This is an optimization exercise on Yosys and OpenROAD, whose aim is small area, a short achievable clock period and few clock cycles, not a production implementation.
In this exercise RTL edits were held to simulation tests only and were not proved equivalent to the original.
Some runs may be left out. An edit can pass the tests and still lose a function that they never use.

### Clock wires, drivers and flops, run 1

Scale bar: 100 um.
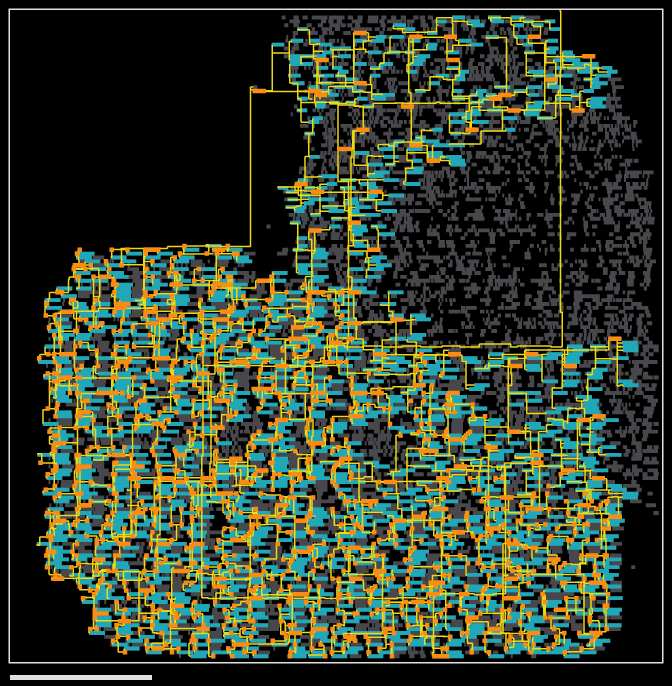
### Cell outlines without signal wires, run 1

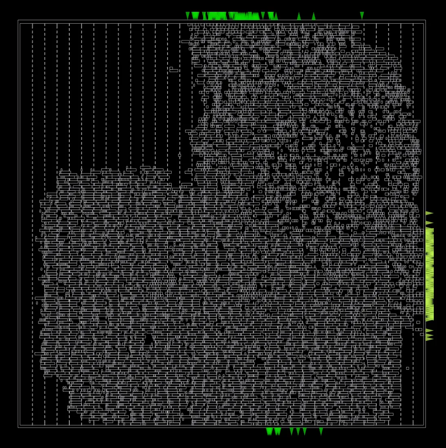
### Routed metal, one color a layer, run 1

Scale bar: 100 um.
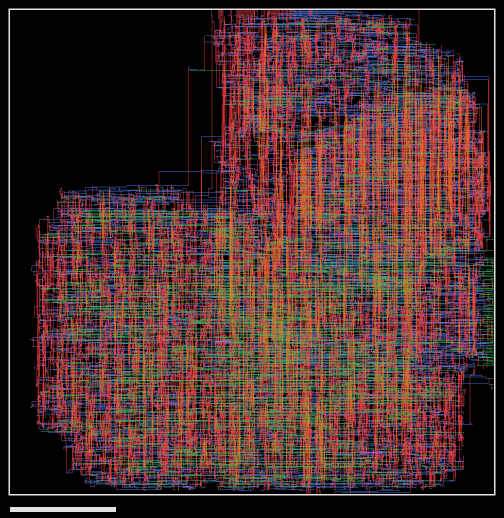
### Wires at chosen ports, followed through buffers, run 1

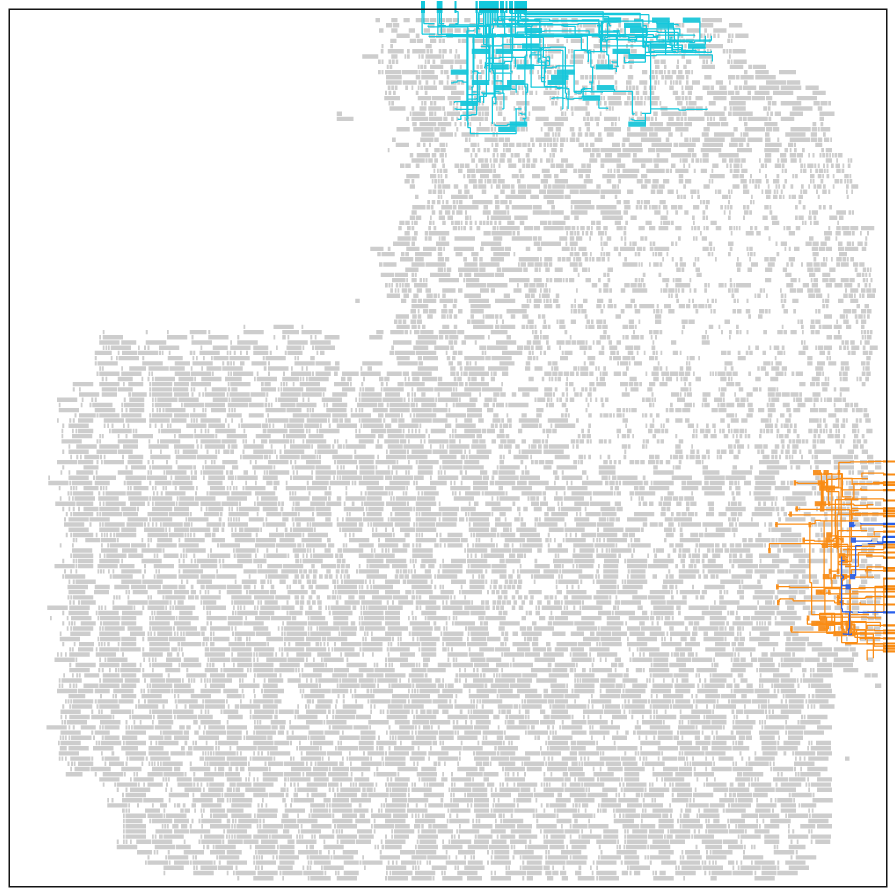
**design/flow/config.mk**
```make
export PLATFORM = sky130hd
export DESIGN_NAME = RV32core
export DESIGN_NICKNAME = RV32core
export VERILOG_FILES = /design/flow/design.v
export SDC_FILE = /design/flow/constraint.sdc
export NUM_CORES = 4
export LEC_CHECK = 0
export CAP_MARGIN = 20
export CORE_MARGIN = 2
export CORE_UTILIZATION = 40
export SLEW_MARGIN = 20
```
**design/flow/run.sh**
```bash
#!/bin/bash
# synth_recipe.tcl (not shown) runs the flow's synth.tcl, then flattens the netlist and writes it again
# the make line also repeats each setting of config.mk as NAME=value (left out here)
make -C /OpenROAD-flow-scripts/flow DESIGN_CONFIG=/design/flow/config.mk WORK_HOME=/design/flow/orfs CLKGATE_MAP_FILE= SYNTH_SCRIPT=/design/flow/synth_recipe.tcl finish
```
**design/flow/design.v**
```verilog
`timescale 1ns / 1ps
module REG32(
                    input clk,
					input rst,
					input CE,
					input [31:0]D,
					output reg[31:0]Q
					);
	always @(posedge clk or posedge rst)
		if (rst==1)  Q <= 32'h00000000;
		else if (CE) Q <= D;
endmodule
`timescale 1ns / 1ps
module add_32(    input [31:0] a, 
				  input [31:0] b, 
				  output [31:0]c
    );
    assign c=a+b;
endmodule
`timescale 1ns / 1ps
module cmp_32(  input [31:0] a,
                input [31:0] b,
                input [2:0] ctrl,
                output c
    );
    parameter cmp_EQ  = 3'b001;
    parameter cmp_NE  = 3'b010;
    parameter cmp_LT  = 3'b011;
    parameter cmp_LTU = 3'b100;
    parameter cmp_GE  = 3'b101;
    parameter cmp_GEU = 3'b110;
    wire res_EQ  = a == b;
    wire res_NE  = ~res_EQ;
    wire res_LT  = (a[31] & ~b[31]) || (~(a[31] ^ b[31]) && a < b);
    wire res_LTU = a < b;
    wire res_GE  = ~res_LT;
    wire res_GEU = ~res_LTU;
    wire EQ  = ctrl == cmp_EQ ; 
    wire NE  = ctrl == cmp_NE ; 
    wire LT  = ctrl == cmp_LT ; 
    wire LTU = ctrl == cmp_LTU;
    wire GE  = ctrl == cmp_GE ; 
    wire GEU = ctrl == cmp_GEU;
    assign c = EQ  & res_EQ  |
               NE  & res_NE  |
               LT  & res_LT  |
               LTU & res_LTU |
               GE  & res_GE  |
               GEU & res_GEU ;
endmodule
`timescale 1ns / 1ps
module MUX2T1_32(input[31:0]I0,
				 input[31:0]I1,
				 input s,
				 output[31:0]o
    );
    assign o = s ? I1 : I0;
endmodule
`timescale 1ns / 1ps
module MUX4T1_32(
    input [1:0]s,
    input [31:0]I0, I1, I2, I3,
    output [31:0]o
    );
    wire s0 = s == 2'b00;
    wire s1 = s == 2'b01;
    wire s2 = s == 2'b10;
    wire s3 = s == 2'b11;
    assign o =  {32{s0}} & I0 |
                {32{s1}} & I1 |
                {32{s2}} & I2 |
                {32{s3}} & I3 ;
endmodule
`timescale 1ns / 1ps
module ALU(
    input[31:0] A, B,
    input[3:0] Control,
    output[31:0] res,
    output zero, overflow
);
    parameter ALU_ADD  = 4'b0001;
    parameter ALU_SUB  = 4'b0010;
    parameter ALU_AND  = 4'b0011;
    parameter ALU_OR   = 4'b0100;
    parameter ALU_XOR  = 4'b0101;
    parameter ALU_SLL  = 4'b0110;
    parameter ALU_SRL  = 4'b0111;
    parameter ALU_SLT  = 4'b1000;
    parameter ALU_SLTU = 4'b1001;
    parameter ALU_SRA  = 4'b1010;
    parameter ALU_Ap4  = 4'b1011;
    parameter ALU_Bout = 4'b1100;
    wire[4:0] shamt = B[4:0];
    wire[32:0] res_subu = {1'b0,A} - {1'b0,B};
    wire[31:0] res_ADD  = A + B;
    wire[31:0] res_SUB  = A - B;
    wire[31:0] res_AND  = A & B;
    wire[31:0] res_OR   = A | B;
    wire[31:0] res_XOR  = A ^ B;
    wire[31:0] res_SLL  = A << shamt;
    wire[31:0] res_SRL  = A >> shamt;
    wire add_of = A[31] & B[31] & ~res_ADD[31] |  
                  ~A[31] & ~B[31] & res_ADD[31];  
    wire sub_of = ~A[31] & B[31] & res_SUB[31] |  
                  A[31] & ~B[31] & ~res_SUB[31];  
    wire[31:0] res_SLT  = {31'b0, res_SUB[31] ^ sub_of};
    wire[31:0] res_SLTU = {31'b0, res_subu[32]};
    wire[31:0] res_SRA  = {{32{A[31]}}, A} >> shamt;
    wire[31:0] res_Ap4  = A + 4;
    wire[31:0] res_Bout = B;
    wire ADD  = Control == ALU_ADD ;
    wire SUB  = Control == ALU_SUB ;
    wire AND  = Control == ALU_AND ;
    wire OR   = Control == ALU_OR  ;
    wire XOR  = Control == ALU_XOR ;
    wire SLL  = Control == ALU_SLL ;
    wire SRL  = Control == ALU_SRL ;
    wire SLT  = Control == ALU_SLT ;
    wire SLTU = Control == ALU_SLTU;
    wire SRA  = Control == ALU_SRA ;
    wire Ap4  = Control == ALU_Ap4 ;
    wire Bout = Control == ALU_Bout;
    assign zero = ~|res;
    assign overflow = (Control == ALU_ADD && add_of) | 
                    (Control == ALU_SUB && sub_of);
    assign res = {32{ADD }} & res_ADD  |
                 {32{SUB }} & res_SUB  |
                 {32{AND }} & res_AND  |
                 {32{OR  }} & res_OR   |
                 {32{XOR }} & res_XOR  |
                 {32{SLL }} & res_SLL  |
                 {32{SRL }} & res_SRL  |
                 {32{SLT }} & res_SLT  |
                 {32{SLTU}} & res_SLTU |
                 {32{SRA }} & res_SRA  |
                 {32{Ap4 }} & res_Ap4  |
                 {32{Bout}} & res_Bout ;
endmodule
`timescale 1ns / 1ps
module ImmGen(
            input  wire [2:0] ImmSel,
            input  wire [31:0] inst_field,
            output[31:0] Imm_out
    );
    parameter Imm_type_I = 3'b001;
    parameter Imm_type_B = 3'b010;
    parameter Imm_type_J = 3'b011;
    parameter Imm_type_S = 3'b100;
    parameter Imm_type_U = 3'b101;
    wire I = ImmSel == Imm_type_I;
    wire B = ImmSel == Imm_type_B;
    wire J = ImmSel == Imm_type_J;
    wire S = ImmSel == Imm_type_S;
    wire U = ImmSel == Imm_type_U;
    wire[31:0] Imm_I = {{20{inst_field[31]}}, inst_field[31:20]};
    wire[31:0] Imm_B = {{20{inst_field[31]}}, inst_field[7], inst_field[30:25], inst_field[11:8], 1'b0};
    wire[31:0] Imm_J = {{12{inst_field[31]}}, inst_field[19:12], inst_field[20], inst_field[30:21],1'b0};
    wire[31:0] Imm_S = {{20{inst_field[31]}}, inst_field[31:25], inst_field[11:7]};
    wire[31:0] Imm_U = {inst_field[31:12], 12'b0};
    assign Imm_out = {32{I}} & Imm_I |
                     {32{B}} & Imm_B |
                     {32{J}} & Imm_J |
                     {32{S}} & Imm_S |
                     {32{U}} & Imm_U ;
endmodule
`timescale 1ns / 1ps
module CtrlUnit(
    input[31:0] inst,
    input cmp_res,
    output Branch, ALUSrc_A, ALUSrc_B, DatatoReg, RegWrite, mem_w,
        MIO, rs1use, rs2use,
    output [1:0] hazard_optype,
    output [2:0] ImmSel, cmp_ctrl,
    output [3:0] ALUControl,
    output JALR
);
    wire[6:0] funct7 = inst[31:25];
    wire[2:0] funct3 = inst[14:12];
    wire[6:0] opcode = inst[6:0];
    wire Rop = opcode == 7'b0110011;
    wire Iop = opcode == 7'b0010011;
    wire Bop = opcode == 7'b1100011;
    wire Lop = opcode == 7'b0000011;
    wire Sop = opcode == 7'b0100011;
    wire funct7_0  = funct7 == 7'h0;
    wire funct7_32 = funct7 == 7'h20;
    wire funct3_0 = funct3 == 3'h0;
    wire funct3_1 = funct3 == 3'h1;
    wire funct3_2 = funct3 == 3'h2;
    wire funct3_3 = funct3 == 3'h3;
    wire funct3_4 = funct3 == 3'h4;
    wire funct3_5 = funct3 == 3'h5;
    wire funct3_6 = funct3 == 3'h6;
    wire funct3_7 = funct3 == 3'h7;
    wire ADD  = Rop & funct3_0 & funct7_0;
    wire SUB  = Rop & funct3_0 & funct7_32;
    wire SLL  = Rop & funct3_1 & funct7_0;
    wire SLT  = Rop & funct3_2 & funct7_0;
    wire SLTU = Rop & funct3_3 & funct7_0;
    wire XOR  = Rop & funct3_4 & funct7_0;
    wire SRL  = Rop & funct3_5 & funct7_0;
    wire SRA  = Rop & funct3_5 & funct7_32;
    wire OR   = Rop & funct3_6 & funct7_0;
    wire AND  = Rop & funct3_7 & funct7_0;
    wire ADDI  = Iop & funct3_0;	
    wire SLTI  = Iop & funct3_2;
    wire SLTIU = Iop & funct3_3;
    wire XORI  = Iop & funct3_4;
    wire ORI   = Iop & funct3_6;
    wire ANDI  = Iop & funct3_7;
    wire SLLI  = Iop & funct3_1 & funct7_0;
    wire SRLI  = Iop & funct3_5 & funct7_0;
    wire SRAI  = Iop & funct3_5 & funct7_32;
    wire BEQ = Bop & funct3_0;
    wire BNE = Bop & funct3_1;
    wire BLT = Bop & funct3_4;
    wire BGE = Bop & funct3_5;
    wire BLTU = Bop & funct3_6;
    wire BGEU = Bop & funct3_7;
    wire LB =  Lop & funct3_0;
    wire LH =  Lop & funct3_1;
    wire LW =  Lop & funct3_2;
    wire LBU = Lop & funct3_4;
    wire LHU = Lop & funct3_5;
    wire SB = Sop & funct3_0;
    wire SH = Sop & funct3_1;
    wire SW = Sop & funct3_2;
    wire LUI   = opcode == 7'b0110111;
    wire AUIPC = opcode == 7'b0010111;
    wire JAL  =  opcode == 7'b1101111;
    assign JALR = (opcode == 7'b1100111) && funct3_0;
    wire R_valid = AND | OR | ADD | XOR | SLL | SRL | SRA | SUB | SLT | SLTU;
    wire I_valid = ANDI | ORI | ADDI | XORI | SLLI | SRLI | SRAI | SLTI | SLTIU;
    wire B_valid = BEQ | BNE | BLT | BGE | BLTU | BGEU;
    wire L_valid = LW | LH | LB | LHU | LBU;
    wire S_valid = SW | SH | SB;
    assign Branch = JAL | JALR | B_valid & cmp_res;
    parameter Imm_type_I = 3'b001;
    parameter Imm_type_B = 3'b010;
    parameter Imm_type_J = 3'b011;
    parameter Imm_type_S = 3'b100;
    parameter Imm_type_U = 3'b101;
    assign ImmSel = {3{I_valid | JALR | L_valid}} & Imm_type_I |
                    {3{B_valid}}                  & Imm_type_B |
                    {3{JAL}}                      & Imm_type_J |
                    {3{S_valid}}                  & Imm_type_S |
                    {3{LUI | AUIPC}}              & Imm_type_U ;
    parameter cmp_EQ  = 3'b001;
    parameter cmp_NE  = 3'b010;
    parameter cmp_LT  = 3'b011;
    parameter cmp_LTU = 3'b100;
    parameter cmp_GE  = 3'b101;
    parameter cmp_GEU = 3'b110;
    assign cmp_ctrl = {3{BEQ }} & cmp_EQ  |
                      {3{BNE }} & cmp_NE  |
                      {3{BLT }} & cmp_LT  |
                      {3{BLTU}} & cmp_LTU |
                      {3{BGE }} & cmp_GE  |
                      {3{BGEU}} & cmp_GEU ;
    assign ALUSrc_A = JAL | JALR | AUIPC;
    assign ALUSrc_B = I_valid | L_valid | S_valid | LUI | AUIPC;
    parameter ALU_ADD  = 4'b0001;
    parameter ALU_SUB  = 4'b0010;
    parameter ALU_AND  = 4'b0011;
    parameter ALU_OR   = 4'b0100;
    parameter ALU_XOR  = 4'b0101;
    parameter ALU_SLL  = 4'b0110;
    parameter ALU_SRL  = 4'b0111;
    parameter ALU_SLT  = 4'b1000;
    parameter ALU_SLTU = 4'b1001;
    parameter ALU_SRA  = 4'b1010;
    parameter ALU_Ap4  = 4'b1011;
    parameter ALU_Bout = 4'b1100;
    assign ALUControl = {4{ADD | ADDI | L_valid | S_valid | AUIPC}} & ALU_ADD  |
                        {4{SUB}}                                    & ALU_SUB  |
                        {4{AND | ANDI}}                             & ALU_AND  |
                        {4{OR | ORI}}                               & ALU_OR   |
                        {4{XOR | XORI}}                             & ALU_XOR  |
                        {4{SLL | SLLI}}                             & ALU_SLL  |
                        {4{SRL | SRLI}}                             & ALU_SRL  |
                        {4{SLT | SLTI}}                             & ALU_SLT  |
                        {4{SLTU | SLTIU}}                           & ALU_SLTU |
                        {4{SRA | SRAI}}                             & ALU_SRA  |
                        {4{JAL | JALR}}                             & ALU_Ap4  |
                        {4{LUI}}                                    & ALU_Bout ;
    assign DatatoReg = L_valid;
    assign RegWrite = R_valid | I_valid | JAL | JALR | L_valid | LUI | AUIPC;
    assign mem_w = S_valid;
    assign MIO = L_valid | S_valid;
    assign rs1use = R_valid | I_valid | B_valid | JALR | L_valid | S_valid ;
    assign rs2use = R_valid | B_valid | S_valid;
    parameter hazard_optype_ALU = 2'd1;
    parameter hazard_optype_LOAD = 2'd2;
    parameter hazard_optype_STORE = 2'd3;
    assign hazard_optype = {2{R_valid | I_valid | JAL | JALR | LUI | AUIPC}} & hazard_optype_ALU  | 
                            {2{L_valid}}                                     & hazard_optype_LOAD |
                            {2{S_valid}}                                     & hazard_optype_STORE;
endmodule
`timescale 1ns / 1ps
module     Regs(input clk,
				input rst,
				input [4:0] R_addr_A, 
				input [4:0] R_addr_B, 
				input [4:0] Wt_addr, 
				input [31:0]Wt_data, 
				input L_S, 
				output [31:0] rdata_A, 
				output [31:0] rdata_B,
				input [4:0] Debug_addr,          
				output[31:0] Debug_regs         
			  );
reg [31:0] register [1:31]; 				 
integer i;
	assign rdata_A = (R_addr_A == 0)? 0 : register[R_addr_A]; 	  
	assign rdata_B = (R_addr_B == 0)? 0 : register[R_addr_B];     
	always @(negedge clk )          
      begin
		if (rst==1) 	 begin 			 
		    for (i=1; i<32; i=i+1)
		    register[i] <= 0;	 
		end 
		else begin
		     if ((Wt_addr != 0) && (L_S == 1)) 	 
		     register[Wt_addr] <= Wt_data;
		end
	end
    assign Debug_regs = (Debug_addr == 0) ? 0 : register[Debug_addr];                
endmodule
`timescale 1ps/1ps
module HazardDetectionUnit(
    input clk,
    input Branch_ID, rs1use_ID, rs2use_ID,
    input[1:0] hazard_optype_ID,
    input[4:0] rd_EXE, rd_MEM, rs1_ID, rs2_ID, rs2_EXE,
    input cmu_stall,
    output PC_EN_IF, reg_FD_EN, reg_FD_stall, reg_FD_flush,
        reg_DE_EN, reg_DE_flush, reg_EM_EN, reg_EM_flush, reg_MW_EN,
    output forward_ctrl_ls,
    output[1:0] forward_ctrl_A, forward_ctrl_B
);
    assign reg_FD_EN = ~cmu_stall;
    assign reg_DE_EN = ~cmu_stall;
    assign reg_EM_EN = ~cmu_stall;
    assign reg_MW_EN = ~cmu_stall;
    assign reg_EM_flush = 0;
    reg[1:0] hazard_optype_EXE, hazard_optype_MEM;
    always@(posedge clk) begin
        hazard_optype_MEM <= hazard_optype_EXE & {2{~reg_EM_flush}};
        hazard_optype_EXE <= hazard_optype_ID & {2{~reg_DE_flush}};
    end
    parameter hazard_optype_ALU = 2'd1;
    parameter hazard_optype_LOAD = 2'd2;
    parameter hazard_optype_STORE = 2'd3;
    wire rs1_forward_1     = rs1use_ID && rs1_ID == rd_EXE && rd_EXE && hazard_optype_EXE == hazard_optype_ALU;
    wire rs1_forward_stall = rs1use_ID && rs1_ID == rd_EXE && rd_EXE && hazard_optype_EXE == hazard_optype_LOAD;
    wire rs1_forward_2     = rs1use_ID && rs1_ID == rd_MEM && rd_MEM && hazard_optype_MEM == hazard_optype_ALU;
    wire rs1_forward_3     = rs1use_ID && rs1_ID == rd_MEM && rd_MEM && hazard_optype_MEM == hazard_optype_LOAD;
    wire rs2_forward_1     = rs2use_ID && rs2_ID == rd_EXE && rd_EXE && hazard_optype_EXE == hazard_optype_ALU;
    wire rs2_forward_stall = rs2use_ID && rs2_ID == rd_EXE && rd_EXE && hazard_optype_EXE == hazard_optype_LOAD
                             && hazard_optype_ID != hazard_optype_STORE;
    wire rs2_forward_2     = rs2use_ID && rs2_ID == rd_MEM && rd_MEM && hazard_optype_MEM == hazard_optype_ALU;
    wire rs2_forward_3     = rs2use_ID && rs2_ID == rd_MEM && rd_MEM && hazard_optype_MEM == hazard_optype_LOAD;
    wire load_stall = rs1_forward_stall | rs2_forward_stall;
    assign PC_EN_IF = ~load_stall & ~cmu_stall;
    assign reg_FD_stall = load_stall;
    assign reg_FD_flush = Branch_ID;
    assign reg_DE_flush = load_stall;
    assign forward_ctrl_A = rs1_forward_1 ? 2'd1 :
                            rs1_forward_2 ? 2'd2 :
                            rs1_forward_3 ? 2'd3 : 2'd0;
    assign forward_ctrl_B = rs2_forward_1 ? 2'd1 :
                            rs2_forward_2 ? 2'd2 :
                            rs2_forward_3 ? 2'd3 : 2'd0;
    assign forward_ctrl_ls = rs2_EXE == rd_MEM && rd_MEM && hazard_optype_EXE == hazard_optype_STORE
                            && hazard_optype_MEM == hazard_optype_LOAD;
endmodule
`timescale 1ns / 1ps
module    REG_IF_ID(input clk,                                       
                    input rst,
                    input EN,                                       
                    input Data_stall,                               
                    input flush,                                    
                    input [31:0] PCOUT,                             
                    input [31:0] IR,                                
                    output reg[31:0] IR_ID,                         
                    output reg[31:0] PCurrent_ID                    
                );
    always @(posedge clk) begin
        if(rst) begin
             IR_ID <= 32'h00000000;                            
             PCurrent_ID <= 32'h00000000;                     
            end
        else if(EN)begin
                if(Data_stall)begin
                    IR_ID <= IR_ID;                           
                    PCurrent_ID <= PCurrent_ID;  end          
                else if(flush)begin
                        IR_ID <= 32'h00000013;               
                        PCurrent_ID <= PCurrent_ID;  end     
                else begin
                        IR_ID <= IR;                        
                        PCurrent_ID <= PCOUT;  end          
            end
            else begin
                IR_ID <= IR_ID;
                PCurrent_ID <= PCurrent_ID;
            end
    end
endmodule
`timescale 1ns / 1ps
module    REG_ID_EX(input clk,                                          
                    input rst,
                    input EN,                                           
                    input flush,                                        
                    input [31:0] IR_ID,                                 
                    input [31:0] PCurrent_ID,                           
                    input [4:0] rs1_addr,                                
                    input [4:0] rs2_addr,                                
                    input [31:0] rs1_data,                              
                    input [31:0] rs2_data,                              
                    input [31:0] Imm32,                                 
                    input [4:0]  rd_addr,                               
                    input ALUSrc_A,                              
                    input ALUSrc_B,                              
                    input [3:0]  ALUC,                                  
                    input DatatoReg,                             
                    input RegWrite,                                     
                    input WR,                                          
                    input [2:0] u_b_h_w,
                    input MIO,
                    output reg[31:0] PCurrent_EX,                      
                    output reg[31:0] IR_EX,                             
                    output reg[4:0]  rs1_EX,
                    output reg[4:0]  rs2_EX,
                    output reg[31:0] A_EX,                              
                    output reg[31:0] B_EX,                              
                    output reg[31:0] Imm32_EX,                           
                    output reg[4:0]  rd_EX,                            
                    output reg       ALUSrc_A_EX,                       
                    output reg       ALUSrc_B_EX,                       
                    output reg[3:0]  ALUC_EX,                           
                    output reg       DatatoReg_EX,                      
                    output reg       RegWrite_EX,                      
                    output reg       WR_EX,                             
                    output reg[2:0]  u_b_h_w_EX,
                    output reg       MIO_EX
                );
    always @(posedge clk ) begin                            
    if(rst) begin
        rd_EX        <= 0;
        RegWrite_EX  <= 0;
        WR_EX        <= 0;
        IR_EX        <= 32'h00000000;
        PCurrent_EX  <= 32'h00000000 ;
        rs1_EX       <= 0;
        rs2_EX       <= 0;
        MIO_EX       <= 0;
    end
    else if(EN)begin
            if(flush)begin                                
                IR_EX       <= 32'h00000000;              
                rd_EX       <= 0;                         
                RegWrite_EX <= 0;                         
                WR_EX       <= 0;                         
                PCurrent_EX <= PCurrent_ID;               
                MIO_EX       <= 0;
            end
            else begin                                    
                PCurrent_EX <= PCurrent_ID;               
                IR_EX       <= IR_ID;                     
                A_EX        <= rs1_data;                  
                B_EX        <= rs2_data;                  
                Imm32_EX    <= Imm32;                     
                rd_EX       <= rd_addr;                   
                rs1_EX      <= rs1_addr;
                rs2_EX      <= rs2_addr;
                ALUSrc_A_EX <= ALUSrc_A;                  
                ALUSrc_B_EX <= ALUSrc_B;                  
                ALUC_EX     <= ALUC;                      
                DatatoReg_EX<= DatatoReg;                
                RegWrite_EX <= RegWrite;                  
                WR_EX       <= WR;                        
                u_b_h_w_EX    <= u_b_h_w;
                MIO_EX       <= MIO;
                end
        end
    end
endmodule
`timescale 1ns / 1ps
module   REG_EX_MEM(input clk,                                       
                    input rst,
                    input EN,                                        
                    input flush,                                     
                    input [31:0] IR_EX,                              
                    input [31:0] PCurrent_EX,                        
                    input [31:0] ALUO_EX,                            
                    input [31:0] B_EX,                               
                    input [4:0]  rd_EX,                              
                    input DatatoReg_EX,                       
                    input RegWrite_EX,                               
                    input WR_EX,                                     
                    input[2:0] u_b_h_w_EX,
                    input MIO_EX,
                    output reg[31:0] PCurrent_MEM,                   
                    output reg[31:0] IR_MEM,                         
                    output reg[31:0] ALUO_MEM,                       
                    output reg[31:0] Datao_MEM,                      
                    output reg[4:0]  rd_MEM,                         
                    output reg       DatatoReg_MEM,                  
                    output reg       RegWrite_MEM,                   
                    output reg       WR_MEM,                          
                    output reg[2:0]  u_b_h_w_MEM,
                    output reg       MIO_MEM
                );
    always @(posedge clk) begin
        if(rst) begin
            IR_MEM       <= 0;
            PCurrent_MEM <= 0;
            rd_MEM       <= 0;
            RegWrite_MEM <= 0;
            WR_MEM       <= 0;
            MIO_MEM      <= 0;
        end
        else if(EN) begin                                       
                IR_MEM       <= IR_EX;
                PCurrent_MEM <= PCurrent_EX;                   
                ALUO_MEM     <= ALUO_EX;                       
                Datao_MEM    <= B_EX;                          
                DatatoReg_MEM <= DatatoReg_EX;                       
                RegWrite_MEM  <= RegWrite_EX;                  
                WR_MEM        <= WR_EX;                        
                rd_MEM        <= rd_EX;                        
                u_b_h_w_MEM   <= u_b_h_w_EX;
                MIO_MEM       <= MIO_EX;
        end
    end
endmodule
`timescale 1ns / 1ps
module   REG_MEM_WB(input clk,                                       
                    input rst,
                    input EN,                                       
                    input [31:0] IR_MEM,                              
                    input [31:0] PCurrent_MEM,                       
                    input [31:0] ALUO_MEM,                            
                    input [31:0] Datai,                               
                    input [4:0]  rd_MEM,                             
                    input DatatoReg_MEM,                       
                    input RegWrite_MEM,                              
                    output reg[31:0] PCurrent_WB,                  
                    output reg[31:0] IR_WB,                         
                    output reg[31:0] ALUO_WB,                       
                    output reg[31:0] MDR_WB,                        
                    output reg[4:0]  rd_WB,                        
                    output reg       DatatoReg_WB,                  
                    output reg       RegWrite_WB                   
                );
    always @(posedge clk) begin
        if(rst) begin
            rd_WB       <= 0;
            RegWrite_WB <= 0;
            IR_WB       <= 0;
            PCurrent_WB <= 0;
        end
        else if(EN)begin                                       
                IR_WB       <= IR_MEM;
                PCurrent_WB <= PCurrent_MEM;             
                ALUO_WB     <= ALUO_MEM;                     
                MDR_WB      <= Datai;                      
                rd_WB       <= rd_MEM;                        
                RegWrite_WB <= RegWrite_MEM;            
                DatatoReg_WB <= DatatoReg_MEM;           
            end
    end
endmodule
`timescale 1ns / 1ps
module  RV32core(
        input clk,                   
        input rst,                   
        output[29:0] imem_addr,      
        input [31:0] imem_data,      
        output[29:0] dmem_addr,      
        output       dmem_we,        
        output[3:0]  dmem_wstrb,     
        output[31:0] dmem_wdata,     
        input [31:0] dmem_rdata      
	);
    wire Branch_ctrl, JALR, RegWrite_ctrl, mem_w_ctrl, MIO_ctrl,
        ALUSrc_A_ctrl, ALUSrc_B_ctrl, DatatoReg_ctrl, rs1use_ctrl, rs2use_ctrl;
    wire[1:0] hazard_optype_ctrl;
    wire[2:0] ImmSel_ctrl, cmp_ctrl;
    wire[3:0] ALUControl_ctrl;
    wire forward_ctrl_ls;
    wire[1:0] forward_ctrl_A, forward_ctrl_B;
	wire PC_EN_IF;
	wire [31:0] PC_IF, next_PC_IF, PC_4_IF, inst_IF;
    wire reg_FD_EN,reg_FD_stall,reg_FD_flush, cmp_res_ID;
    wire [31:0] jump_PC_ID, PC_ID, inst_ID, Debug_regs, rs1_data_reg, rs2_data_reg,
        Imm_out_ID, rs1_data_ID, rs2_data_ID, addA_ID;
    wire reg_DE_EN, reg_DE_flush, RegWrite_EXE, mem_w_EXE, MIO_EXE,
        ALUSrc_A_EXE, ALUSrc_B_EXE, ALUzero_EXE, ALUoverflow_EXE, DatatoReg_EXE;
    wire[2:0] u_b_h_w_EXE;
    wire[3:0] ALUControl_EXE;
    wire[4:0] rs1_EXE, rs2_EXE, rd_EXE;
    wire[31:0] ALUout_EXE, PC_EXE, inst_EXE, rs1_data_EXE, rs2_data_EXE, Imm_EXE,
        ALUA_EXE, ALUB_EXE, Dataout_EXE;
    wire reg_EM_EN, reg_EM_flush, RegWrite_MEM, DatatoReg_MEM, mem_w_MEM, MIO_MEM;
    wire[2:0] u_b_h_w_MEM;
    wire[4:0] rd_MEM;
    wire[31:0] ALUout_MEM, PC_MEM, inst_MEM, Dataout_MEM, Datain_MEM;
    wire reg_MW_EN, RegWrite_WB, DatatoReg_WB;
    wire[4:0] rd_WB;
    wire [31:0] wt_data_WB, PC_WB, inst_WB, ALUout_WB, Datain_WB;
	REG32 REG_PC(.clk(clk),.rst(rst),.CE(PC_EN_IF),.D(next_PC_IF),.Q(PC_IF));
    add_32 add_IF(.a(PC_IF),.b(32'd4),.c(PC_4_IF));
    MUX2T1_32 mux_IF(.I0(PC_4_IF),.I1(jump_PC_ID),.s(Branch_ctrl),.o(next_PC_IF));
    assign imem_addr = PC_IF[31:2];
    assign inst_IF = imem_data;
    REG_IF_ID reg_IF_ID(.clk(clk),.rst(rst),.EN(reg_FD_EN),.Data_stall(reg_FD_stall),
        .flush(reg_FD_flush),.PCOUT(PC_IF),.IR(inst_IF),
        .IR_ID(inst_ID),.PCurrent_ID(PC_ID));
    CtrlUnit ctrl(.inst(inst_ID),.cmp_res(cmp_res_ID),.Branch(Branch_ctrl),.ALUSrc_A(ALUSrc_A_ctrl),
        .ALUSrc_B(ALUSrc_B_ctrl),.DatatoReg(DatatoReg_ctrl),.RegWrite(RegWrite_ctrl),
        .mem_w(mem_w_ctrl),.MIO(MIO_ctrl),.rs1use(rs1use_ctrl),.rs2use(rs2use_ctrl),
        .hazard_optype(hazard_optype_ctrl),.ImmSel(ImmSel_ctrl),.cmp_ctrl(cmp_ctrl),
        .ALUControl(ALUControl_ctrl),.JALR(JALR));
    Regs register(.clk(clk),.rst(rst),.L_S(RegWrite_WB),.R_addr_A(inst_ID[19:15]),
        .R_addr_B(inst_ID[24:20]),.rdata_A(rs1_data_reg),.rdata_B(rs2_data_reg),
        .Wt_addr(rd_WB),.Wt_data(wt_data_WB),
        .Debug_addr(5'd0),.Debug_regs(Debug_regs));
    ImmGen imm_gen(.ImmSel(ImmSel_ctrl),.inst_field(inst_ID),.Imm_out(Imm_out_ID));
    MUX4T1_32 mux_forward_A(.I0(rs1_data_reg),.I1(ALUout_EXE),.I2(ALUout_MEM),.I3(Datain_MEM),
        .s(forward_ctrl_A),.o(rs1_data_ID));
    MUX4T1_32 mux_forward_B(.I0(rs2_data_reg),.I1(ALUout_EXE),.I2(ALUout_MEM),.I3(Datain_MEM),
        .s(forward_ctrl_B),.o(rs2_data_ID));
    MUX2T1_32 mux_branch_ID(.I0(PC_ID),.I1(rs1_data_ID),.s(JALR),.o(addA_ID));
    add_32 add_branch_ID(.a(addA_ID),.b(Imm_out_ID),.c(jump_PC_ID));
    cmp_32 cmp_ID(.a(rs1_data_ID),.b(rs2_data_ID),.ctrl(cmp_ctrl),.c(cmp_res_ID));
    HazardDetectionUnit hazard_unit(.clk(clk),.Branch_ID(Branch_ctrl),.rs1use_ID(rs1use_ctrl),
        .rs2use_ID(rs2use_ctrl),.hazard_optype_ID(hazard_optype_ctrl),.rd_EXE(rd_EXE),
        .rd_MEM(rd_MEM),.rs1_ID(inst_ID[19:15]),.rs2_ID(inst_ID[24:20]),.rs2_EXE(rs2_EXE),.cmu_stall(1'b0),
        .PC_EN_IF(PC_EN_IF),.reg_FD_EN(reg_FD_EN),.reg_FD_stall(reg_FD_stall),
        .reg_FD_flush(reg_FD_flush),.reg_DE_EN(reg_DE_EN),.reg_DE_flush(reg_DE_flush),
        .reg_EM_EN(reg_EM_EN),.reg_EM_flush(reg_EM_flush),.reg_MW_EN(reg_MW_EN),
        .forward_ctrl_ls(forward_ctrl_ls),.forward_ctrl_A(forward_ctrl_A),
        .forward_ctrl_B(forward_ctrl_B));
    REG_ID_EX reg_ID_EX(.clk(clk),.rst(rst),.EN(reg_DE_EN),.flush(reg_DE_flush),.IR_ID(inst_ID),
		.PCurrent_ID(PC_ID),.rs1_addr(inst_ID[19:15]),.rs2_addr(inst_ID[24:20]),.rs1_data(rs1_data_ID),
		.rs2_data(rs2_data_ID),.Imm32(Imm_out_ID),.rd_addr(inst_ID[11:7]),.ALUSrc_A(ALUSrc_A_ctrl),
		.ALUSrc_B(ALUSrc_B_ctrl),.ALUC(ALUControl_ctrl),.DatatoReg(DatatoReg_ctrl),
        .RegWrite(RegWrite_ctrl),.WR(mem_w_ctrl),.u_b_h_w(inst_ID[14:12]),.MIO(MIO_ctrl),
        .PCurrent_EX(PC_EXE),.IR_EX(inst_EXE),.rs1_EX(rs1_EXE),.rs2_EX(rs2_EXE),
        .A_EX(rs1_data_EXE),.B_EX(rs2_data_EXE),.Imm32_EX(Imm_EXE),.rd_EX(rd_EXE),
        .ALUSrc_A_EX(ALUSrc_A_EXE),.ALUSrc_B_EX(ALUSrc_B_EXE),.ALUC_EX(ALUControl_EXE),
        .DatatoReg_EX(DatatoReg_EXE),.RegWrite_EX(RegWrite_EXE),.WR_EX(mem_w_EXE),
        .u_b_h_w_EX(u_b_h_w_EXE),.MIO_EX(MIO_EXE));
    MUX2T1_32 mux_A_EXE(.I0(rs1_data_EXE),.I1(PC_EXE),.s(ALUSrc_A_EXE),.o(ALUA_EXE));
    MUX2T1_32 mux_B_EXE(.I0(rs2_data_EXE),.I1(Imm_EXE),.s(ALUSrc_B_EXE),.o(ALUB_EXE));
    ALU alu(.A(ALUA_EXE),.B(ALUB_EXE),.Control(ALUControl_EXE),
        .res(ALUout_EXE),.zero(ALUzero_EXE),.overflow(ALUoverflow_EXE));
    MUX2T1_32 mux_forward_EXE(.I0(rs2_data_EXE),.I1(Datain_MEM),.s(forward_ctrl_ls),.o(Dataout_EXE));
    REG_EX_MEM reg_EXE_MEM(.clk(clk),.rst(rst),.EN(reg_EM_EN),.flush(reg_EM_flush),
        .IR_EX(inst_EXE),.PCurrent_EX(PC_EXE),.ALUO_EX(ALUout_EXE),.B_EX(Dataout_EXE),
        .rd_EX(rd_EXE),.DatatoReg_EX(DatatoReg_EXE),.RegWrite_EX(RegWrite_EXE),
        .WR_EX(mem_w_EXE),.u_b_h_w_EX(u_b_h_w_EXE),.MIO_EX(MIO_EXE),
        .PCurrent_MEM(PC_MEM),.IR_MEM(inst_MEM),.ALUO_MEM(ALUout_MEM),.Datao_MEM(Dataout_MEM),
        .rd_MEM(rd_MEM),.DatatoReg_MEM(DatatoReg_MEM),.RegWrite_MEM(RegWrite_MEM),
        .WR_MEM(mem_w_MEM),.u_b_h_w_MEM(u_b_h_w_MEM),.MIO_MEM(MIO_MEM));
    wire[1:0] byte_off = ALUout_MEM[1:0];
    wire is_b = u_b_h_w_MEM[1:0] == 2'b00;
    wire is_h = u_b_h_w_MEM[1:0] == 2'b01;
    assign dmem_addr  = ALUout_MEM[31:2];
    assign dmem_we    = mem_w_MEM;
    assign dmem_wstrb = is_b ? (4'b0001 << byte_off) :
                        is_h ? (byte_off[1] ? 4'b1100 : 4'b0011) : 4'b1111;
    assign dmem_wdata = is_b ? {4{Dataout_MEM[7:0]}} :
                        is_h ? {2{Dataout_MEM[15:0]}} : Dataout_MEM;
    wire[7:0]  ld_byte = dmem_rdata >> {byte_off, 3'b000};
    wire[15:0] ld_half = byte_off[1] ? dmem_rdata[31:16] : dmem_rdata[15:0];
    assign Datain_MEM = is_b ? {{24{~u_b_h_w_MEM[2] & ld_byte[7]}}, ld_byte} :
                        is_h ? {{16{~u_b_h_w_MEM[2] & ld_half[15]}}, ld_half} : dmem_rdata;
    REG_MEM_WB reg_MEM_WB(.clk(clk),.rst(rst),.EN(reg_MW_EN),.IR_MEM(inst_MEM),
        .PCurrent_MEM(PC_MEM),.ALUO_MEM(ALUout_MEM),.Datai(Datain_MEM),.rd_MEM(rd_MEM),
        .DatatoReg_MEM(DatatoReg_MEM),.RegWrite_MEM(RegWrite_MEM),
        .PCurrent_WB(PC_WB),.IR_WB(inst_WB),.ALUO_WB(ALUout_WB),.MDR_WB(Datain_WB),
        .rd_WB(rd_WB),.DatatoReg_WB(DatatoReg_WB),.RegWrite_WB(RegWrite_WB));
    MUX2T1_32 mux_WB(.I0(ALUout_WB),.I1(Datain_WB),.s(DatatoReg_WB),.o(wt_data_WB));
endmodule
```
**design/flow/constraint.sdc**
```tcl
create_clock -name core_clock -period 13.0 [get_ports {clk}]
set_input_delay 2.6000 -clock core_clock [delete_from_list [all_inputs] [get_ports {clk}]]
set_output_delay 2.6000 -clock core_clock [all_outputs]
set_load 0.01 [all_outputs]
```
==> Flow_metrics.wiki, run 1 <==
{| class="wikitable"
! Metric !! Value
|-
| Number of combinational gates with multiple inputs || approximately 4700
|-
| Clock tree from TritonCTS || done
|-
| Pin count of the biggest net entering global routing || 113
|-
| Total count of max-transition violations in the final report || 0
|-
| Fraction of layout cells with a size suffix above 1 || ~18%
|-
| Worst Path Max Fanout || between 80 and 90
|-
| RSZ-0062 raised after global routing || no
|-
| Count of mapped cells out of synthesis || slightly below 7000
|-
| Proportion of synthesized chip area in sequential cells || 50.0%
|-
| Via total after detailed routing || between 60000 and 70000
|-
| Post-synthesis instance area || 82500 um^2
|-
| Cells on worst reg2reg path || 21
|-
| Run status || finished clean
|-
| Total congestion overflow || 0
|-
| Number of distinct standard cells referenced by the synthesized netlist || around 110
|-
| Clock buffers created by TritonCTS || between 150 and 200
|-
| Slew at the pin with the worst max-slew slack || between 1 and 1.5 ns
|-
| Detailed-placement wirelength estimate || between 200 and 250 mm
|-
| Standard cell core area || about 200000 um^2
|-
| Pre-CTS setup slack || approximately 0.4 ns
|-
| Multi-input combinational cell area || about 39000 um^2
|-
| Worst-case hold path end point || hazard_unit.hazard_optype_MEM[0]$_DFF_P_
|-
| Fraction of post-synthesis cell area in the top cell type by area || 46.0%
|-
| Setup crit end kind || flop
|-
| Critical path type || reg2reg
|-
| Area fraction of clock buffers and clock inverters || a little under a tenth
|-
| Antenna diodes || 3
|-
| Deepest level of the CTS H-tree || 4
|-
| R2r endpoint || reg_IF_ID.IR_ID[21]$_SDFFE_PP0N_
|-
| Max cap viols || 0
|-
| Vias per cell || 6.31
|-
| Initial core utilization || approximately two fifths
|-
| Vias in the first global route || between 60000 and 70000
|-
| Layout clock buffers || between 150 and 200
|-
| Fin nets || approximately 8200
|-
| Number of stages on the worst hold path || 0
|-
| FP Rows || 166
|-
| Wire length of the first global-routing pass || 475 mm
|-
| Clock transition at the registers of the reported paths || about 0.080 ns
|-
| Plain + repair buffers || between 400 and 500
|-
| CTS Root Cell || clkbuf_16
|-
| Number of clock sinks || 1420
|-
| Fraction of area in multi-input gates || 39.5%
|-
| Most common cell in the synthesized netlist || nor2_1
|-
| Num sequential || around 1400
|-
| Initial antenna violation count || 9
|-
| Post-CTS setup repair buffer count || 0
|-
| Chain of cells forming the critical path || mux4_2 > mux4_2 > nor2_1 > nor3_1 > a221oi_1 > o21ai_1 > ha_1 > and4_1 > nand3_1 > nor4_1 > buf_4 > xnor2_1 > nor2_1 > a21oi_1 > o21ai_0 > buf_4 > o22ai_4 > buf_12 > buf_4 > nand3_1 > a21oi_1
|-
| Initial DRT Pass Iterations || 9
|-
| Finished layout cell area || between 90000 and 100000 um^2
|-
| Most frequent cells in the layout || 1280 x nor2_1, 1263 x edfxtp_1, 1225 x inv_1
|-
| GP Congestion || 1.00
|-
| # hold bufs at CTS || 0
|-
| Endpoint arrival time on the critical path || approximately 14 ns
|-
| Cell types occupying the most area after synthesis || edfxtp_1 46%, mux4_2 16%, nor2_1 5.8%, mux2i_1 3.5%, dfxtp_1 3.0%
|-
| Most used flip-flop cell after synthesis || edfxtp_1
|-
| Number of hold violations in the final report || 0
|-
| Startpoint class of the critical path || flop
|-
| Die width || between 400 and 500 um
|-
| Setup slack of the most critical reg-to-reg path || about 0.22 ns
|-
| Routed len/inst || approximately 32 um
|-
| Synth Register Bits || between 1000 and 1500
|-
| Endpoints failing setup || 0
|-
| Longest Clk Path Bufs || 3
|-
| Die Span Y || roughly 460 um
|-
| Area taken by flip-flops and latches || between 40000 and 50000 um^2
|-
| CP Data Required Time || about 14 ns
|-
| Delay-heaviest family, CP || simple AND/OR/NAND/NOR gates
|-
| Hold Startpoint || hazard_unit.hazard_optype_EXE[0]$_DFF_P_
|}
Testbench counts for the RTL of run 1, summed over its fixed seeds: cycles 100,157.
About 'Clock wires, drivers and flops':
- cyan: flip-flops (count 1420)
- orange: clock drivers (count 1183)
- yellow: clock wires (length 23.4 mm)
- routed clock nets: 1184
Clk Latency, worst-skew pair: 0.88 ns

About 'Cell outlines without signal wires':
n_taps: 2688
core utilization of the finished layout: 47.8%

About 'Routed metal, one color a layer':
- green: metal 3 (wire length 43.6 mm)
- orange: metal 4 (wire length 22.0 mm)
- blue: metal 1 (wire length 123 mm)
- red: metal 2 (wire length 152 mm)
- purple: metal 5 (wire length 34.0 um)

About 'Wires at chosen ports, followed through buffers':
- blue: `dmem_wstrb` (bits 4; direction output; end cells 4; wire 137 um)
- cyan: `imem_addr` (bits 30; direction output; end cells 30; wire 3590 um)
- orange: `dmem_rdata` (bits 32; direction input; end cells 55; wire 2090 um)
I/O pin count: 163
count of buffers inserted at the top-level ports: 162

run 1: metal layers:
layer  global-route usage, %  routed length, um
met1                    39.8             123000
met4                    19.6              22000
met2                    47.3             152000
met5                       0                 34
met3                    10.2              43600
run 1: state kept, by name (all words and copies together) (netlist names), 5 cells and up:
signal / flops
reg_EXE_MEM.Datao_MEM: 32
REG_PC.Q: 32
reg_MEM_WB.ALUO_WB: 32
reg_MEM_WB.MDR_WB: 32
reg_ID_EX.Imm32_EX: 32
reg_MEM_WB.rd_WB: 5
reg_ID_EX.A_EX: 32
reg_ID_EX.B_EX: 32
reg_IF_ID.PCurrent_ID: 32
reg_ID_EX.PCurrent_EX: 32
reg_IF_ID.IR_ID: 32
reg_EXE_MEM.ALUO_MEM: 32
reg_ID_EX.rd_EX: 5
reg_EXE_MEM.rd_MEM: 5
register.register: 1024
reg_ID_EX.rs2_EX: 5
run 1: kinds of logic after synthesis:
family / share of synthesized area, %
adder cells (fa/ha/maj): 2.54
AND/OR/NAND/NOR: 11.6
AO/OA/AOI/OAI: 9.62
XOR/XNOR: 0.871
flip-flops: 50.0
multiplexers: 21.3
other: 0.00455
buffers and inverters: 4.16
--- run 2 (changed files replaced; the others as in run 1) ---
==> design/flow/design.v <==
`timescale 1ns / 1ps
module  RV32core(
        input clk,                   
        input rst,                   
        output[29:0] imem_addr,      
        input [31:0] imem_data,      
        output[29:0] dmem_addr,      
        output       dmem_we,        
        output[3:0]  dmem_wstrb,     
        output[31:0] dmem_wdata,     
        input [31:0] dmem_rdata      
	);
    reg [29:0] pc;                   
    reg        d_valid;              
    reg [31:0] d_inst;
    reg [29:0] d_pc;
    reg        e_valid;              
    reg [31:0] e_a, e_b, e_c;        
    reg [1:0]  e_fa, e_fb, e_fc;     
    reg [4:0]  e_rd;
    reg        e_wr;                 
    reg [2:0]  e_f3;                 
    reg        e_sub;                
    reg        e_sra;                
    reg        e_br, e_pred, e_jalr, e_link, e_load, e_store;
    reg [31:0] m_res;                
    reg [31:0] m_wdata;
    reg [3:0]  m_wstrb;
    reg        m_we;
    reg [4:0]  m_rd;
    reg        m_wr, m_load;
    reg [2:0]  m_f3;
    reg [31:0] w_val;                
    reg [4:0]  w_rd;
    reg        w_wr;
    reg [31:1] rf_v;                 
    reg [31:0] rf [1:31];
    wire [4:0] d_rs1 = d_inst[19:15];
    wire [4:0] d_rs2 = d_inst[24:20];
    reg [31:0] rf_r1, rf_r2;
    integer i;
    always @* begin
        rf_r1 = 32'd0;
        rf_r2 = 32'd0;
        for (i = 1; i < 32; i = i + 1) begin
            rf_r1 = rf_r1 | ({32{d_rs1 == i[4:0] && rf_v[i]}} & rf[i]);
            rf_r2 = rf_r2 | ({32{d_rs2 == i[4:0] && rf_v[i]}} & rf[i]);
        end
    end
    genvar g;
    generate
        for (g = 1; g < 32; g = g + 1) begin : RF
            always @(posedge clk)
                if (w_wr && w_rd == g) rf[g] <= w_val;
        end
    endgenerate
    always @(posedge clk)
        if (rst) rf_v <= 31'd0;
        else if (w_wr) rf_v <= rf_v | (31'd1 << (w_rd - 5'd1));
    wire [6:0] op = d_inst[6:0];
    wire [2:0] f3 = d_inst[14:12];
    wire [4:0] rd = d_inst[11:7];
    wire is_lui   = op[6:2] == 5'b01101;
    wire is_auipc = op[6:2] == 5'b00101;
    wire is_jal   = op[6:2] == 5'b11011;
    wire is_jalr  = op[6:2] == 5'b11001;
    wire is_br    = op[6:2] == 5'b11000;
    wire is_load  = op[6:2] == 5'b00000;
    wire is_store = op[6:2] == 5'b01000;
    wire is_opi   = op[6:2] == 5'b00100;
    wire is_op    = op[6:2] == 5'b01100;
    wire use1 = ~(is_lui | is_auipc | is_jal);
    wire use2 = is_op | is_br | is_store;
    wire wr   = ~(is_br | is_store) & (rd != 5'd0);
    wire [31:0] imm_i = {{20{d_inst[31]}}, d_inst[31:20]};
    wire [31:0] imm_s = {{20{d_inst[31]}}, d_inst[31:25], d_inst[11:7]};
    wire [31:0] imm_b = {{20{d_inst[31]}}, d_inst[7], d_inst[30:25], d_inst[11:8], 1'b0};
    wire [31:0] imm_u = {d_inst[31:12], 12'b0};
    wire [31:0] imm_j = {{12{d_inst[31]}}, d_inst[19:12], d_inst[20], d_inst[30:21], 1'b0};
    wire [31:0] imm_pc = is_br ? imm_b : is_jal ? imm_j : imm_u;
    wire [29:0] d_tgt  = d_pc + imm_pc[31:2];
    wire [29:0] d_pc1  = d_pc + 30'd1;
    wire pred = is_jal | (is_br & d_inst[31]);
    wire byp1 = w_wr && w_rd == d_rs1;
    wire byp2 = w_wr && w_rd == d_rs2;
    wire [31:0] rs1v = byp1 ? w_val : rf_r1;
    wire [31:0] rs2v = byp2 ? w_val : rf_r2;
    wire f1m = e_valid && e_wr && e_rd == d_rs1;
    wire f1w = m_wr && m_rd == d_rs1;
    wire f2m = e_valid && e_wr && e_rd == d_rs2;
    wire f2w = m_wr && m_rd == d_rs2;
    wire stall = d_valid && e_valid && e_load && e_wr &&
                 ((use1 && e_rd == d_rs1) || (use2 && e_rd == d_rs2));
    wire [31:0] A = e_fa[0] ? m_res : e_fa[1] ? w_val : e_a;
    wire [31:0] B = e_fb[0] ? m_res : e_fb[1] ? w_val : e_b;
    wire [31:0] C = e_fc[0] ? m_res : e_fc[1] ? w_val : e_c;
    wire [31:0] Bx  = B ^ {32{e_sub}};
    wire [32:0] sum = {1'b0, A} + {1'b0, Bx} + {32'd0, e_sub};
    wire        eq  = A == B;
    wire        ltu = ~sum[32];
    wire        lt  = (A[31] ^ B[31]) ? A[31] : sum[31];
    wire        shl = ~e_f3[2];
    wire [31:0] A_rev;
    generate
        for (g = 0; g < 32; g = g + 1) begin : REV_A
            assign A_rev[g] = A[31 - g];
        end
    endgenerate
    wire [31:0] sh_in = shl ? A_rev : A;
    wire        sh_f  = e_sra & ~shl & A[31];
    wire [31:0] sh_1  = B[0] ? {sh_f,        sh_in[31:1]} : sh_in;
    wire [31:0] sh_2  = B[1] ? {{2{sh_f}},  sh_1[31:2]}  : sh_1;
    wire [31:0] sh_4  = B[2] ? {{4{sh_f}},  sh_2[31:4]}  : sh_2;
    wire [31:0] sh_8  = B[3] ? {{8{sh_f}},  sh_4[31:8]}  : sh_4;
    wire [31:0] sh_r  = B[4] ? {{16{sh_f}}, sh_8[31:16]} : sh_8;
    wire [31:0] sh_out;
    generate
        for (g = 0; g < 32; g = g + 1) begin : REV_S
            assign sh_out[g] = shl ? sh_r[31 - g] : sh_r[g];
        end
    endgenerate
    reg [31:0] alu;
    always @* begin
        case (e_f3)
            3'b000: alu = sum[31:0];
            3'b001: alu = sh_out;
            3'b010: alu = {31'd0, lt};
            3'b011: alu = {31'd0, ltu};
            3'b100: alu = A ^ B;
            3'b101: alu = sh_out;
            3'b110: alu = A | B;
            default: alu = A & B;
        endcase
    end
    wire [31:0] e_res = e_link ? C : alu;
    reg taken;
    always @* begin
        case (e_f3)
            3'b000: taken = eq;
            3'b001: taken = ~eq;
            3'b100: taken = lt;
            3'b101: taken = ~lt;
            3'b110: taken = ltu;
            default: taken = ~ltu;
        endcase
    end
    wire        redirect = e_valid && (e_jalr || (e_br && (taken != e_pred)));
    wire [29:0] e_tgt    = e_jalr ? sum[31:2] : C[31:2];
    wire [1:0] ea = sum[1:0];
    wire [3:0] st_strb = e_f3[1:0] == 2'b00 ? (4'b0001 << ea) :
                         e_f3[1:0] == 2'b01 ? (ea[1] ? 4'b1100 : 4'b0011) : 4'b1111;
    wire [31:0] st_data = e_f3[1:0] == 2'b00 ? {4{C[7:0]}} :
                          e_f3[1:0] == 2'b01 ? {2{C[15:0]}} : C;
    wire [1:0]  mo = m_res[1:0];
    wire [7:0]  ld_b = mo[1] ? (mo[0] ? dmem_rdata[31:24] : dmem_rdata[23:16])
                             : (mo[0] ? dmem_rdata[15:8]  : dmem_rdata[7:0]);
    wire [15:0] ld_h = mo[1] ? dmem_rdata[31:16] : dmem_rdata[15:0];
    wire [31:0] ld   = m_f3[1:0] == 2'b00 ? {{24{~m_f3[2] & ld_b[7]}}, ld_b} :
                       m_f3[1:0] == 2'b01 ? {{16{~m_f3[2] & ld_h[15]}}, ld_h} : dmem_rdata;
    assign imem_addr  = pc;
    assign dmem_addr  = m_res[31:2];
    assign dmem_we    = m_we;
    assign dmem_wstrb = m_wstrb;
    assign dmem_wdata = m_wdata;
    wire d_redirect = d_valid && pred && !stall;
    always @(posedge clk) begin
        if (rst) pc <= 30'd0;
        else if (redirect) pc <= e_tgt;
        else if (!stall) pc <= d_redirect ? d_tgt : pc + 30'd1;
        if (rst) d_valid <= 1'b0;
        else if (redirect || d_redirect) d_valid <= 1'b0;
        else if (!stall) d_valid <= 1'b1;
        if (!stall) begin
            d_inst <= imem_data;
            d_pc   <= pc;
        end
        if (rst) e_valid <= 1'b0;
        else e_valid <= d_valid && !stall && !redirect;
        e_a   <= (is_lui | is_auipc | is_jal) ? 32'd0 : rs1v;
        e_b   <= is_op | is_br ? rs2v :
                 is_store      ? imm_s :
                 is_lui        ? imm_u :
                 is_auipc      ? {d_tgt, 2'b00} : imm_i;
        e_c   <= is_store ? rs2v :
                 is_br    ? {(pred ? d_pc1 : d_tgt), 2'b00} : {d_pc1, 2'b00};
        e_fa  <= {f1w & ~f1m & use1, f1m & use1};
        e_fb  <= {f2w & ~f2m & (is_op | is_br), f2m & (is_op | is_br)};
        e_fc  <= {f2w & ~f2m & is_store, f2m & is_store};
        e_rd  <= rd;
        e_wr  <= wr;
        e_f3  <= (is_op | is_opi | is_br | is_load | is_store) ? f3 : 3'b000;
        e_sub <= is_br | (is_op & d_inst[30] & f3 == 3'b000) |
                 ((is_op | is_opi) & f3[2:1] == 2'b01);
        e_sra <= d_inst[30];
        e_br  <= is_br;
        e_pred <= pred;
        e_jalr <= is_jalr;
        e_link <= is_jal | is_jalr;
        e_load <= is_load;
        e_store <= is_store;
        if (rst) begin
            m_we <= 1'b0;
            m_wr <= 1'b0;
        end else begin
            m_we <= e_valid && e_store;
            m_wr <= e_valid && e_wr;
        end
        m_res   <= (e_load | e_store) ? sum[31:0] : e_res;
        m_wdata <= st_data;
        m_wstrb <= st_strb;
        m_rd    <= e_rd;
        m_load  <= e_load;
        m_f3    <= e_f3;
        if (rst) w_wr <= 1'b0;
        else w_wr <= m_wr;
        w_val <= m_load ? ld : m_res;
        w_rd  <= m_rd;
    end
endmodule
### Wires at chosen ports, followed through buffers, run 2

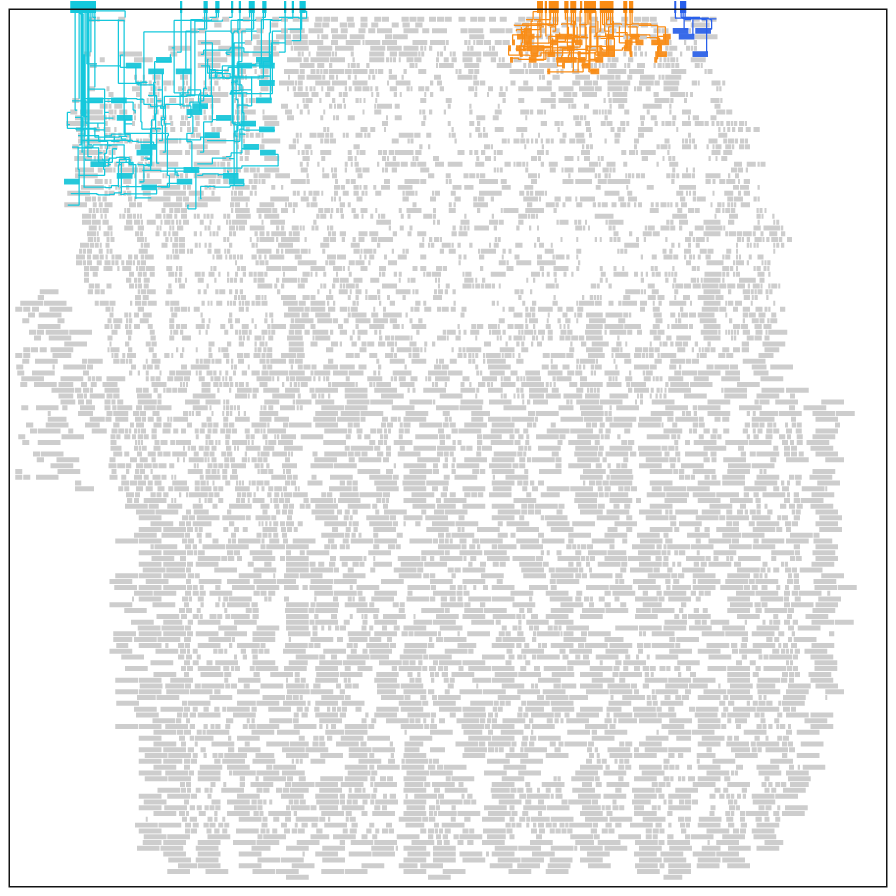
- blue: `dmem_wstrb` (bits 4; direction output; end cells 4; wire 95.5 um)
- orange: `dmem_rdata` (bits 32; direction input; end cells 43; wire 1170 um)
- cyan: `imem_addr` (bits 30; direction output; end cells 30; wire 3470 um)
count of buffers inserted at the top-level ports: 160

### Routed metal, one color a layer, run 2

Scale bar: 100 um.
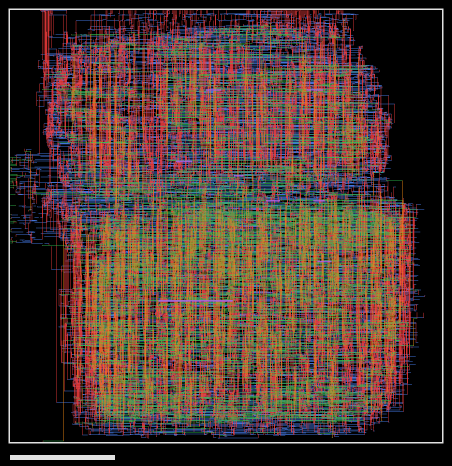
- green: metal 3 (wire length 58.8 mm)
- orange: metal 4 (wire length 26.6 mm)
- purple: metal 5 (wire length 150 um)
- red: metal 2 (wire length 134 mm)
- blue: metal 1 (wire length 123 mm)

==> run 2 against run 1 <==
- area after synthesis fell by 20%
- final cell count is 25% lower
- sequential share of layout area up 7.6 points
- highest routed layer unchanged
==> Flow_metrics.wiki, run 2 <==
{| class="wikitable"
! Metric !! Value
|-
| Run status || finished clean
|-
| Share of cell area taken by muxes after synthesis || around 5%
|-
| Pre-CTS setup slack || ~5.7 ns
|-
| Standard cell core area || about 160000 um^2
|-
| CTS Root Cell || clkbuf_16
|-
| Number of stages on the worst hold path || 0
|-
| FP Rows || 149
|-
| I/O pin count || between 150 and 200
|-
| Endpoints failing setup || 0
|-
| Fraction of post-synthesis cell area in the top cell type by area || a little under half
|-
| Deepest level of the CTS H-tree || 4
|-
| Startpoint class of the critical path || flop
|-
| Critical path type || reg2reg
|-
| DRT met1 WL || 123 mm
|-
| Fin nets || 5968
|-
| Worst-case hold path end point || m_rd[4]$_DFF_P_
|-
| Setup crit end kind || flop
|-
| Met2 Wirelength || 134 mm
|-
| Slew at the pin with the worst max-slew slack || approximately 1.3 ns
|-
| Cell types occupying the most area after synthesis || edfxtp_1 48%, dfxtp_1 9.0%, a22oi_1 5.1%, a221oi_1 3.2%, a22o_1 3.1%
|-
| Share of the synthesized netlist area taken by xor and xnor gates || 1.96%
|-
| Initial antenna violation count || 14
|-
| CP Data Required Time || around 14 ns
|-
| Endpoint arrival time on the critical path || about 8.5 ns
|-
| Proportion of synthesized chip area in sequential cells || approximately 57%
|-
| Setup slack of the most critical reg-to-reg path || between 5 and 6 ns
|-
| Pin count of the biggest net entering global routing || 83
|-
| Post-synthesis instance area || approximately 66000 um^2
|-
| Number of flip-flops in the largest register || between 900 and 1000
|-
| Initial DRT Pass Iterations || 12
|-
| Number of distinct standard cells referenced by the synthesized netlist || a little under 90
|-
| Clock transition at the registers of the reported paths || 0.06 ns
|-
| Worst Path Max Fanout || 32
|-
| Largest family of logic cells by synthesized area || compound AO/OA/AOI/OAI gates
|-
| # hold bufs at CTS || 0
|-
| Vias per cell || about 7.4
|-
| Clk Latency, worst-skew pair || 0.85 ns
|-
| Wire length of the first global-routing pass || ~460 mm
|-
| Chain of cells forming the critical path || mux2_2 > mux2i_1 > inv_1 > ha_1 > nand2_1 > nor3_1 > nand4_1 > a311oi_1 > nor2_1 > a31oi_1 > a41oi_1 > buf_4 > a221oi_2 > nand4_1 > nand3_2 > mux2_2
|-
| Most flops, register || rf
|-
| Simple-gate area share of the yosys netlist || 9.61%
|-
| Complex-gate fraction of the synthesized area || between 20 and 25%
|-
| Vias in the first global route || ~55000
|-
| Total count of max-transition violations in the final report || 0
|-
| Hold Startpoint || e_rd[4]$_DFF_P_
|-
| Global Route met3 Usage || between 15 and 20%
|-
| Die Span Y || 411 um
|-
| RSZ-0062 raised after global routing || no
|}
Testbench counts for the RTL of run 2, summed over its fixed seeds: cycles 106,450.
==> run 2: cell count changes after synthesis, sizes merged, moves of 63 or more <==
cell and change:
mux2i -124, clkbuf -63, a22oi +420, inv -82, a22o +227, dfxtp +174
mux4 -539, nor2 -869, a221oi +158, mux2 -64, nand2 -177, buf -81
edfxtp -211, nand4 +117
==> run 2: per-stage QoR <==
step                hold WS [ns]  util, %  instance area [um^2]
floorplan                  0.329        -                 66300
global placement           0.383     42.8                 70500
detailed placement         0.386     42.8                 70500
CTS                        0.386     45.8                 75400
global route               0.389     45.8                 75500
finish                     0.383     45.8                 75500
==> run 2: cells by family after synthesis <==
family	count (synthesis)
AO/OA/AOI/OAI	1900
XOR/XNOR	148
adder cells (fa/ha/maj)	128
buffers and inverters	599
flip-flops	1351
multiplexers	274
AND/OR/NAND/NOR	1344
==> run 2: cell type report <==
type,instances,area [um^2]
antenna,8,20.0
timing repair buffer,369,3180
sequential,1351,37600
clock buffer,196,4050
tap,2189,2740
inverter,111,420
multi-input combinational,3794,26600
clock inverter,72,885
fill,15200,89300
### Clock wires, drivers and flops, run 2

Scale bar: 100 um.
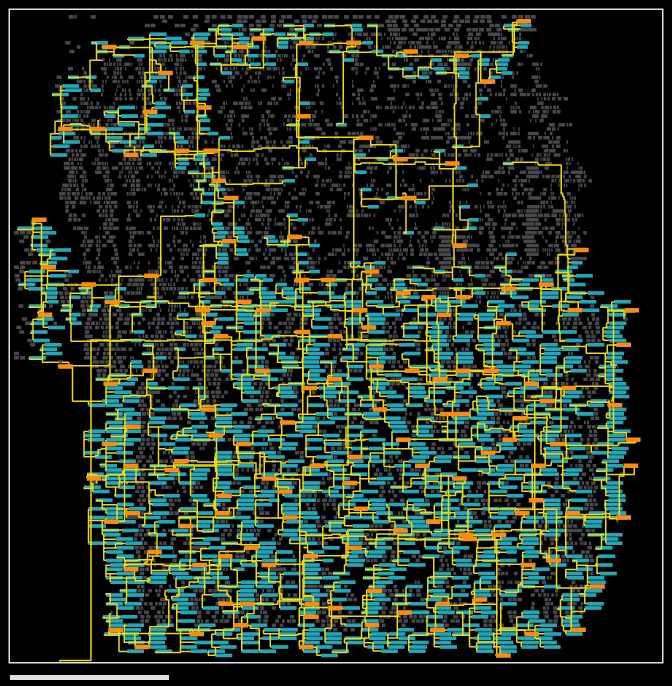

==> run 3: a larger rewrite; changed files in full <==
removed: design/flow/run.sh
==> design/flow/design.v <==
`timescale 1ns / 1ps
module  RV32core(
        input clk,                   
        input rst,                   
        output[29:0] imem_addr,      
        input [31:0] imem_data,      
        output[29:0] dmem_addr,      
        output       dmem_we,        
        output[3:0]  dmem_wstrb,     
        output[31:0] dmem_wdata,     
        input [31:0] dmem_rdata      
	);
    reg [29:0] pc;                   
    reg        d_valid;              
    reg [31:0] d_inst;
    reg [29:0] d_pc;
    reg        d_fp;                 
    reg        e_valid;              
    reg [31:0] e_a, e_b, e_c;        
    reg [1:0]  e_fa, e_fb, e_fc;     
    reg [4:0]  e_rd;
    reg        e_wr;                 
    reg [2:0]  e_f3;                 
    reg [2:0]  e_sz;                 
    reg        e_sub;                
    reg        e_sra;                
    reg        e_sgn;                
    reg        e_br, e_pred, e_jalr, e_link, e_load, e_store;
    reg [31:0] m_res;                
    reg [31:0] m_wdata;
    reg [3:0]  m_wstrb;
    reg        m_we;
    reg [4:0]  m_rd;
    reg        m_wr, m_load;
    reg [2:0]  m_f3;
    reg [31:0] w_val;                
    reg [4:0]  w_rd;
    reg        w_wr;
    reg [31:1] rf_v;                 
    reg [31:0] rf [1:31];
    wire [4:0] d_rs1 = d_inst[19:15];
    wire [4:0] d_rs2 = d_inst[24:20];
    reg [31:0] rf_r1, rf_r2;
    integer i;
    always @* begin
        rf_r1 = 32'd0;
        rf_r2 = 32'd0;
        for (i = 1; i < 32; i = i + 1) begin
            rf_r1 = rf_r1 | ({32{d_rs1 == i[4:0] && rf_v[i]}} & rf[i]);
            rf_r2 = rf_r2 | ({32{d_rs2 == i[4:0] && rf_v[i]}} & rf[i]);
        end
    end
    genvar g;
    generate
        for (g = 1; g < 32; g = g + 1) begin : RF
            always @(posedge clk)
                if (w_wr && w_rd == g) rf[g] <= w_val;
        end
    endgenerate
    always @(posedge clk or posedge rst)
        if (rst) rf_v <= 31'd0;
        else if (w_wr) rf_v <= rf_v | (31'd1 << (w_rd - 5'd1));
    wire [6:0] op = d_inst[6:0];
    wire [2:0] f3 = d_inst[14:12];
    wire [4:0] rd = d_inst[11:7];
    wire is_lui   = op[6:2] == 5'b01101;
    wire is_auipc = op[6:2] == 5'b00101;
    wire is_jal   = op[6:2] == 5'b11011;
    wire is_jalr  = op[6:2] == 5'b11001;
    wire is_br    = op[6:2] == 5'b11000;
    wire is_load  = op[6:2] == 5'b00000;
    wire is_store = op[6:2] == 5'b01000;
    wire is_opi   = op[6:2] == 5'b00100;
    wire is_op    = op[6:2] == 5'b01100;
    wire use1 = ~(is_lui | is_auipc | is_jal);
    wire use2 = is_op | is_br | is_store;
    wire wr   = ~(is_br | is_store) & (rd != 5'd0);
    wire [31:0] imm_i = {{20{d_inst[31]}}, d_inst[31:20]};
    wire [31:0] imm_s = {{20{d_inst[31]}}, d_inst[31:25], d_inst[11:7]};
    wire [31:0] imm_b = {{20{d_inst[31]}}, d_inst[7], d_inst[30:25], d_inst[11:8], 1'b0};
    wire [31:0] imm_u = {d_inst[31:12], 12'b0};
    wire [31:0] imm_j = {{12{d_inst[31]}}, d_inst[19:12], d_inst[20], d_inst[30:21], 1'b0};
    wire [31:0] imm_pc = is_br ? imm_b : is_jal ? imm_j : imm_u;
    wire [29:0] d_tgt  = d_pc + imm_pc[31:2];
    wire [29:0] d_pc1  = d_pc + 30'd1;
    wire bpred = is_br & d_fp;               
    wire pred  = is_jal | bpred;
    wire [29:0] d_jtgt = d_pc + imm_j[31:2];
    wire byp1 = w_wr && w_rd == d_rs1;
    wire byp2 = w_wr && w_rd == d_rs2;
    wire [31:0] rs1v = byp1 ? w_val : rf_r1;
    wire [31:0] rs2v = byp2 ? w_val : rf_r2;
    wire f1m = e_valid && e_wr && e_rd == d_rs1;
    wire f1w = m_wr && m_rd == d_rs1;
    wire f2m = e_valid && e_wr && e_rd == d_rs2;
    wire f2w = m_wr && m_rd == d_rs2;
    wire stall = d_valid && e_valid && e_load && e_wr &&
                 ((use1 && e_rd == d_rs1) || (use2 && e_rd == d_rs2));
    wire [31:0] A = e_fa[0] ? m_res : e_fa[1] ? w_val : e_a;
    wire [31:0] B = e_fb[0] ? m_res : e_fb[1] ? w_val : e_b;
    wire [31:0] C = e_fc[0] ? m_res : e_fc[1] ? w_val : e_c;
    wire [31:0] Bx  = B ^ {32{e_sub}};
    wire [32:0] sum = {1'b0, A} + {1'b0, Bx} + {32'd0, e_sub};
    wire        eq  = A == B;
    wire        lt  = {A[31] ^ e_sgn, A[30:0]} < {B[31] ^ e_sgn, B[30:0]};
    wire        shl = ~e_f3[2];
    wire [31:0] A_rev;
    generate
        for (g = 0; g < 32; g = g + 1) begin : REV_A
            assign A_rev[g] = A[31 - g];
        end
    endgenerate
    wire [31:0] sh_in = shl ? A_rev : A;
    wire        sh_f  = e_sra & ~shl & A[31];
    wire [31:0] sh_1  = B[0] ? {sh_f,        sh_in[31:1]} : sh_in;
    wire [31:0] sh_2  = B[1] ? {{2{sh_f}},  sh_1[31:2]}  : sh_1;
    wire [31:0] sh_4  = B[2] ? {{4{sh_f}},  sh_2[31:4]}  : sh_2;
    wire [31:0] sh_8  = B[3] ? {{8{sh_f}},  sh_4[31:8]}  : sh_4;
    wire [31:0] sh_r  = B[4] ? {{16{sh_f}}, sh_8[31:16]} : sh_8;
    wire [31:0] sh_out;
    generate
        for (g = 0; g < 32; g = g + 1) begin : REV_S
            assign sh_out[g] = shl ? sh_r[31 - g] : sh_r[g];
        end
    endgenerate
    reg [31:0] alu;
    always @* begin
        case (e_f3)
            3'b000: alu = sum[31:0];
            3'b001: alu = sh_out;
            3'b010: alu = {31'd0, lt};
            3'b011: alu = {31'd0, lt};
            3'b100: alu = A ^ B;
            3'b101: alu = sh_out;
            3'b110: alu = A | B;
            default: alu = A & B;
        endcase
    end
    wire [31:0] e_res = e_link ? C : alu;
    wire taken = (e_f3[2] ? lt : eq) ^ e_f3[0];
    wire        redirect = e_valid && (e_jalr || (e_br && (taken != e_pred)));
    wire [29:0] e_tgt    = e_jalr ? sum[31:2] : C[31:2];
    wire [1:0] ea = sum[1:0];
    wire [3:0] st_strb = e_sz[1:0] == 2'b00 ? (4'b0001 << ea) :
                         e_sz[1:0] == 2'b01 ? (ea[1] ? 4'b1100 : 4'b0011) : 4'b1111;
    wire [31:0] st_data = e_sz[1:0] == 2'b00 ? {4{C[7:0]}} :
                          e_sz[1:0] == 2'b01 ? {2{C[15:0]}} : C;
    wire [1:0]  mo = m_res[1:0];
    wire [7:0]  ld_b = mo[1] ? (mo[0] ? dmem_rdata[31:24] : dmem_rdata[23:16])
                             : (mo[0] ? dmem_rdata[15:8]  : dmem_rdata[7:0]);
    wire [15:0] ld_h = mo[1] ? dmem_rdata[31:16] : dmem_rdata[15:0];
    wire [31:0] ld   = m_f3[1:0] == 2'b00 ? {{24{~m_f3[2] & ld_b[7]}}, ld_b} :
                       m_f3[1:0] == 2'b01 ? {{16{~m_f3[2] & ld_h[15]}}, ld_h} : dmem_rdata;
    assign imem_addr  = pc;
    assign dmem_addr  = m_res[31:2];
    assign dmem_we    = m_we;
    assign dmem_wstrb = m_wstrb;
    assign dmem_wdata = m_wdata;
    wire d_redirect = d_valid && is_jal && !stall;
    wire        f_bb   = imem_data[6:0] == 7'b1100011 && imem_data[31];
    wire [9:0]  f_off  = {imem_data[7], imem_data[30:25], imem_data[11:9]};
    wire [9:0]  kp0 = pc[9:0] ^ f_off, kg0 = pc[9:0] & f_off;
    wire [9:0]  kp1 = {kp0[9:1] & kp0[8:0], kp0[0]};
    wire [9:0]  kg1 = {kg0[9:1] | (kp0[9:1] & kg0[8:0]), kg0[0]};
    wire [9:0]  kp2 = {kp1[9:2] & kp1[7:0], kp1[1:0]};
    wire [9:0]  kg2 = {kg1[9:2] | (kp1[9:2] & kg1[7:0]), kg1[1:0]};
    wire [9:0]  kp3 = {kp2[9:4] & kp2[5:0], kp2[3:0]};
    wire [9:0]  kg3 = {kg2[9:4] | (kp2[9:4] & kg2[5:0]), kg2[3:0]};
    wire [9:0]  kg4 = {kg3[9:8] | (kp3[9:8] & kg3[1:0]), kg3[7:0]};
    wire [10:0] f_lo = {kg4[9], kp0 ^ {kg4[8:0], 1'b0}};
    wire        f_fp   = f_bb && f_lo[10];
    wire [29:0] f_tgt  = {pc[29:10], f_lo[9:0]};
    wire [29:0] pc_nb  = redirect ? e_tgt : stall ? pc : d_redirect ? d_jtgt : pc + 30'd1;
    wire        f_take = f_fp && !redirect && !stall && !d_redirect;
    always @(posedge clk or posedge rst) begin
        if (rst) begin
            pc      <= 30'd0;
            d_valid <= 1'b0;
            e_valid <= 1'b0;
            m_we    <= 1'b0;
            m_wr    <= 1'b0;
            w_wr    <= 1'b0;
        end else begin
            pc      <= f_take ? f_tgt : pc_nb;
            d_valid <= !(redirect || d_redirect) && (stall ? d_valid : 1'b1);
            e_valid <= d_valid && !stall && !redirect;
            m_we    <= e_valid && e_store;
            m_wr    <= e_valid && e_wr;
            w_wr    <= m_wr;
        end
    end
    always @(posedge clk) begin
        if (!stall) begin
            d_inst <= imem_data;
            d_pc   <= pc;
            d_fp   <= f_fp;
        end
        e_a   <= (is_lui | is_auipc | is_jal) ? 32'd0 : rs1v;
        e_b   <= is_op | is_br ? rs2v :
                 is_store      ? imm_s :
                 is_lui        ? imm_u :
                 is_auipc      ? {d_tgt, 2'b00} : imm_i;
        e_c   <= is_store ? rs2v :
                 is_br    ? {(bpred ? d_pc1 : d_tgt), 2'b00} : {d_pc1, 2'b00};
        e_fa  <= {f1w & ~f1m & use1, f1m & use1};
        e_fb  <= {f2w & ~f2m & (is_op | is_br), f2m & (is_op | is_br)};
        e_fc  <= {f2w & ~f2m & is_store, f2m & is_store};
        e_rd  <= rd;
        e_wr  <= wr;
        e_f3  <= (is_op | is_opi | is_br) ? f3 : 3'b000;
        e_sz  <= f3;
        e_sub <= is_op & d_inst[30] & f3 == 3'b000;
        e_sgn <= is_br ? ~f3[1] : ~f3[0];
        e_sra <= d_inst[30];
        e_br  <= is_br;
        e_pred <= pred;
        e_jalr <= is_jalr;
        e_link <= is_jal | is_jalr;
        e_load <= is_load;
        e_store <= is_store;
        m_res   <= e_res;
        m_wdata <= st_data;
        m_wstrb <= st_strb;
        m_rd    <= e_rd;
        m_load  <= e_load;
        m_f3    <= e_sz;
        w_val <= m_load ? ld : m_res;
        w_rd  <= m_rd;
    end
endmodule
==> design/flow/flow/run.sh <==
#!/bin/bash
set -euo pipefail
bash standard.sh SETUP_SLACK_MARGIN=8.5 TNS_END_PERCENT=20 \
    "BUFFER_PORTS_ARGS=-buffer_cell sky130_fd_sc_hd__buf_4" \
    finish > standard_flow.log 2>&1
==> design/flow/standard.sh <==
#!/bin/bash
# synth_recipe.tcl (not shown) runs the flow's synth.tcl, then flattens the netlist and writes it again
# the make line also repeats each setting of config.mk as NAME=value (left out here)
make -C /OpenROAD-flow-scripts/flow DESIGN_CONFIG=/design/flow/config.mk WORK_HOME=/design/flow/orfs CLKGATE_MAP_FILE= SYNTH_SCRIPT=/design/flow/synth_recipe.tcl "${@:-finish}"
==> design/flow/config.mk <==
export PLATFORM = sky130hd
export DESIGN_NAME = RV32core
export DESIGN_NICKNAME = RV32core
export VERILOG_FILES = /design/flow/design.v
export SDC_FILE = /design/flow/constraint.sdc
export NUM_CORES = 4
export LEC_CHECK = 0
export CAP_MARGIN = 20
export CORE_MARGIN = 2
export CORE_UTILIZATION = 55
export SLEW_MARGIN = 20
### Clock wires, drivers and flops, run 3

Scale bar: 100 um.
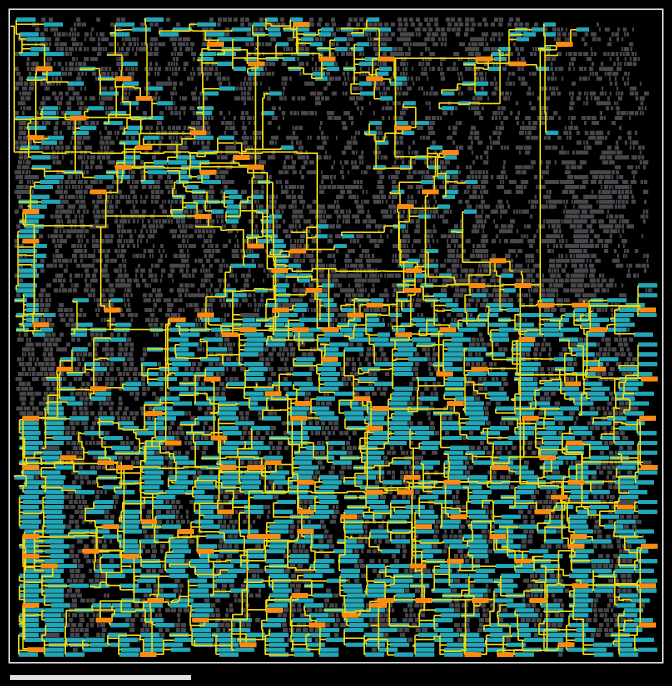
- orange: clock drivers (count 143)
- yellow: clock wires (length 16400 um)
- cyan: flip-flops (count 1356)
- routed clock nets: 144

### Gate-type map, run 3

Scale bar: 100 um.
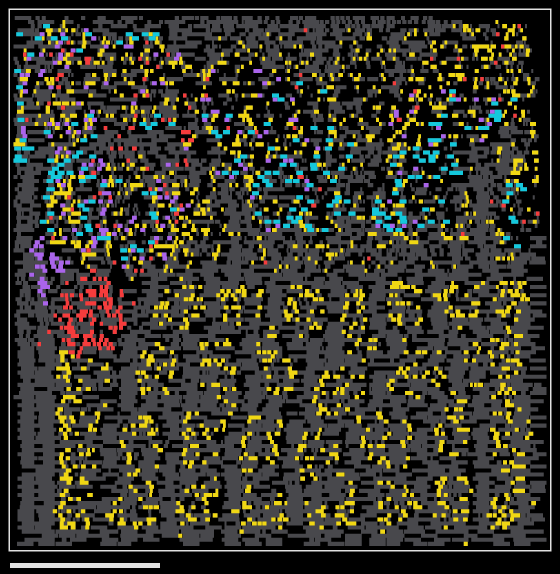
- red: and/or cells (cells 202)
- cyan: fa/ha/maj cells (cells 200)
- yellow: aoi and oai cells (cells 1640; where widely spread)
- purple: xor and xnor cells (cells 187)
commonest non-fill, non-tap cell in the layout: edfxtp_1
final instance count without filler cells: 7958
fraction of area in multi-input gates: 38.1%

==> run 3 against run 2 <==
- setup slack gained 2.9 ns
- first-iteration DRC count rose by 19%
- wire length up 2.9%
- synthesized cell count increased by 6.3%
- critical path type unchanged
==> Flow_metrics.wiki, run 3 <==
{| class="wikitable"
! Metric !! Value
|-
| Pin count of the biggest net entering global routing || 69
|-
| Area fraction of clock buffers and clock inverters || under 10%
|-
| RSZ-0062 raised after global routing || yes
|-
| Post-CTS sizing || between 70 and 80
|-
| Startpoint class of the critical path || flop
|-
| Initial DRT Pass Iterations || 14
|-
| FP Rows || between 100 and 150
|-
| Area taken by flip-flops and latches || between 30000 and 40000 um^2
|-
| Cell accounting for the most synthesized area || edfxtp_1
|-
| Vias per cell || approximately 8
|-
| Most flops, register || rf
|-
| Vias in the first global route || just under 60000
|-
| GP Congestion || approximately 1.1
|-
| Setup slack of the most critical reg-to-reg path || ~8.1 ns
|-
| Die width || between 300 and 400 um
|-
| Critical path type || reg2reg
|-
| Highest signal layer in the routed design || met5
|-
| Multi-input combinational cell area || 30200 um^2
|-
| DRT met1 WL || roughly 120 mm
|-
| Worst Path Max Fanout || 19
|-
| Slowest-stage cell, CP || and3_2
|-
| Max cap viols || 0
|-
| Number of hold violations in the final report || 0
|-
| CP Data Required Time || approximately 14 ns
|-
| Endpoints failing setup || 0
|-
| Synth Register Bits || roughly 1400
|-
| Non-clock inverter instance count of the final layout || roughly 130
|-
| Wire length of the first global-routing pass || 471 mm
|-
| Cell types occupying the most area after synthesis || edfxtp_1 45%, dfxtp_1 6.8%, a22oi_1 5.1%, ha_1 3.5%, a221oi_1 3.0%
|-
| # hold bufs at CTS || 0
|-
| Via total after detailed routing || around 65000
|-
| Chain of cells forming the critical path || nor2b_1 > and3_2 > buf_4 > a22o_1 > a221oi_1 > nand4_1 > nor3_1 > a21oi_1
|-
| Biggest Area Class || flip-flops and latches
|-
| Clock tree from TritonCTS || done
|-
| Post-route minimum period || just under 5 ns
|-
| Buffer share of cell area || ~4.4%
|-
| Post-CTS setup repair buffer count || 16
|-
| Total congestion overflow || 0
|-
| Most common cell in the synthesized netlist || edfxtp_1
|-
| Number of combinational gates with multiple inputs || between 4000 and 5000
|-
| Global Route met3 Usage || a little over a quarter
|-
| Synthesized area per cell || between 10 and 15 um^2
|-
| Fin nets || 6438
|-
| Proportion of synthesized chip area in sequential cells || about 54%
|-
| Longest Clk Path Bufs || 3
|-
| Fraction of post-synthesis cell area in the top cell type by area || 45.3%
|-
| Delay-heaviest family, CP || simple AND/OR/NAND/NOR gates
|-
| N_taps || 1650
|-
| Most used flip-flop cell after synthesis || edfxtp_1
|-
| Pre-CTS setup slack || 6.74 ns
|-
| Fill cell count || about 9900
|-
| Detailed-placement wirelength estimate || around 220 mm
|-
| Met2 Wirelength || about 130 mm
|-
| I/O pin count || around 160
|-
| Count of mapped cells out of synthesis || 6104
|-
| Global route hottest layer || met1
|-
| Clk Latency, worst-skew pair || slightly above 0.8 ns
|-
| Fraction of layout cells with a size suffix above 1 || between 10% and 20%
|-
| Num sequential || 1356
|-
| Number of warning messages in the yosys log || 2
|-
| Core utilization of the finished layout || a little over three fifths
|-
| Slew at the pin with the worst max-slew slack || 1.34 ns
|-
| Count of buffers inserted at the top-level ports || 162
|-
| Post-synthesis instance area || about 70000 um^2
|-
| Finished layout cell area || 79200 um^2
|-
| Routed wire length on met3 || 67.9 mm
|-
| Clock buffers created by TritonCTS || 143
|-
| Most frequent cells in the layout || 1053 x edfxtp_1, 471 x a22oi_1, 400 x buf_4
|-
| Standard cell area after detailed placement || roughly 73000 um^2
|-
| Setup crit end kind || flop
|-
| Die Span Y || 360 um
|-
| Antenna diodes || 20
|-
| Number of flops mapped to enable cells by yosys || 1053
|-
| Global routing met1 resource utilization || approximately 68%
|-
| Plain + repair buffers || about 430
|-
| Initial antenna violation count || 36
|-
| Number of clock sinks || around 1400
|-
| Deepest level of the CTS H-tree || 4
|-
| Initial core utilization || a little under three fifths
|-
| Routed len/inst || between 40 and 50 um
|-
| Run status || finished clean
|-
| Number of flip-flops in the largest register || between 900 and 1000
|-
| Total count of max-transition violations in the final report || 0
|-
| Clock transition at the registers of the reported paths || around 0.06 ns
|-
| Met2 track utilization from global routing || between 60% and 70%
|-
| Endpoint arrival time on the critical path || 5.48 ns
|-
| Smallest hold slack || between 0.3 and 0.4 ns
|-
| Number of distinct standard cells referenced by the synthesized netlist || 101
|-
| Standard cell core area || roughly 130000 um^2
|-
| Share of the final layout cell area in sequential cells || between 40% and 50%
|}
Testbench counts for the RTL of run 3, summed over its fixed seeds: cycles 99,919.
-- run 3: final timing paths --
path / to / depth (start not counted) / startpoint
max: e_a[8]$_SDFF_PN0_ / 8 / d_inst[16]$_DFFE_PN_
min: m_f3[2]$_DFF_P_ / 0 / e_sz[2]$_DFF_P_
max reg2reg: e_a[8]$_SDFF_PN0_ / 8 / d_inst[16]$_DFFE_PN_
min reg2reg: m_f3[2]$_DFF_P_ / 0 / e_sz[2]$_DFF_P_
max in group asynchronous: rf_v[12]$_DFFE_PP0P_ / 3 / rst
min in group asynchronous: pc[13]$_DFFE_PP0P_ / 3 / rst
-- run 3: cells by family after synthesis --
group | share of synthesized area (%)
buf+inv | 3.73
xor+xnor | 2.35
fa+ha+maj | 3.63
flops | 54.5
compound gates | 21.1
simple gates | 9.77
mux | 5.00
==> inputs of run 4 (changes only) <==
--- a/design/flow/design.v
+++ b/design/flow/design.v
@@ -20,2 +20,4 @@
     reg [1:0]  e_fa, e_fb, e_fc;     
+    reg [4:0]  e_sh;                 
+    reg [1:0]  e_fs;                 
     reg [4:0]  e_rd;
@@ -76,2 +78,3 @@
     wire use2 = is_op | is_br | is_store;
+    wire is_shift = (is_op | is_opi) & f3[1:0] == 2'b01;
     wire wr   = ~(is_br | is_store) & (rd != 5'd0);
@@ -101,2 +104,3 @@
     wire [31:0] C = e_fc[0] ? m_res : e_fc[1] ? w_val : e_c;
+    wire [4:0]  S = e_fs[0] ? m_res[4:0] : e_fs[1] ? w_val[4:0] : e_sh;
     wire [31:0] Bx  = B ^ {32{e_sub}};
@@ -114,7 +118,7 @@
     wire        sh_f  = e_sra & ~shl & A[31];
-    wire [31:0] sh_1  = B[0] ? {sh_f,        sh_in[31:1]} : sh_in;
-    wire [31:0] sh_2  = B[1] ? {{2{sh_f}},  sh_1[31:2]}  : sh_1;
-    wire [31:0] sh_4  = B[2] ? {{4{sh_f}},  sh_2[31:4]}  : sh_2;
-    wire [31:0] sh_8  = B[3] ? {{8{sh_f}},  sh_4[31:8]}  : sh_4;
-    wire [31:0] sh_r  = B[4] ? {{16{sh_f}}, sh_8[31:16]} : sh_8;
+    wire [31:0] sh_1  = S[0] ? {sh_f,        sh_in[31:1]} : sh_in;
+    wire [31:0] sh_2  = S[1] ? {{2{sh_f}},  sh_1[31:2]}  : sh_1;
+    wire [31:0] sh_4  = S[2] ? {{4{sh_f}},  sh_2[31:4]}  : sh_2;
+    wire [31:0] sh_8  = S[3] ? {{8{sh_f}},  sh_4[31:8]}  : sh_4;
+    wire [31:0] sh_r  = S[4] ? {{16{sh_f}}, sh_8[31:16]} : sh_8;
     wire [31:0] sh_out;
@@ -207,2 +211,4 @@
         e_fc  <= {f2w & ~f2m & is_store, f2m & is_store};
+        e_sh  <= !is_shift ? 5'd0 : is_op ? rs2v[4:0] : d_inst[24:20];
+        e_fs  <= {f2w & ~f2m & is_op & is_shift, f2m & is_op & is_shift};
         e_rd  <= rd;
==> design/flow/flow/run.sh (replaced) <==
#!/bin/bash
set -euo pipefail
bash standard.sh SETUP_SLACK_MARGIN=9.2 TNS_END_PERCENT=20 \
    "BUFFER_PORTS_ARGS=-buffer_cell sky130_fd_sc_hd__buf_4" \
    finish > standard_flow.log 2>&1
### Wires at chosen ports, followed through buffers, run 4

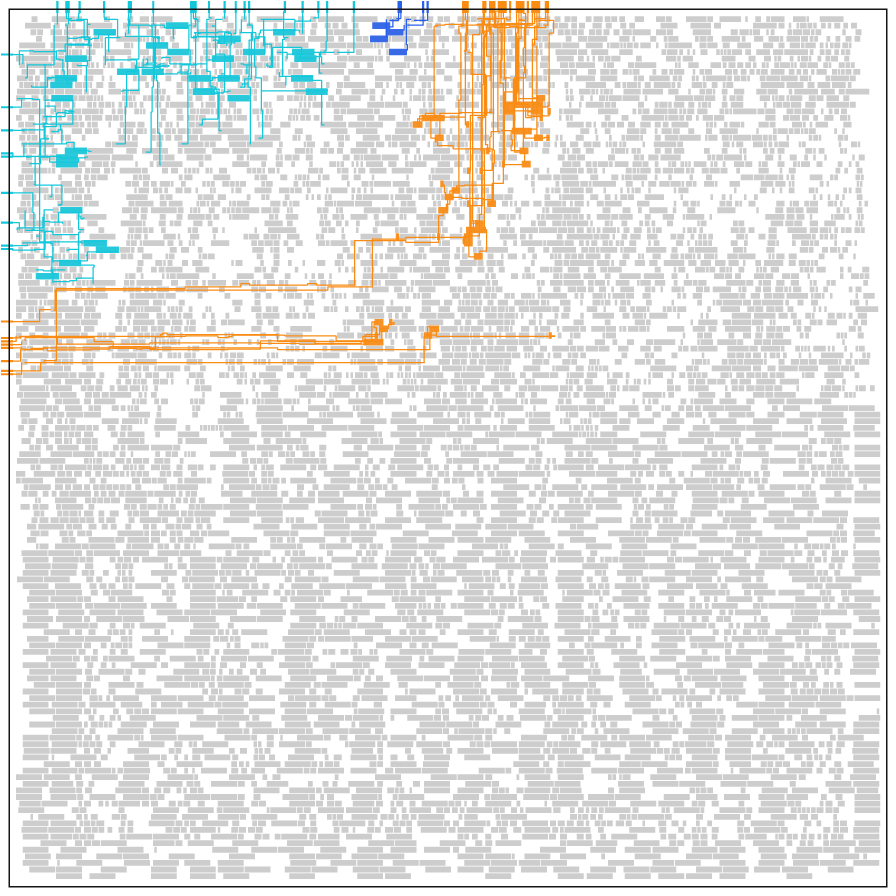
- orange: `dmem_rdata` (bits 32; direction input; end cells 43; wire 3660 um)
- cyan: `imem_addr` (bits 30; direction output; end cells 30; wire 2290 um)
- blue: `dmem_wstrb` (bits 4; direction output; end cells 4; wire 64.7 um)

### Clock wires, drivers and flops, run 4

Scale bar: 100 um.
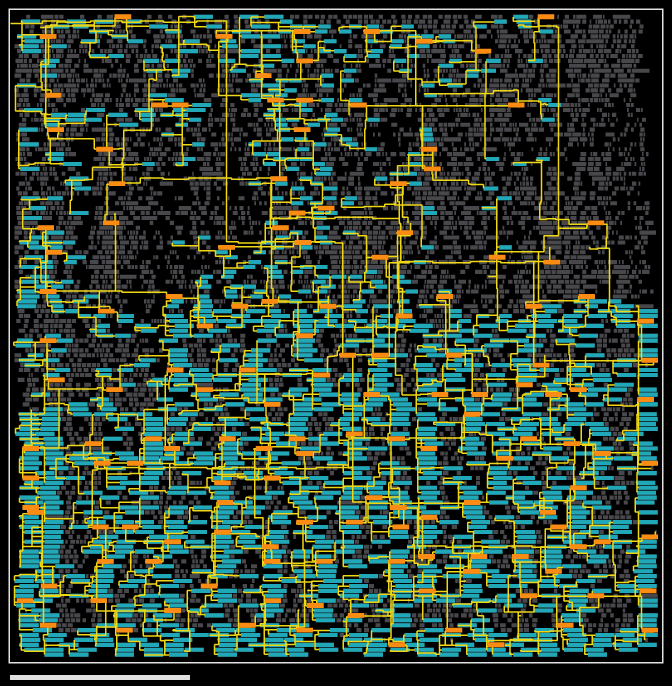
- yellow: clock wires (length 16700 um)
- orange: clock drivers (count 145)
- cyan: flip-flops (count 1363)
- flops lie: widely spread
- routed clock nets: 146

==> run 4 against run 3 <==
- still clean on timing, DRC and antenna
- design area grew 4.5%
- setup slack gained 0.54 ns
- sequential share of layout area shrank 1.8 points
- clock skew shrank 0.0091 ns
- register-to-register slack gained 0.54 ns
- largest cell class unchanged
==> Flow_metrics.wiki, run 4 <==
{| class="wikitable"
! Metric !! Value
|-
| Run status || finished clean
|-
| Count of buffers inserted at the top-level ports || between 150 and 200
|-
| Worst setup path endpoint || e_b[15]$_DFF_P_
|-
| Initial core utilization || a little under three fifths
|-
| Instance count on the critical path || 11
|-
| Most common cell in the synthesized netlist || edfxtp_1
|-
| Slowest-stage cell, CP || nor3_1
|-
| Fill cell count || slightly below 10000
|-
| Setup crit start || d_inst[24]$_DFFE_PN_
|-
| Critical path type || reg2reg
|-
| Fraction of post-synthesis cell area in the top cell type by area || approximately 45%
|-
| GP Congestion || between 1 and 1.5
|-
| Count of mapped cells out of synthesis || between 6000 and 7000
|-
| Synthesized area per cell || 11.3 um^2
|-
| Routed wire length on met3 || between 70 and 80 mm
|-
| Vias in the first global route || a little over 60000
|-
| Clock transition at the registers of the reported paths || approximately 0.06 ns
|-
| Global routing met1 resource utilization || 68.8%
|-
| Simple-gate area share of the yosys netlist || between 10% and 20%
|-
| Beginning of the worst register-to-register path || d_inst[24]$_DFFE_PN_
|-
| Clock buffers created by TritonCTS || ~150
|-
| Setup crit end kind || flop
|-
| Share of cell area taken by muxes after synthesis || 4.80%
|-
| Total count of max-transition violations in the final report || 0
|-
| CTS Root Cell || clkbuf_16
|-
| Clk Latency, worst-skew pair || a little over 0.8 ns
|-
| Pre-CTS setup slack || ~7 ns
|-
| Commonest non-fill, non-tap cell in the layout || edfxtp_1
|-
| Total congestion overflow || 0
|-
| Core utilization of the finished layout || 65.1%
|-
| Proportion of synthesized chip area in sequential cells || between 50% and 60%
|-
| Number of stages on the worst hold path || 0
|-
| Number of warning messages in the yosys log || 2
|-
| Area taken by flip-flops and latches || 38300 um^2
|-
| Vias per cell || between 8 and 9
|-
| Wire length of the first global-routing pass || just under 500 mm
|-
| RSZ-0062 raised after global routing || yes
|-
| Die width || between 300 and 400 um
|-
| Endpoints failing setup || 0
|-
| Synth Register Bits || between 1000 and 1500
|-
| Most flops, register || rf
|-
| Via total after detailed routing || around 67000
|-
| Share of the synthesized netlist area taken by xor and xnor gates || under 10%
|-
| Max cap viols || 0
|-
| Post-route minimum period || 4.39 ns
|-
| Endpoint arrival time on the critical path || just over 5 ns
|-
| Met2 track utilization from global routing || 69.2%
|-
| DRT met1 WL || 122 mm
|-
| Initial DRT Pass Iterations || 13
|-
| Detailed-placement wirelength estimate || 214 mm
|-
| Multi-input combinational cell area || ~32000 um^2
|-
| Number of flip-flops in the largest register || about 990
|-
| Highest signal layer in the routed design || met5
|-
| Die Span Y || between 300 and 400 um
|-
| Worst-case hold path end point || m_f3[2]$_DFF_P_
|-
| Met2 Wirelength || approximately 140 mm
|-
| I/O pin count || between 150 and 200
|-
| Complex-gate fraction of the synthesized area || a little over a fifth
|-
| Cell accounting for the most synthesized area || edfxtp_1
|-
| Number of flops mapped to enable cells by yosys || ~1100
|-
| Startpoint class of the critical path || flop
|-
| Longest Clk Path Bufs || 3
|-
| Routed len/inst || 43.8 um
|-
| FP Rows || ~130
|-
| Fin nets || ~6700
|}
Testbench counts for the RTL of run 4, summed over its fixed seeds: cycles 99,919.
==> run 4: changes by cell type after synthesis, moves of 21 or more <==
| cell | before | now |
|---|---|---|
| clkbuf_1 | 381 | 402 |
| o21ai_1 | 1 | 25 |
| nor3_1 | 94 | 118 |
| nor2_1 | 365 | 407 |
| a21oi_1 | 350 | 374 |
| o21ai_0 | 253 | 209 |
==> run 4: repair_timing <==
action / in CTS / in global routing
gates resized for setup: 295 / 271
buffers inserted: 93 / 107
cloned: 8 / 3
endpoints found under the setup margin: 298 / 304
pin swaps: 72 / 72
==> run 4: layout make-up <==
| class | count | area share, % |
|---|---|---|
| diodes | 17 | 0.0514 |
| clock buffers | 178 | 4.61 |
| clock inverters | 90 | 1.30 |
| inverters | 120 | 0.580 |
| multi-input cells | 4208 | 38.7 |
| flip-flops and latches | 1363 | 46.2 |
| well taps | 1662 | 2.51 |
| repair buffers | 581 | 6.08 |
==> run 4: worst reg2reg max path, cell delays in order, from the launching register on <==
cell and delay (ns):
edfxtp_1 0.32, buf_4 0.27, clkinvlp_4 0.31, and2_1 0.27, and3_2 0.40, buf_4 0.41
a22o_1 0.35, a221oi_1 0.33, nand4_1 0.18, nor3_1 0.68, a21oi_1 0.38, a221o_1 0.39
==> inputs of run 5 (changes only) <==
--- a/design/flow/design.v
+++ b/design/flow/design.v
@@ -163,15 +163,9 @@
     wire d_redirect = d_valid && is_jal && !stall;
-    wire        f_bb   = imem_data[6:0] == 7'b1100011 && imem_data[31];
-    wire [9:0]  f_off  = {imem_data[7], imem_data[30:25], imem_data[11:9]};
-    wire [9:0]  kp0 = pc[9:0] ^ f_off, kg0 = pc[9:0] & f_off;
-    wire [9:0]  kp1 = {kp0[9:1] & kp0[8:0], kp0[0]};
-    wire [9:0]  kg1 = {kg0[9:1] | (kp0[9:1] & kg0[8:0]), kg0[0]};
-    wire [9:0]  kp2 = {kp1[9:2] & kp1[7:0], kp1[1:0]};
-    wire [9:0]  kg2 = {kg1[9:2] | (kp1[9:2] & kg1[7:0]), kg1[1:0]};
-    wire [9:0]  kp3 = {kp2[9:4] & kp2[5:0], kp2[3:0]};
-    wire [9:0]  kg3 = {kg2[9:4] | (kp2[9:4] & kg2[5:0]), kg2[3:0]};
-    wire [9:0]  kg4 = {kg3[9:8] | (kp3[9:8] & kg3[1:0]), kg3[7:0]};
-    wire [10:0] f_lo = {kg4[9], kp0 ^ {kg4[8:0], 1'b0}};
-    wire        f_fp   = f_bb && f_lo[10];
-    wire [29:0] f_tgt  = {pc[29:10], f_lo[9:0]};
+    wire        f_bb   = imem_data[6:0] == 7'b1100011 && imem_data[31] &&
+                         imem_data[7] && imem_data[30:27] == 4'b1111;
+    wire [4:0]  f_off  = {imem_data[26:25], imem_data[11:9]};
+    wire [5:0]  f_lo   = {1'b0, pc[4:0]} + {1'b0, f_off};
+    wire [24:0] pc_hm1 = pc[29:5] - 25'd1;
+    wire        f_fp   = f_bb;
+    wire [29:0] f_tgt  = {f_lo[5] ? pc[29:5] : pc_hm1, f_lo[4:0]};
     wire [29:0] pc_nb  = redirect ? e_tgt : stall ? pc : d_redirect ? d_jtgt : pc + 30'd1;
==> design/flow/flow/run.sh (replaced) <==
#!/bin/bash
set -euo pipefail
bash standard.sh SETUP_SLACK_MARGIN=9.4 TNS_END_PERCENT=20 \
    "BUFFER_PORTS_ARGS=-buffer_cell sky130_fd_sc_hd__buf_4" \
    finish > standard_flow.log 2>&1
--- a/design/flow/config.mk
+++ b/design/flow/config.mk
@@ -10,2 +10,4 @@
 export CORE_UTILIZATION = 55
+export CTS_CLUSTER_DIAMETER = 120
+export CTS_CLUSTER_SIZE = 24
 export SLEW_MARGIN = 20
### Gate-type map, run 5

Scale bar: 100 um.
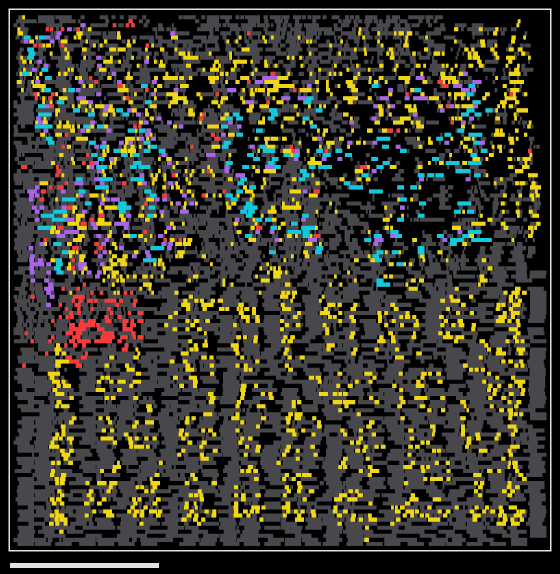
- cyan: fa/ha/maj cells (cells 197)
- purple: xor and xnor cells (cells 197)
- red: and/or cells (cells 189)
- yellow: aoi and oai cells (cells 1666; where widely spread)
fraction of area in multi-input gates: 40.5%
final instance count without filler cells: 8122

### Routed metal, one color a layer, run 5

Scale bar: 100 um.
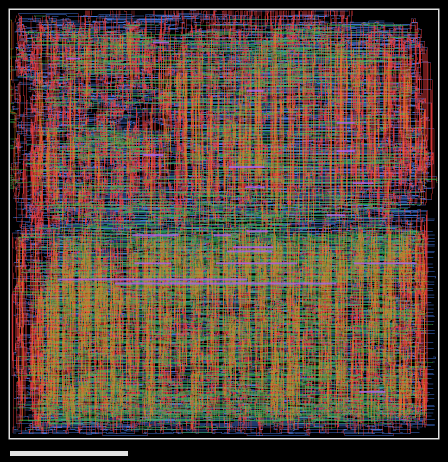
- green: metal 3 (wire length 72.3 mm)
- red: metal 2 (wire length 138 mm)
- blue: metal 1 (wire length 124 mm)
- purple: metal 5 (wire length 800 um)
- orange: metal 4 (wire length 32.5 mm)
Final Routed Wirelength: 367 mm
routed len/inst: 45.2 um
total routing usage reported by global routing: 54.2%

==> run 5 against run 4 <==
- global-route usage rose by 0.85 points
- clock skew rose by 0.0012 ns
- first-iteration DRC count rose by 2.8%
- non-clock buffer count fell by 14
- via count barely moved
- maximum frequency rose by 0.73%
- synthesized cell count rose by 1.1%
- critical path depth rose by 6
- utilization fell by 1.7 points
- highest routed layer unchanged
==> Flow_metrics.wiki, run 5 <==
{| class="wikitable"
! Metric !! Value
|-
| Multi-input combinational cell area || between 30000 and 40000 um^2
|-
| Non-clock inverter instance count of the final layout || between 100 and 150
|-
| Plain + repair buffers || approximately 570
|-
| Number of warning messages in the yosys log || 2
|-
| # hold bufs at CTS || 0
|-
| Setup crit start || e_fb[1]$_DFF_P_
|-
| Setup crit end kind || flop
|-
| Number of distinct standard cells referenced by the synthesized netlist || 100
|-
| Total count of max-transition violations in the final report || 0
|-
| Most used flip-flop cell after synthesis || edfxtp_1
|-
| Met2 Wirelength || 138 mm
|-
| Vias in the first global route || 60300
|-
| Number of clock sinks || ~1400
|-
| Post-route minimum period || approximately 4.4 ns
|-
| Share of the synthesized netlist area taken by xor and xnor gates || between 2 and 2.5%
|-
| Global route hottest layer || met2
|-
| Layout clock buffers || 115
|-
| Cells on worst reg2reg path || 17
|-
| Global Route met3 Usage || a little under 30%
|-
| Wire length of the first global-routing pass || 490 mm
|-
| Cell accounting for the most synthesized area || edfxtp_1
|-
| Standard cell area after detailed placement || 73700 um^2
|-
| Fin nets || around 6600
|-
| Synthesized area per cell || 11.3 um^2
|-
| CTS Root Cell || clkbuf_16
|-
| Setup slack of the most critical reg-to-reg path || between 8 and 9 ns
|-
| RSZ-0062 raised after global routing || yes
|-
| Max cap viols || 0
|-
| Initial antenna violation count || 25
|-
| Beginning of the worst register-to-register path || e_fb[1]$_DFF_P_
|-
| Antenna diodes || 18
|-
| Smallest hold slack || around 0.34 ns
|-
| Buffer share of cell area || between 6 and 7%
|-
| Synth Area in Adders || under 10%
|-
| Finished layout cell area || 80900 um^2
|-
| DRT met1 WL || between 100 and 150 mm
|-
| Worst Path Max Fanout || 7
|-
| Endpoint arrival time on the critical path || roughly 5.0 ns
|-
| Number of stages on the worst hold path || 0
|-
| Total congestion overflow || 0
|-
| Count of mapped cells out of synthesis || roughly 6300
|-
| Cell types occupying the most area after synthesis || edfxtp_1 45%, dfxtp_1 6.9%, a22oi_1 5.3%, ha_1 3.4%, mux2i_1 3.3%
|-
| Complex-gate fraction of the synthesized area || a little over a fifth
|-
| Run status || finished clean
|-
| Routed wire length on met3 || between 70 and 80 mm
|-
| Met2 track utilization from global routing || 70.3%
|-
| Critical path type || reg2reg
|-
| FP Rows || between 100 and 150
|-
| Area fraction of clock buffers and clock inverters || under 10%
|-
| Clk Latency, worst-skew pair || just under 0.8 ns
|-
| Synth Register Bits || 1363
|}
Testbench counts for the RTL of run 5, summed over its fixed seeds: cycles 99,919.
[run 5: cell types whose count changed in the layout (fill, tap and decap cells not counted), sizes merged, moves of 18 or more]
| cell | before | now |
|---|---|---|
| nor2 | 407 | 371 |
| nand2 | 312 | 336 |
| a21oi | 376 | 395 |
| inv | 118 | 147 |
| a22oi | 469 | 499 |
| clkinv | 64 | 4 |
| clkbuf | 183 | 117 |
| a221oi | 246 | 228 |
[run 5: kinds of logic after synthesis]
kind of cell	count (synthesis)
AND/OR/NAND/NOR	1485
adder cells (fa/ha/maj)	197
buffers and inverters	661
multiplexers	295
flip-flops	1363
XOR/XNOR	197
AO/OA/AOI/OAI	2070
[run 5: critical path, stage by stage (launching register included)]
cell and delay [ns]:
dfxtp_4 0.40, buf_6 0.12, buf_16 0.15, mux2i_1 0.20
nor2_1 0.07, a21oi_2 0.25, ha_1 0.20, o21bai_1 0.15
a221oi_4 0.41, o22ai_2 0.14, nor4_4 0.41, o211ai_1 0.13
buf_4 0.19, mux2_4 0.33, a31o_4 0.31, buf_12 0.18
a211oi_2 0.51, a21oi_1 0.08
==> inputs of run 6 (changes only) <==
--- a/design/flow/design.v
+++ b/design/flow/design.v
@@ -19,5 +19,5 @@
     reg [31:0] e_a, e_b, e_c;        
-    reg [1:0]  e_fa, e_fb, e_fc;     
+    reg        e_fa, e_fb, e_fc;     
     reg [4:0]  e_sh;                 
-    reg [1:0]  e_fs;                 
+    reg        e_fs;                 
     reg [4:0]  e_rd;
@@ -37,5 +37,3 @@
     reg [2:0]  m_f3;
-    reg [31:0] w_val;                
-    reg [4:0]  w_rd;
-    reg        w_wr;
+    wire [31:0] wb_val;              
     reg [31:1] rf_v;                 
@@ -58,3 +56,3 @@
             always @(posedge clk)
-                if (w_wr && w_rd == g) rf[g] <= w_val;
+                if (m_wr && m_rd == g) rf[g] <= wb_val;
         end
@@ -63,3 +61,3 @@
         if (rst) rf_v <= 31'd0;
-        else if (w_wr) rf_v <= rf_v | (31'd1 << (w_rd - 5'd1));
+        else if (m_wr) rf_v <= rf_v | (31'd1 << (m_rd - 5'd1));
     wire [6:0] op = d_inst[6:0];
@@ -91,16 +89,14 @@
     wire [29:0] d_jtgt = d_pc + imm_j[31:2];
-    wire byp1 = w_wr && w_rd == d_rs1;
-    wire byp2 = w_wr && w_rd == d_rs2;
-    wire [31:0] rs1v = byp1 ? w_val : rf_r1;
-    wire [31:0] rs2v = byp2 ? w_val : rf_r2;
+    wire byp1 = m_wr && m_rd == d_rs1;
+    wire byp2 = m_wr && m_rd == d_rs2;
+    wire [31:0] rs1v = byp1 ? wb_val : rf_r1;
+    wire [31:0] rs2v = byp2 ? wb_val : rf_r2;
     wire f1m = e_valid && e_wr && e_rd == d_rs1;
-    wire f1w = m_wr && m_rd == d_rs1;
     wire f2m = e_valid && e_wr && e_rd == d_rs2;
-    wire f2w = m_wr && m_rd == d_rs2;
     wire stall = d_valid && e_valid && e_load && e_wr &&
                  ((use1 && e_rd == d_rs1) || (use2 && e_rd == d_rs2));
-    wire [31:0] A = e_fa[0] ? m_res : e_fa[1] ? w_val : e_a;
-    wire [31:0] B = e_fb[0] ? m_res : e_fb[1] ? w_val : e_b;
-    wire [31:0] C = e_fc[0] ? m_res : e_fc[1] ? w_val : e_c;
-    wire [4:0]  S = e_fs[0] ? m_res[4:0] : e_fs[1] ? w_val[4:0] : e_sh;
+    wire [31:0] A = e_fa ? m_res : e_a;
+    wire [31:0] B = e_fb ? m_res : e_b;
+    wire [31:0] C = e_fc ? m_res : e_c;
+    wire [4:0]  S = e_fs ? m_res[4:0] : e_sh;
     wire [31:0] Bx  = B ^ {32{e_sub}};
@@ -157,2 +153,3 @@
                        m_f3[1:0] == 2'b01 ? {{16{~m_f3[2] & ld_h[15]}}, ld_h} : dmem_rdata;
+    assign wb_val     = m_load ? ld : m_res;
     assign imem_addr  = pc;
@@ -179,3 +176,2 @@
             m_wr    <= 1'b0;
-            w_wr    <= 1'b0;
         end else begin
@@ -186,3 +182,2 @@
             m_wr    <= e_valid && e_wr;
-            w_wr    <= m_wr;
         end
@@ -202,7 +197,7 @@
                  is_br    ? {(bpred ? d_pc1 : d_tgt), 2'b00} : {d_pc1, 2'b00};
-        e_fa  <= {f1w & ~f1m & use1, f1m & use1};
-        e_fb  <= {f2w & ~f2m & (is_op | is_br), f2m & (is_op | is_br)};
-        e_fc  <= {f2w & ~f2m & is_store, f2m & is_store};
+        e_fa  <= f1m & use1;
+        e_fb  <= f2m & (is_op | is_br);
+        e_fc  <= f2m & is_store;
         e_sh  <= !is_shift ? 5'd0 : is_op ? rs2v[4:0] : d_inst[24:20];
-        e_fs  <= {f2w & ~f2m & is_op & is_shift, f2m & is_op & is_shift};
+        e_fs  <= f2m & is_op & is_shift;
         e_rd  <= rd;
@@ -226,4 +221,2 @@
         m_f3    <= e_sz;
-        w_val <= m_load ? ld : m_res;
-        w_rd  <= m_rd;
     end
### Cell outlines without signal wires, run 6

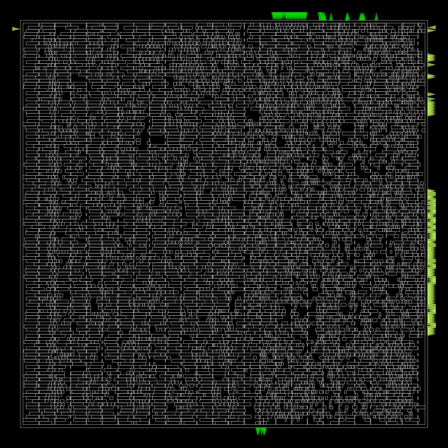
share of the final layout cell area in sequential cells: 46.1%
standard cell core area: 123000 um^2
FP Rows: 129
num sequential: 1321

==> run 6 against run 5 <==
- still clean on timing, DRC and antenna
- clock-buffer cell count down 7
- wire length down 0.62%
- critical endpoint is now e_a[4]$_SDFF_PP0_
- highest routed layer unchanged
==> Flow_metrics.wiki, run 6 <==
{| class="wikitable"
! Metric !! Value
|-
| Run status || finished clean
|-
| Wire length of the first global-routing pass || about 480 mm
|-
| Fin nets || between 6000 and 7000
|-
| Proportion of synthesized chip area in sequential cells || roughly 55%
|-
| R2r endpoint || e_a[4]$_SDFF_PP0_
|-
| Total congestion overflow || 0
|-
| Antenna diodes || 20
|-
| Most used flip-flop cell after synthesis || edfxtp_1
|-
| N_taps || 1637
|-
| Number of warning messages in the yosys log || 2
|-
| Initial core utilization || 55.3%
|-
| Slew at the pin with the worst max-slew slack || roughly 1.4 ns
|-
| Clock transition at the registers of the reported paths || 0.11 ns
|-
| Complex-gate fraction of the synthesized area || 20.7%
|-
| Cell types occupying the most area after synthesis || edfxtp_1 46%, dfxtp_1 6.0%, a22oi_1 4.9%, ha_1 3.5%, a221oi_1 3.0%
|-
| # hold bufs at CTS || 0
|-
| Biggest Area Class || flip-flops and latches
|-
| Number of hold violations in the final report || 0
|-
| Number of clock sinks || between 1000 and 1500
|-
| Cells on worst reg2reg path || 7
|-
| Setup crit start || d_inst[16]$_DFFE_PN_
|-
| Plain + repair buffers || between 700 and 800
|-
| Post-CTS setup repair buffer count || around 200
|-
| Most common cell in the synthesized netlist || edfxtp_1
|-
| Pin count of the biggest net entering global routing || 66
|-
| Initial DRT Pass Iterations || 13
|-
| I/O pin count || around 160
|-
| Total count of max-transition violations in the final report || 0
|-
| Synth Register Bits || about 1300
|-
| Synth Area in Adders || ~3.7%
|-
| Total routing usage reported by global routing || a little under three fifths
|-
| Fill cell count || between 9000 and 10000
|-
| Layout clock buffers || ~110
|-
| Worst setup path endpoint || e_a[4]$_SDFF_PP0_
|-
| Vias in the first global route || ~60000
|-
| Worst Path Max Fanout || 27
|-
| Area taken by flip-flops and latches || about 37000 um^2
|-
| Fraction of layout cells with a size suffix above 1 || between 20% and 30%
|-
| Clock buffers created by TritonCTS || 67
|-
| Area fraction of clock buffers and clock inverters || under 10%
|-
| Clk Latency, worst-skew pair || between 0.7 and 0.8 ns
|-
| Worst-case hold path end point || m_f3[2]$_DFF_P_
|-
| Most flops, register || rf
|-
| Buffer share of cell area || under 10%
|-
| RSZ-0062 raised after global routing || yes
|-
| Max cap viols || 0
|-
| Synthesized area per cell || 11.4 um^2
|-
| Most frequent cells in the layout || 1053 x edfxtp_1, 544 x buf_4, 446 x a22oi_1
|}
Testbench counts for the RTL of run 6, summed over its fixed seeds: cycles 99,919.
### Routed metal, one color a layer, run 6

Scale bar: 100 um.
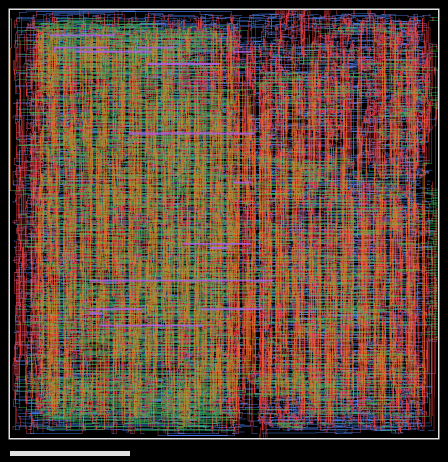
- purple: metal 5 (wire length 785 um)
- orange: metal 4 (wire length 41.7 mm)
- blue: metal 1 (wire length 113 mm)
- green: metal 3 (wire length 68.0 mm)
- red: metal 2 (wire length 142 mm)
via total after detailed routing: 65500
routed len/inst: 45.8 um

## run 6: changes by cell type after synthesis, moves of 15 or more
cell	delta
a21oi_1	-74
nor2_1	-65
nand3_1	-56
mux2i_1	-52
a22oi_1	-50
o21a_1	-47
dfxtp_1	-41
nand2_1	+37
a222oi_1	+30
o21ai_0	+30
mux2_2	+29
o211ai_1	+18
o21ai_1	-18
a211oi_1	-15
## run 6: layer usage
layer  wire length (um)  up-vias  share of wire, %
met1             113000    31000                31
met4              41700       30                11
met5                784        -              0.21
met2             142000     7711                39
met3              68000     2513                19
li1                   -    24200                 -
## run 6: critical path, cell delays in order, from the launching register on
cell,delay [ns]
edfxtp_1,0.72
nor2b_1,0.66
and3_2,0.66
buf_4,0.69
a22oi_1,0.21
nand4_1,0.18
nor4_1,0.08
a21oi_1,0.84
## run 6: per-stage QoR
stage               instance area, um^2  util, %  hold WS (ns)  instances
floorplan                         68300        -         0.310       5960
finish                            81200     65.8         0.341       7975
global placement                  71200     57.7         0.311       7437
detailed placement                71200     57.7         0.312       7437
CTS                               78200     63.4         0.338       7800
global route                      81200     65.8         0.346       7959
==> inputs of run 7 (changes only) <==
--- a/design/flow/design.v
+++ b/design/flow/design.v
@@ -83,3 +83,3 @@
     wire [31:0] imm_j = {{12{d_inst[31]}}, d_inst[19:12], d_inst[20], d_inst[30:21], 1'b0};
-    wire [31:0] imm_pc = is_br ? imm_b : is_jal ? imm_j : imm_u;
+    wire [31:0] imm_pc = d_inst[3] ? imm_j : imm_b;
     wire [29:0] d_tgt  = d_pc + imm_pc[31:2];
@@ -88,3 +88,2 @@
     wire pred  = is_jal | bpred;
-    wire [29:0] d_jtgt = d_pc + imm_j[31:2];
     wire byp1 = m_wr && m_rd == d_rs1;
@@ -167,3 +166,3 @@
     wire [29:0] f_tgt  = {f_lo[5] ? pc[29:5] : pc_hm1, f_lo[4:0]};
-    wire [29:0] pc_nb  = redirect ? e_tgt : stall ? pc : d_redirect ? d_jtgt : pc + 30'd1;
+    wire [29:0] pc_nb  = redirect ? e_tgt : stall ? pc : d_redirect ? d_tgt : pc + 30'd1;
     wire        f_take = f_fp && !redirect && !stall && !d_redirect;
@@ -190,7 +189,6 @@
         end
-        e_a   <= (is_lui | is_auipc | is_jal) ? 32'd0 : rs1v;
+        e_a   <= is_auipc ? {d_pc, 2'b00} : (is_lui | is_jal) ? 32'd0 : rs1v;
         e_b   <= is_op | is_br ? rs2v :
                  is_store      ? imm_s :
-                 is_lui        ? imm_u :
-                 is_auipc      ? {d_tgt, 2'b00} : imm_i;
+                 is_lui | is_auipc ? imm_u : imm_i;
         e_c   <= is_store ? rs2v :
### Routed metal, one color a layer, run 7

Scale bar: 100 um.
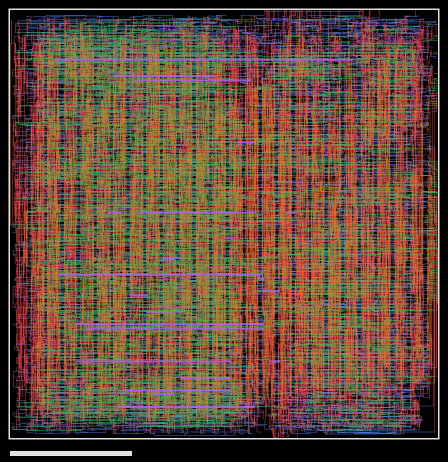
- red: metal 2 (wire length 139 mm)
- green: metal 3 (wire length 69.8 mm)
- blue: metal 1 (wire length 113 mm)
- purple: metal 5 (wire length 1470 um)
- orange: metal 4 (wire length 44.2 mm)
total routing usage reported by global routing: 56.5%
Final Routed Wirelength: 367 mm
via total after detailed routing: 64500
routed len/inst: 47.0 um

==> run 7 against run 6 <==
- flip-flop and latch count did not move
- via count fell by 1.5%
- clock skew rose by 0.031 ns
- first-iteration DRC count fell by 4.4%
- sequential share of layout area rose by 0.49 points
- design area fell by 0.85%
- global-route usage rose by 1.2 points
- area after synthesis fell by 2.3%
- clock-buffer cell count fell by 15
- wire length rose by 0.57%
- critical path type unchanged
- highest routed layer unchanged
==> Flow_metrics.wiki, run 7 <==
{| class="wikitable"
! Metric !! Value
|-
| Synth Register Bits || approximately 1300
|-
| Slew at the pin with the worst max-slew slack || between 1 and 1.5 ns
|-
| Endpoint arrival time on the critical path || between 4 and 5 ns
|-
| Clock transition at the registers of the reported paths || between 0.1 and 0.15 ns
|-
| Vias per cell || around 8.3
|-
| Share of the final layout cell area in sequential cells || between 40% and 50%
|-
| Smallest hold slack || about 0.35 ns
|-
| Most frequent cells in the layout || 1053 x edfxtp_1, 543 x buf_4, 404 x a22oi_1
|-
| Pin count of the biggest net entering global routing || 66
|-
| Number of distinct standard cells referenced by the synthesized netlist || 90
|-
| Number of combinational gates with multiple inputs || 3849
|-
| Share of cell area taken by muxes after synthesis || 4.18%
|-
| Antenna diodes || 24
|-
| Finished layout cell area || just over 80000 um^2
|-
| Vias in the first global route || about 57000
|-
| Clock tree from TritonCTS || done
|-
| Placed Instances || slightly above 7000
|-
| Layout clock buffers || 93
|-
| Fill cell count || 8923
|-
| Deepest level of the CTS H-tree || 3
|-
| Chain of cells forming the critical path || buf_12 > buf_16 > buf_12 > mux2i_4 > buf_6 > xnor2_2 > ha_4 > nand4_1 > nor2_1 > a211oi_2 > o21a_4 > o22ai_2 > a311o_1 > and3b_1 > or3_4 > mux2_4 > a221o_1
|-
| Standard cell core area || approximately 120000 um^2
|-
| GP Congestion || 1.08
|-
| Area taken by flip-flops and latches || roughly 37000 um^2
|-
| Synth Area in Adders || approximately 3.2%
|-
| Most flops, register || rf
|-
| Slowest-stage cell, CP || dfxtp_4
|-
| Worst Path Max Fanout || 8
|-
| Clock buffers created by TritonCTS || 66
|-
| Total congestion overflow || 0
|-
| FP Rows || between 100 and 150
|-
| Multi-input combinational cell area || between 30000 and 40000 um^2
|-
| CP Data Required Time || 13.59 ns
|-
| Slowest cell delay on critical path || 0.45 ns
|-
| Initial core utilization || between 50% and 60%
|-
| N_taps || between 1500 and 2000
|-
| Cell with the most instances on the worst path || buf_12
|-
| Num sequential || ~1300
|-
| Area fraction of clock buffers and clock inverters || roughly 2.5%
|-
| Simple-gate area share of the yosys netlist || 10.2%
|-
| CTS Root Cell || clkbuf_16
|-
| Initial DRT Pass Iterations || 14
|-
| Share of the synthesized netlist area taken by xor and xnor gates || 2.10%
|-
| Number of flops mapped to enable cells by yosys || 1053
|-
| Cell accounting for the most synthesized area || edfxtp_1
|-
| Delay-heaviest family, CP || compound AO/OA/AOI/OAI gates
|-
| Die Span Y || 352 um
|-
| Count of buffers inserted at the top-level ports || approximately 160
|-
| Complex-gate fraction of the synthesized area || 20.5%
|-
| Endpoints failing setup || 0
|-
| Wire length of the first global-routing pass || around 480 mm
|-
| Largest family of logic cells by synthesized area || compound AO/OA/AOI/OAI gates
|-
| Count of mapped cells out of synthesis || ~5800
|-
| Max cap viols || 0
|-
| Die width || roughly 350 um
|-
| Fin nets || 6376
|-
| Detailed-placement wirelength estimate || 210 mm
|-
| Plain + repair buffers || approximately 760
|-
| Core utilization of the finished layout || roughly 67%
|-
| Synthesized area per cell || about 12 um^2
|-
| Number of hold violations in the final report || 0
|-
| Biggest Area Class || flip-flops and latches
|-
| Run status || finished clean
|-
| Most common cell in the synthesized netlist || edfxtp_1
|-
| RSZ-0062 raised after global routing || yes
|-
| Worst path buffer plus inverter count || 4
|-
| Number of warning messages in the yosys log || 2
|-
| Standard cell area after detailed placement || about 70000 um^2
|-
| Critical path type || reg2reg
|}
Testbench counts for the RTL of run 7, summed over its fixed seeds: cycles 99,919.
### Gate-type map, run 7

Scale bar: 100 um.
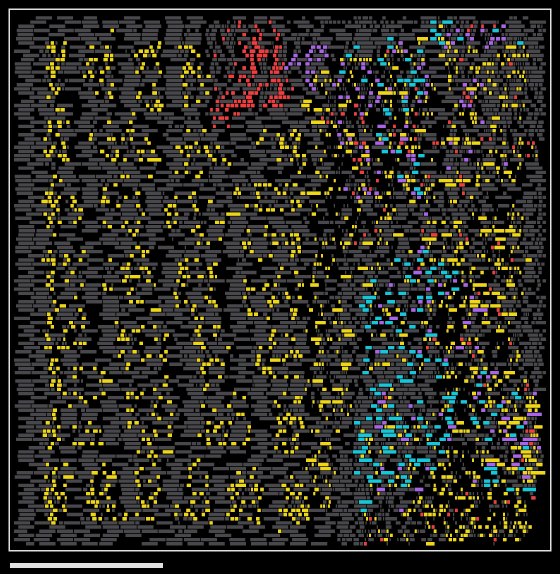
- cyan: fa/ha/maj cells (cells 167; where a column on the right)
- yellow: aoi and oai cells (cells 1519; where widely spread)
- purple: xor and xnor cells (cells 160)
- red: and/or cells (cells 197)

-- run 7: layer usage --
metal / vias to the layer above / routed length (um) / track usage, %
met1: 30200 / 113000 / 65.7
met4: 41 / 44200 / 50.1
li1: 23600 / - / -
met2: 8036 / 139000 / 73.9
met5: - / 1470 / 5.88
met3: 2566 / 69800 / 30.4
-- run 7: repair_timing --
item,CTS,global route
gates resized for setup,556,411
gates cloned,49,15
endpoints found under the hold margin,0,0
pin swaps,147,83
endpoints found under the setup margin,1218,1087
buffers inserted,203,186
-- run 7: path summary, 6_finish.rpt --
check	from	slack, ns	depth (start not counted)	to
max	e_fb$_DFF_P_	8.78	17	m_res[22]$_DFF_P_
min	e_sz[2]$_DFF_P_	0.35	0	m_f3[2]$_DFF_P_
max reg2reg	e_fb$_DFF_P_	8.78	17	m_res[22]$_DFF_P_
min reg2reg	e_sz[2]$_DFF_P_	0.35	0	m_f3[2]$_DFF_P_
max in group asynchronous	rst	10.15	3	pc[2]$_DFFE_PP0P_
min in group asynchronous	rst	2.13	3	pc[6]$_DFFE_PP0P_

## Gallery

Clock wires, drivers and flops.
Scale bar: 100 um.
shot_01.png
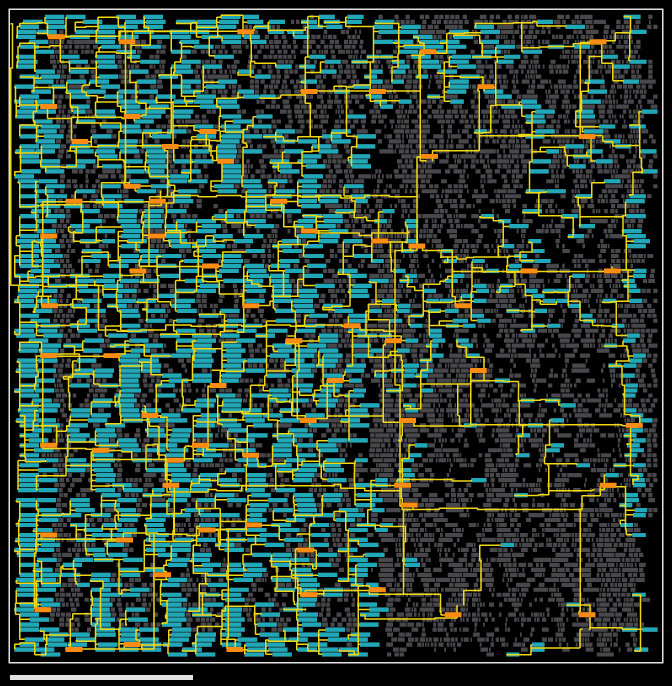
shot_02.png
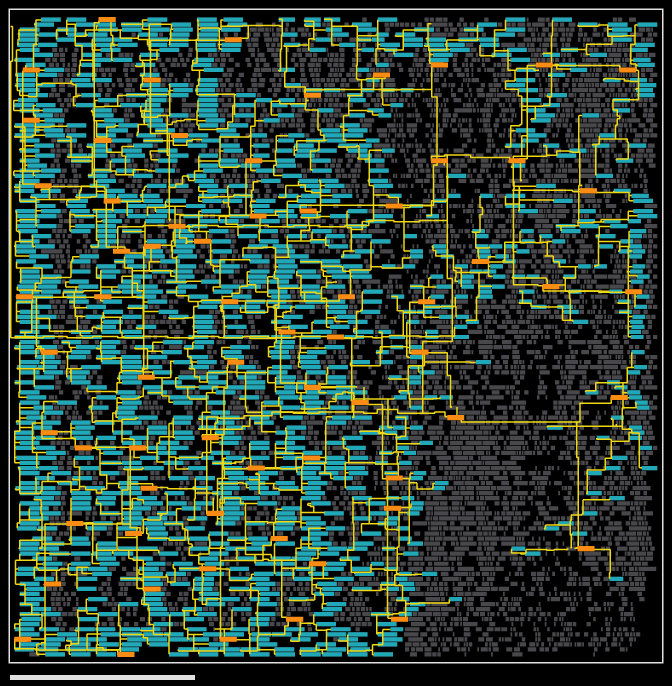
shot_03.png
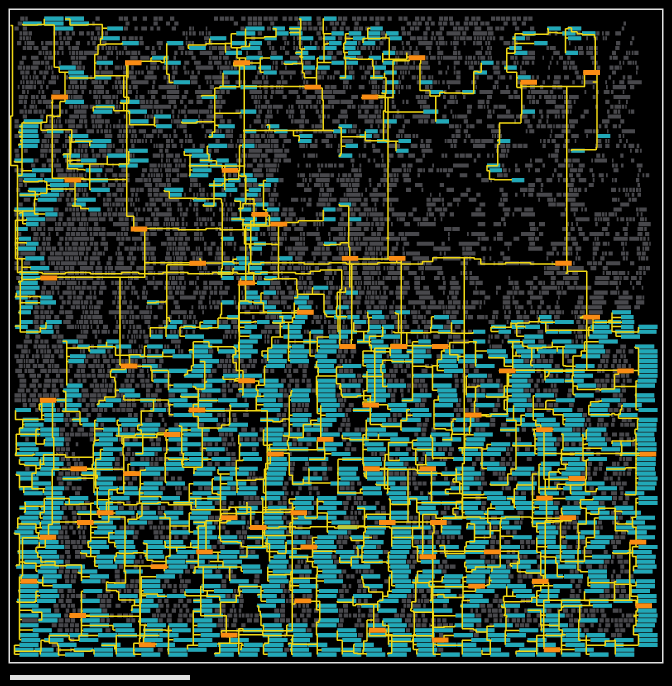
| from | picture |
|---|---|
| run 6 | shot_01.png |
| run 7 | shot_02.png |
| run 5 | shot_03.png |

Key to shot_01.png:
- yellow: clock wires (length 14600 um)
- cyan: flip-flops (count 1321)
- orange: clock drivers (count 67)
- flops lie: widely spread

-- what the ideal ports hide --
The results above use ideal ports. As a check the final layouts listed here were re-extracted and re-timed, cells and wires unchanged. Step 1: set_driving_cell puts a clkbuf_16 on clk and a buf_2 on each other input, an assumption about the parent block. Step 2 moves the port delays by t, midway between the first and last clock arrival at a register: inputs arrive t later, outputs are due t later. That takes back most of the time a late clock gives input paths. Slacks: ideal / step 1 / step 2; pairs: ideal / step 1.
| run | t (ns) | setup WS [ns] | worst hold slack (ns) | worst slew at a driven data input, ns |
|---|---|---|---|---|
| run 2 | 0.911 | 5.176 / 5.176 / 5.176 | 0.383 / 0.383 / 0.383 | 0.04 |
| run 3 | 0.879 | 8.067 / 8.067 / 7.757 | 0.336 / 0.336 / 0.336 | 0.06 |
| run 4 | 0.893 | 8.607 / 8.607 / 7.820 | 0.322 / 0.322 / 0.322 | 0.06 |
| run 5 | 0.832 | 8.639 / 8.639 / 8.110 | 0.342 / 0.342 / 0.342 | 0.05 |
| run 6 | 0.779 | 8.690 / 8.690 / 8.013 | 0.341 / 0.341 / 0.341 | 0.07 |
| run 7 | 0.810 | 8.778 / 8.778 / 8.196 | 0.348 / 0.348 / 0.348 | 0.07 |
After both steps every run listed still meets setup and hold. For run 4, which loses most, drivers alone change the setup slack by 0.000 ns; drivers and shift together by -0.787 ns.
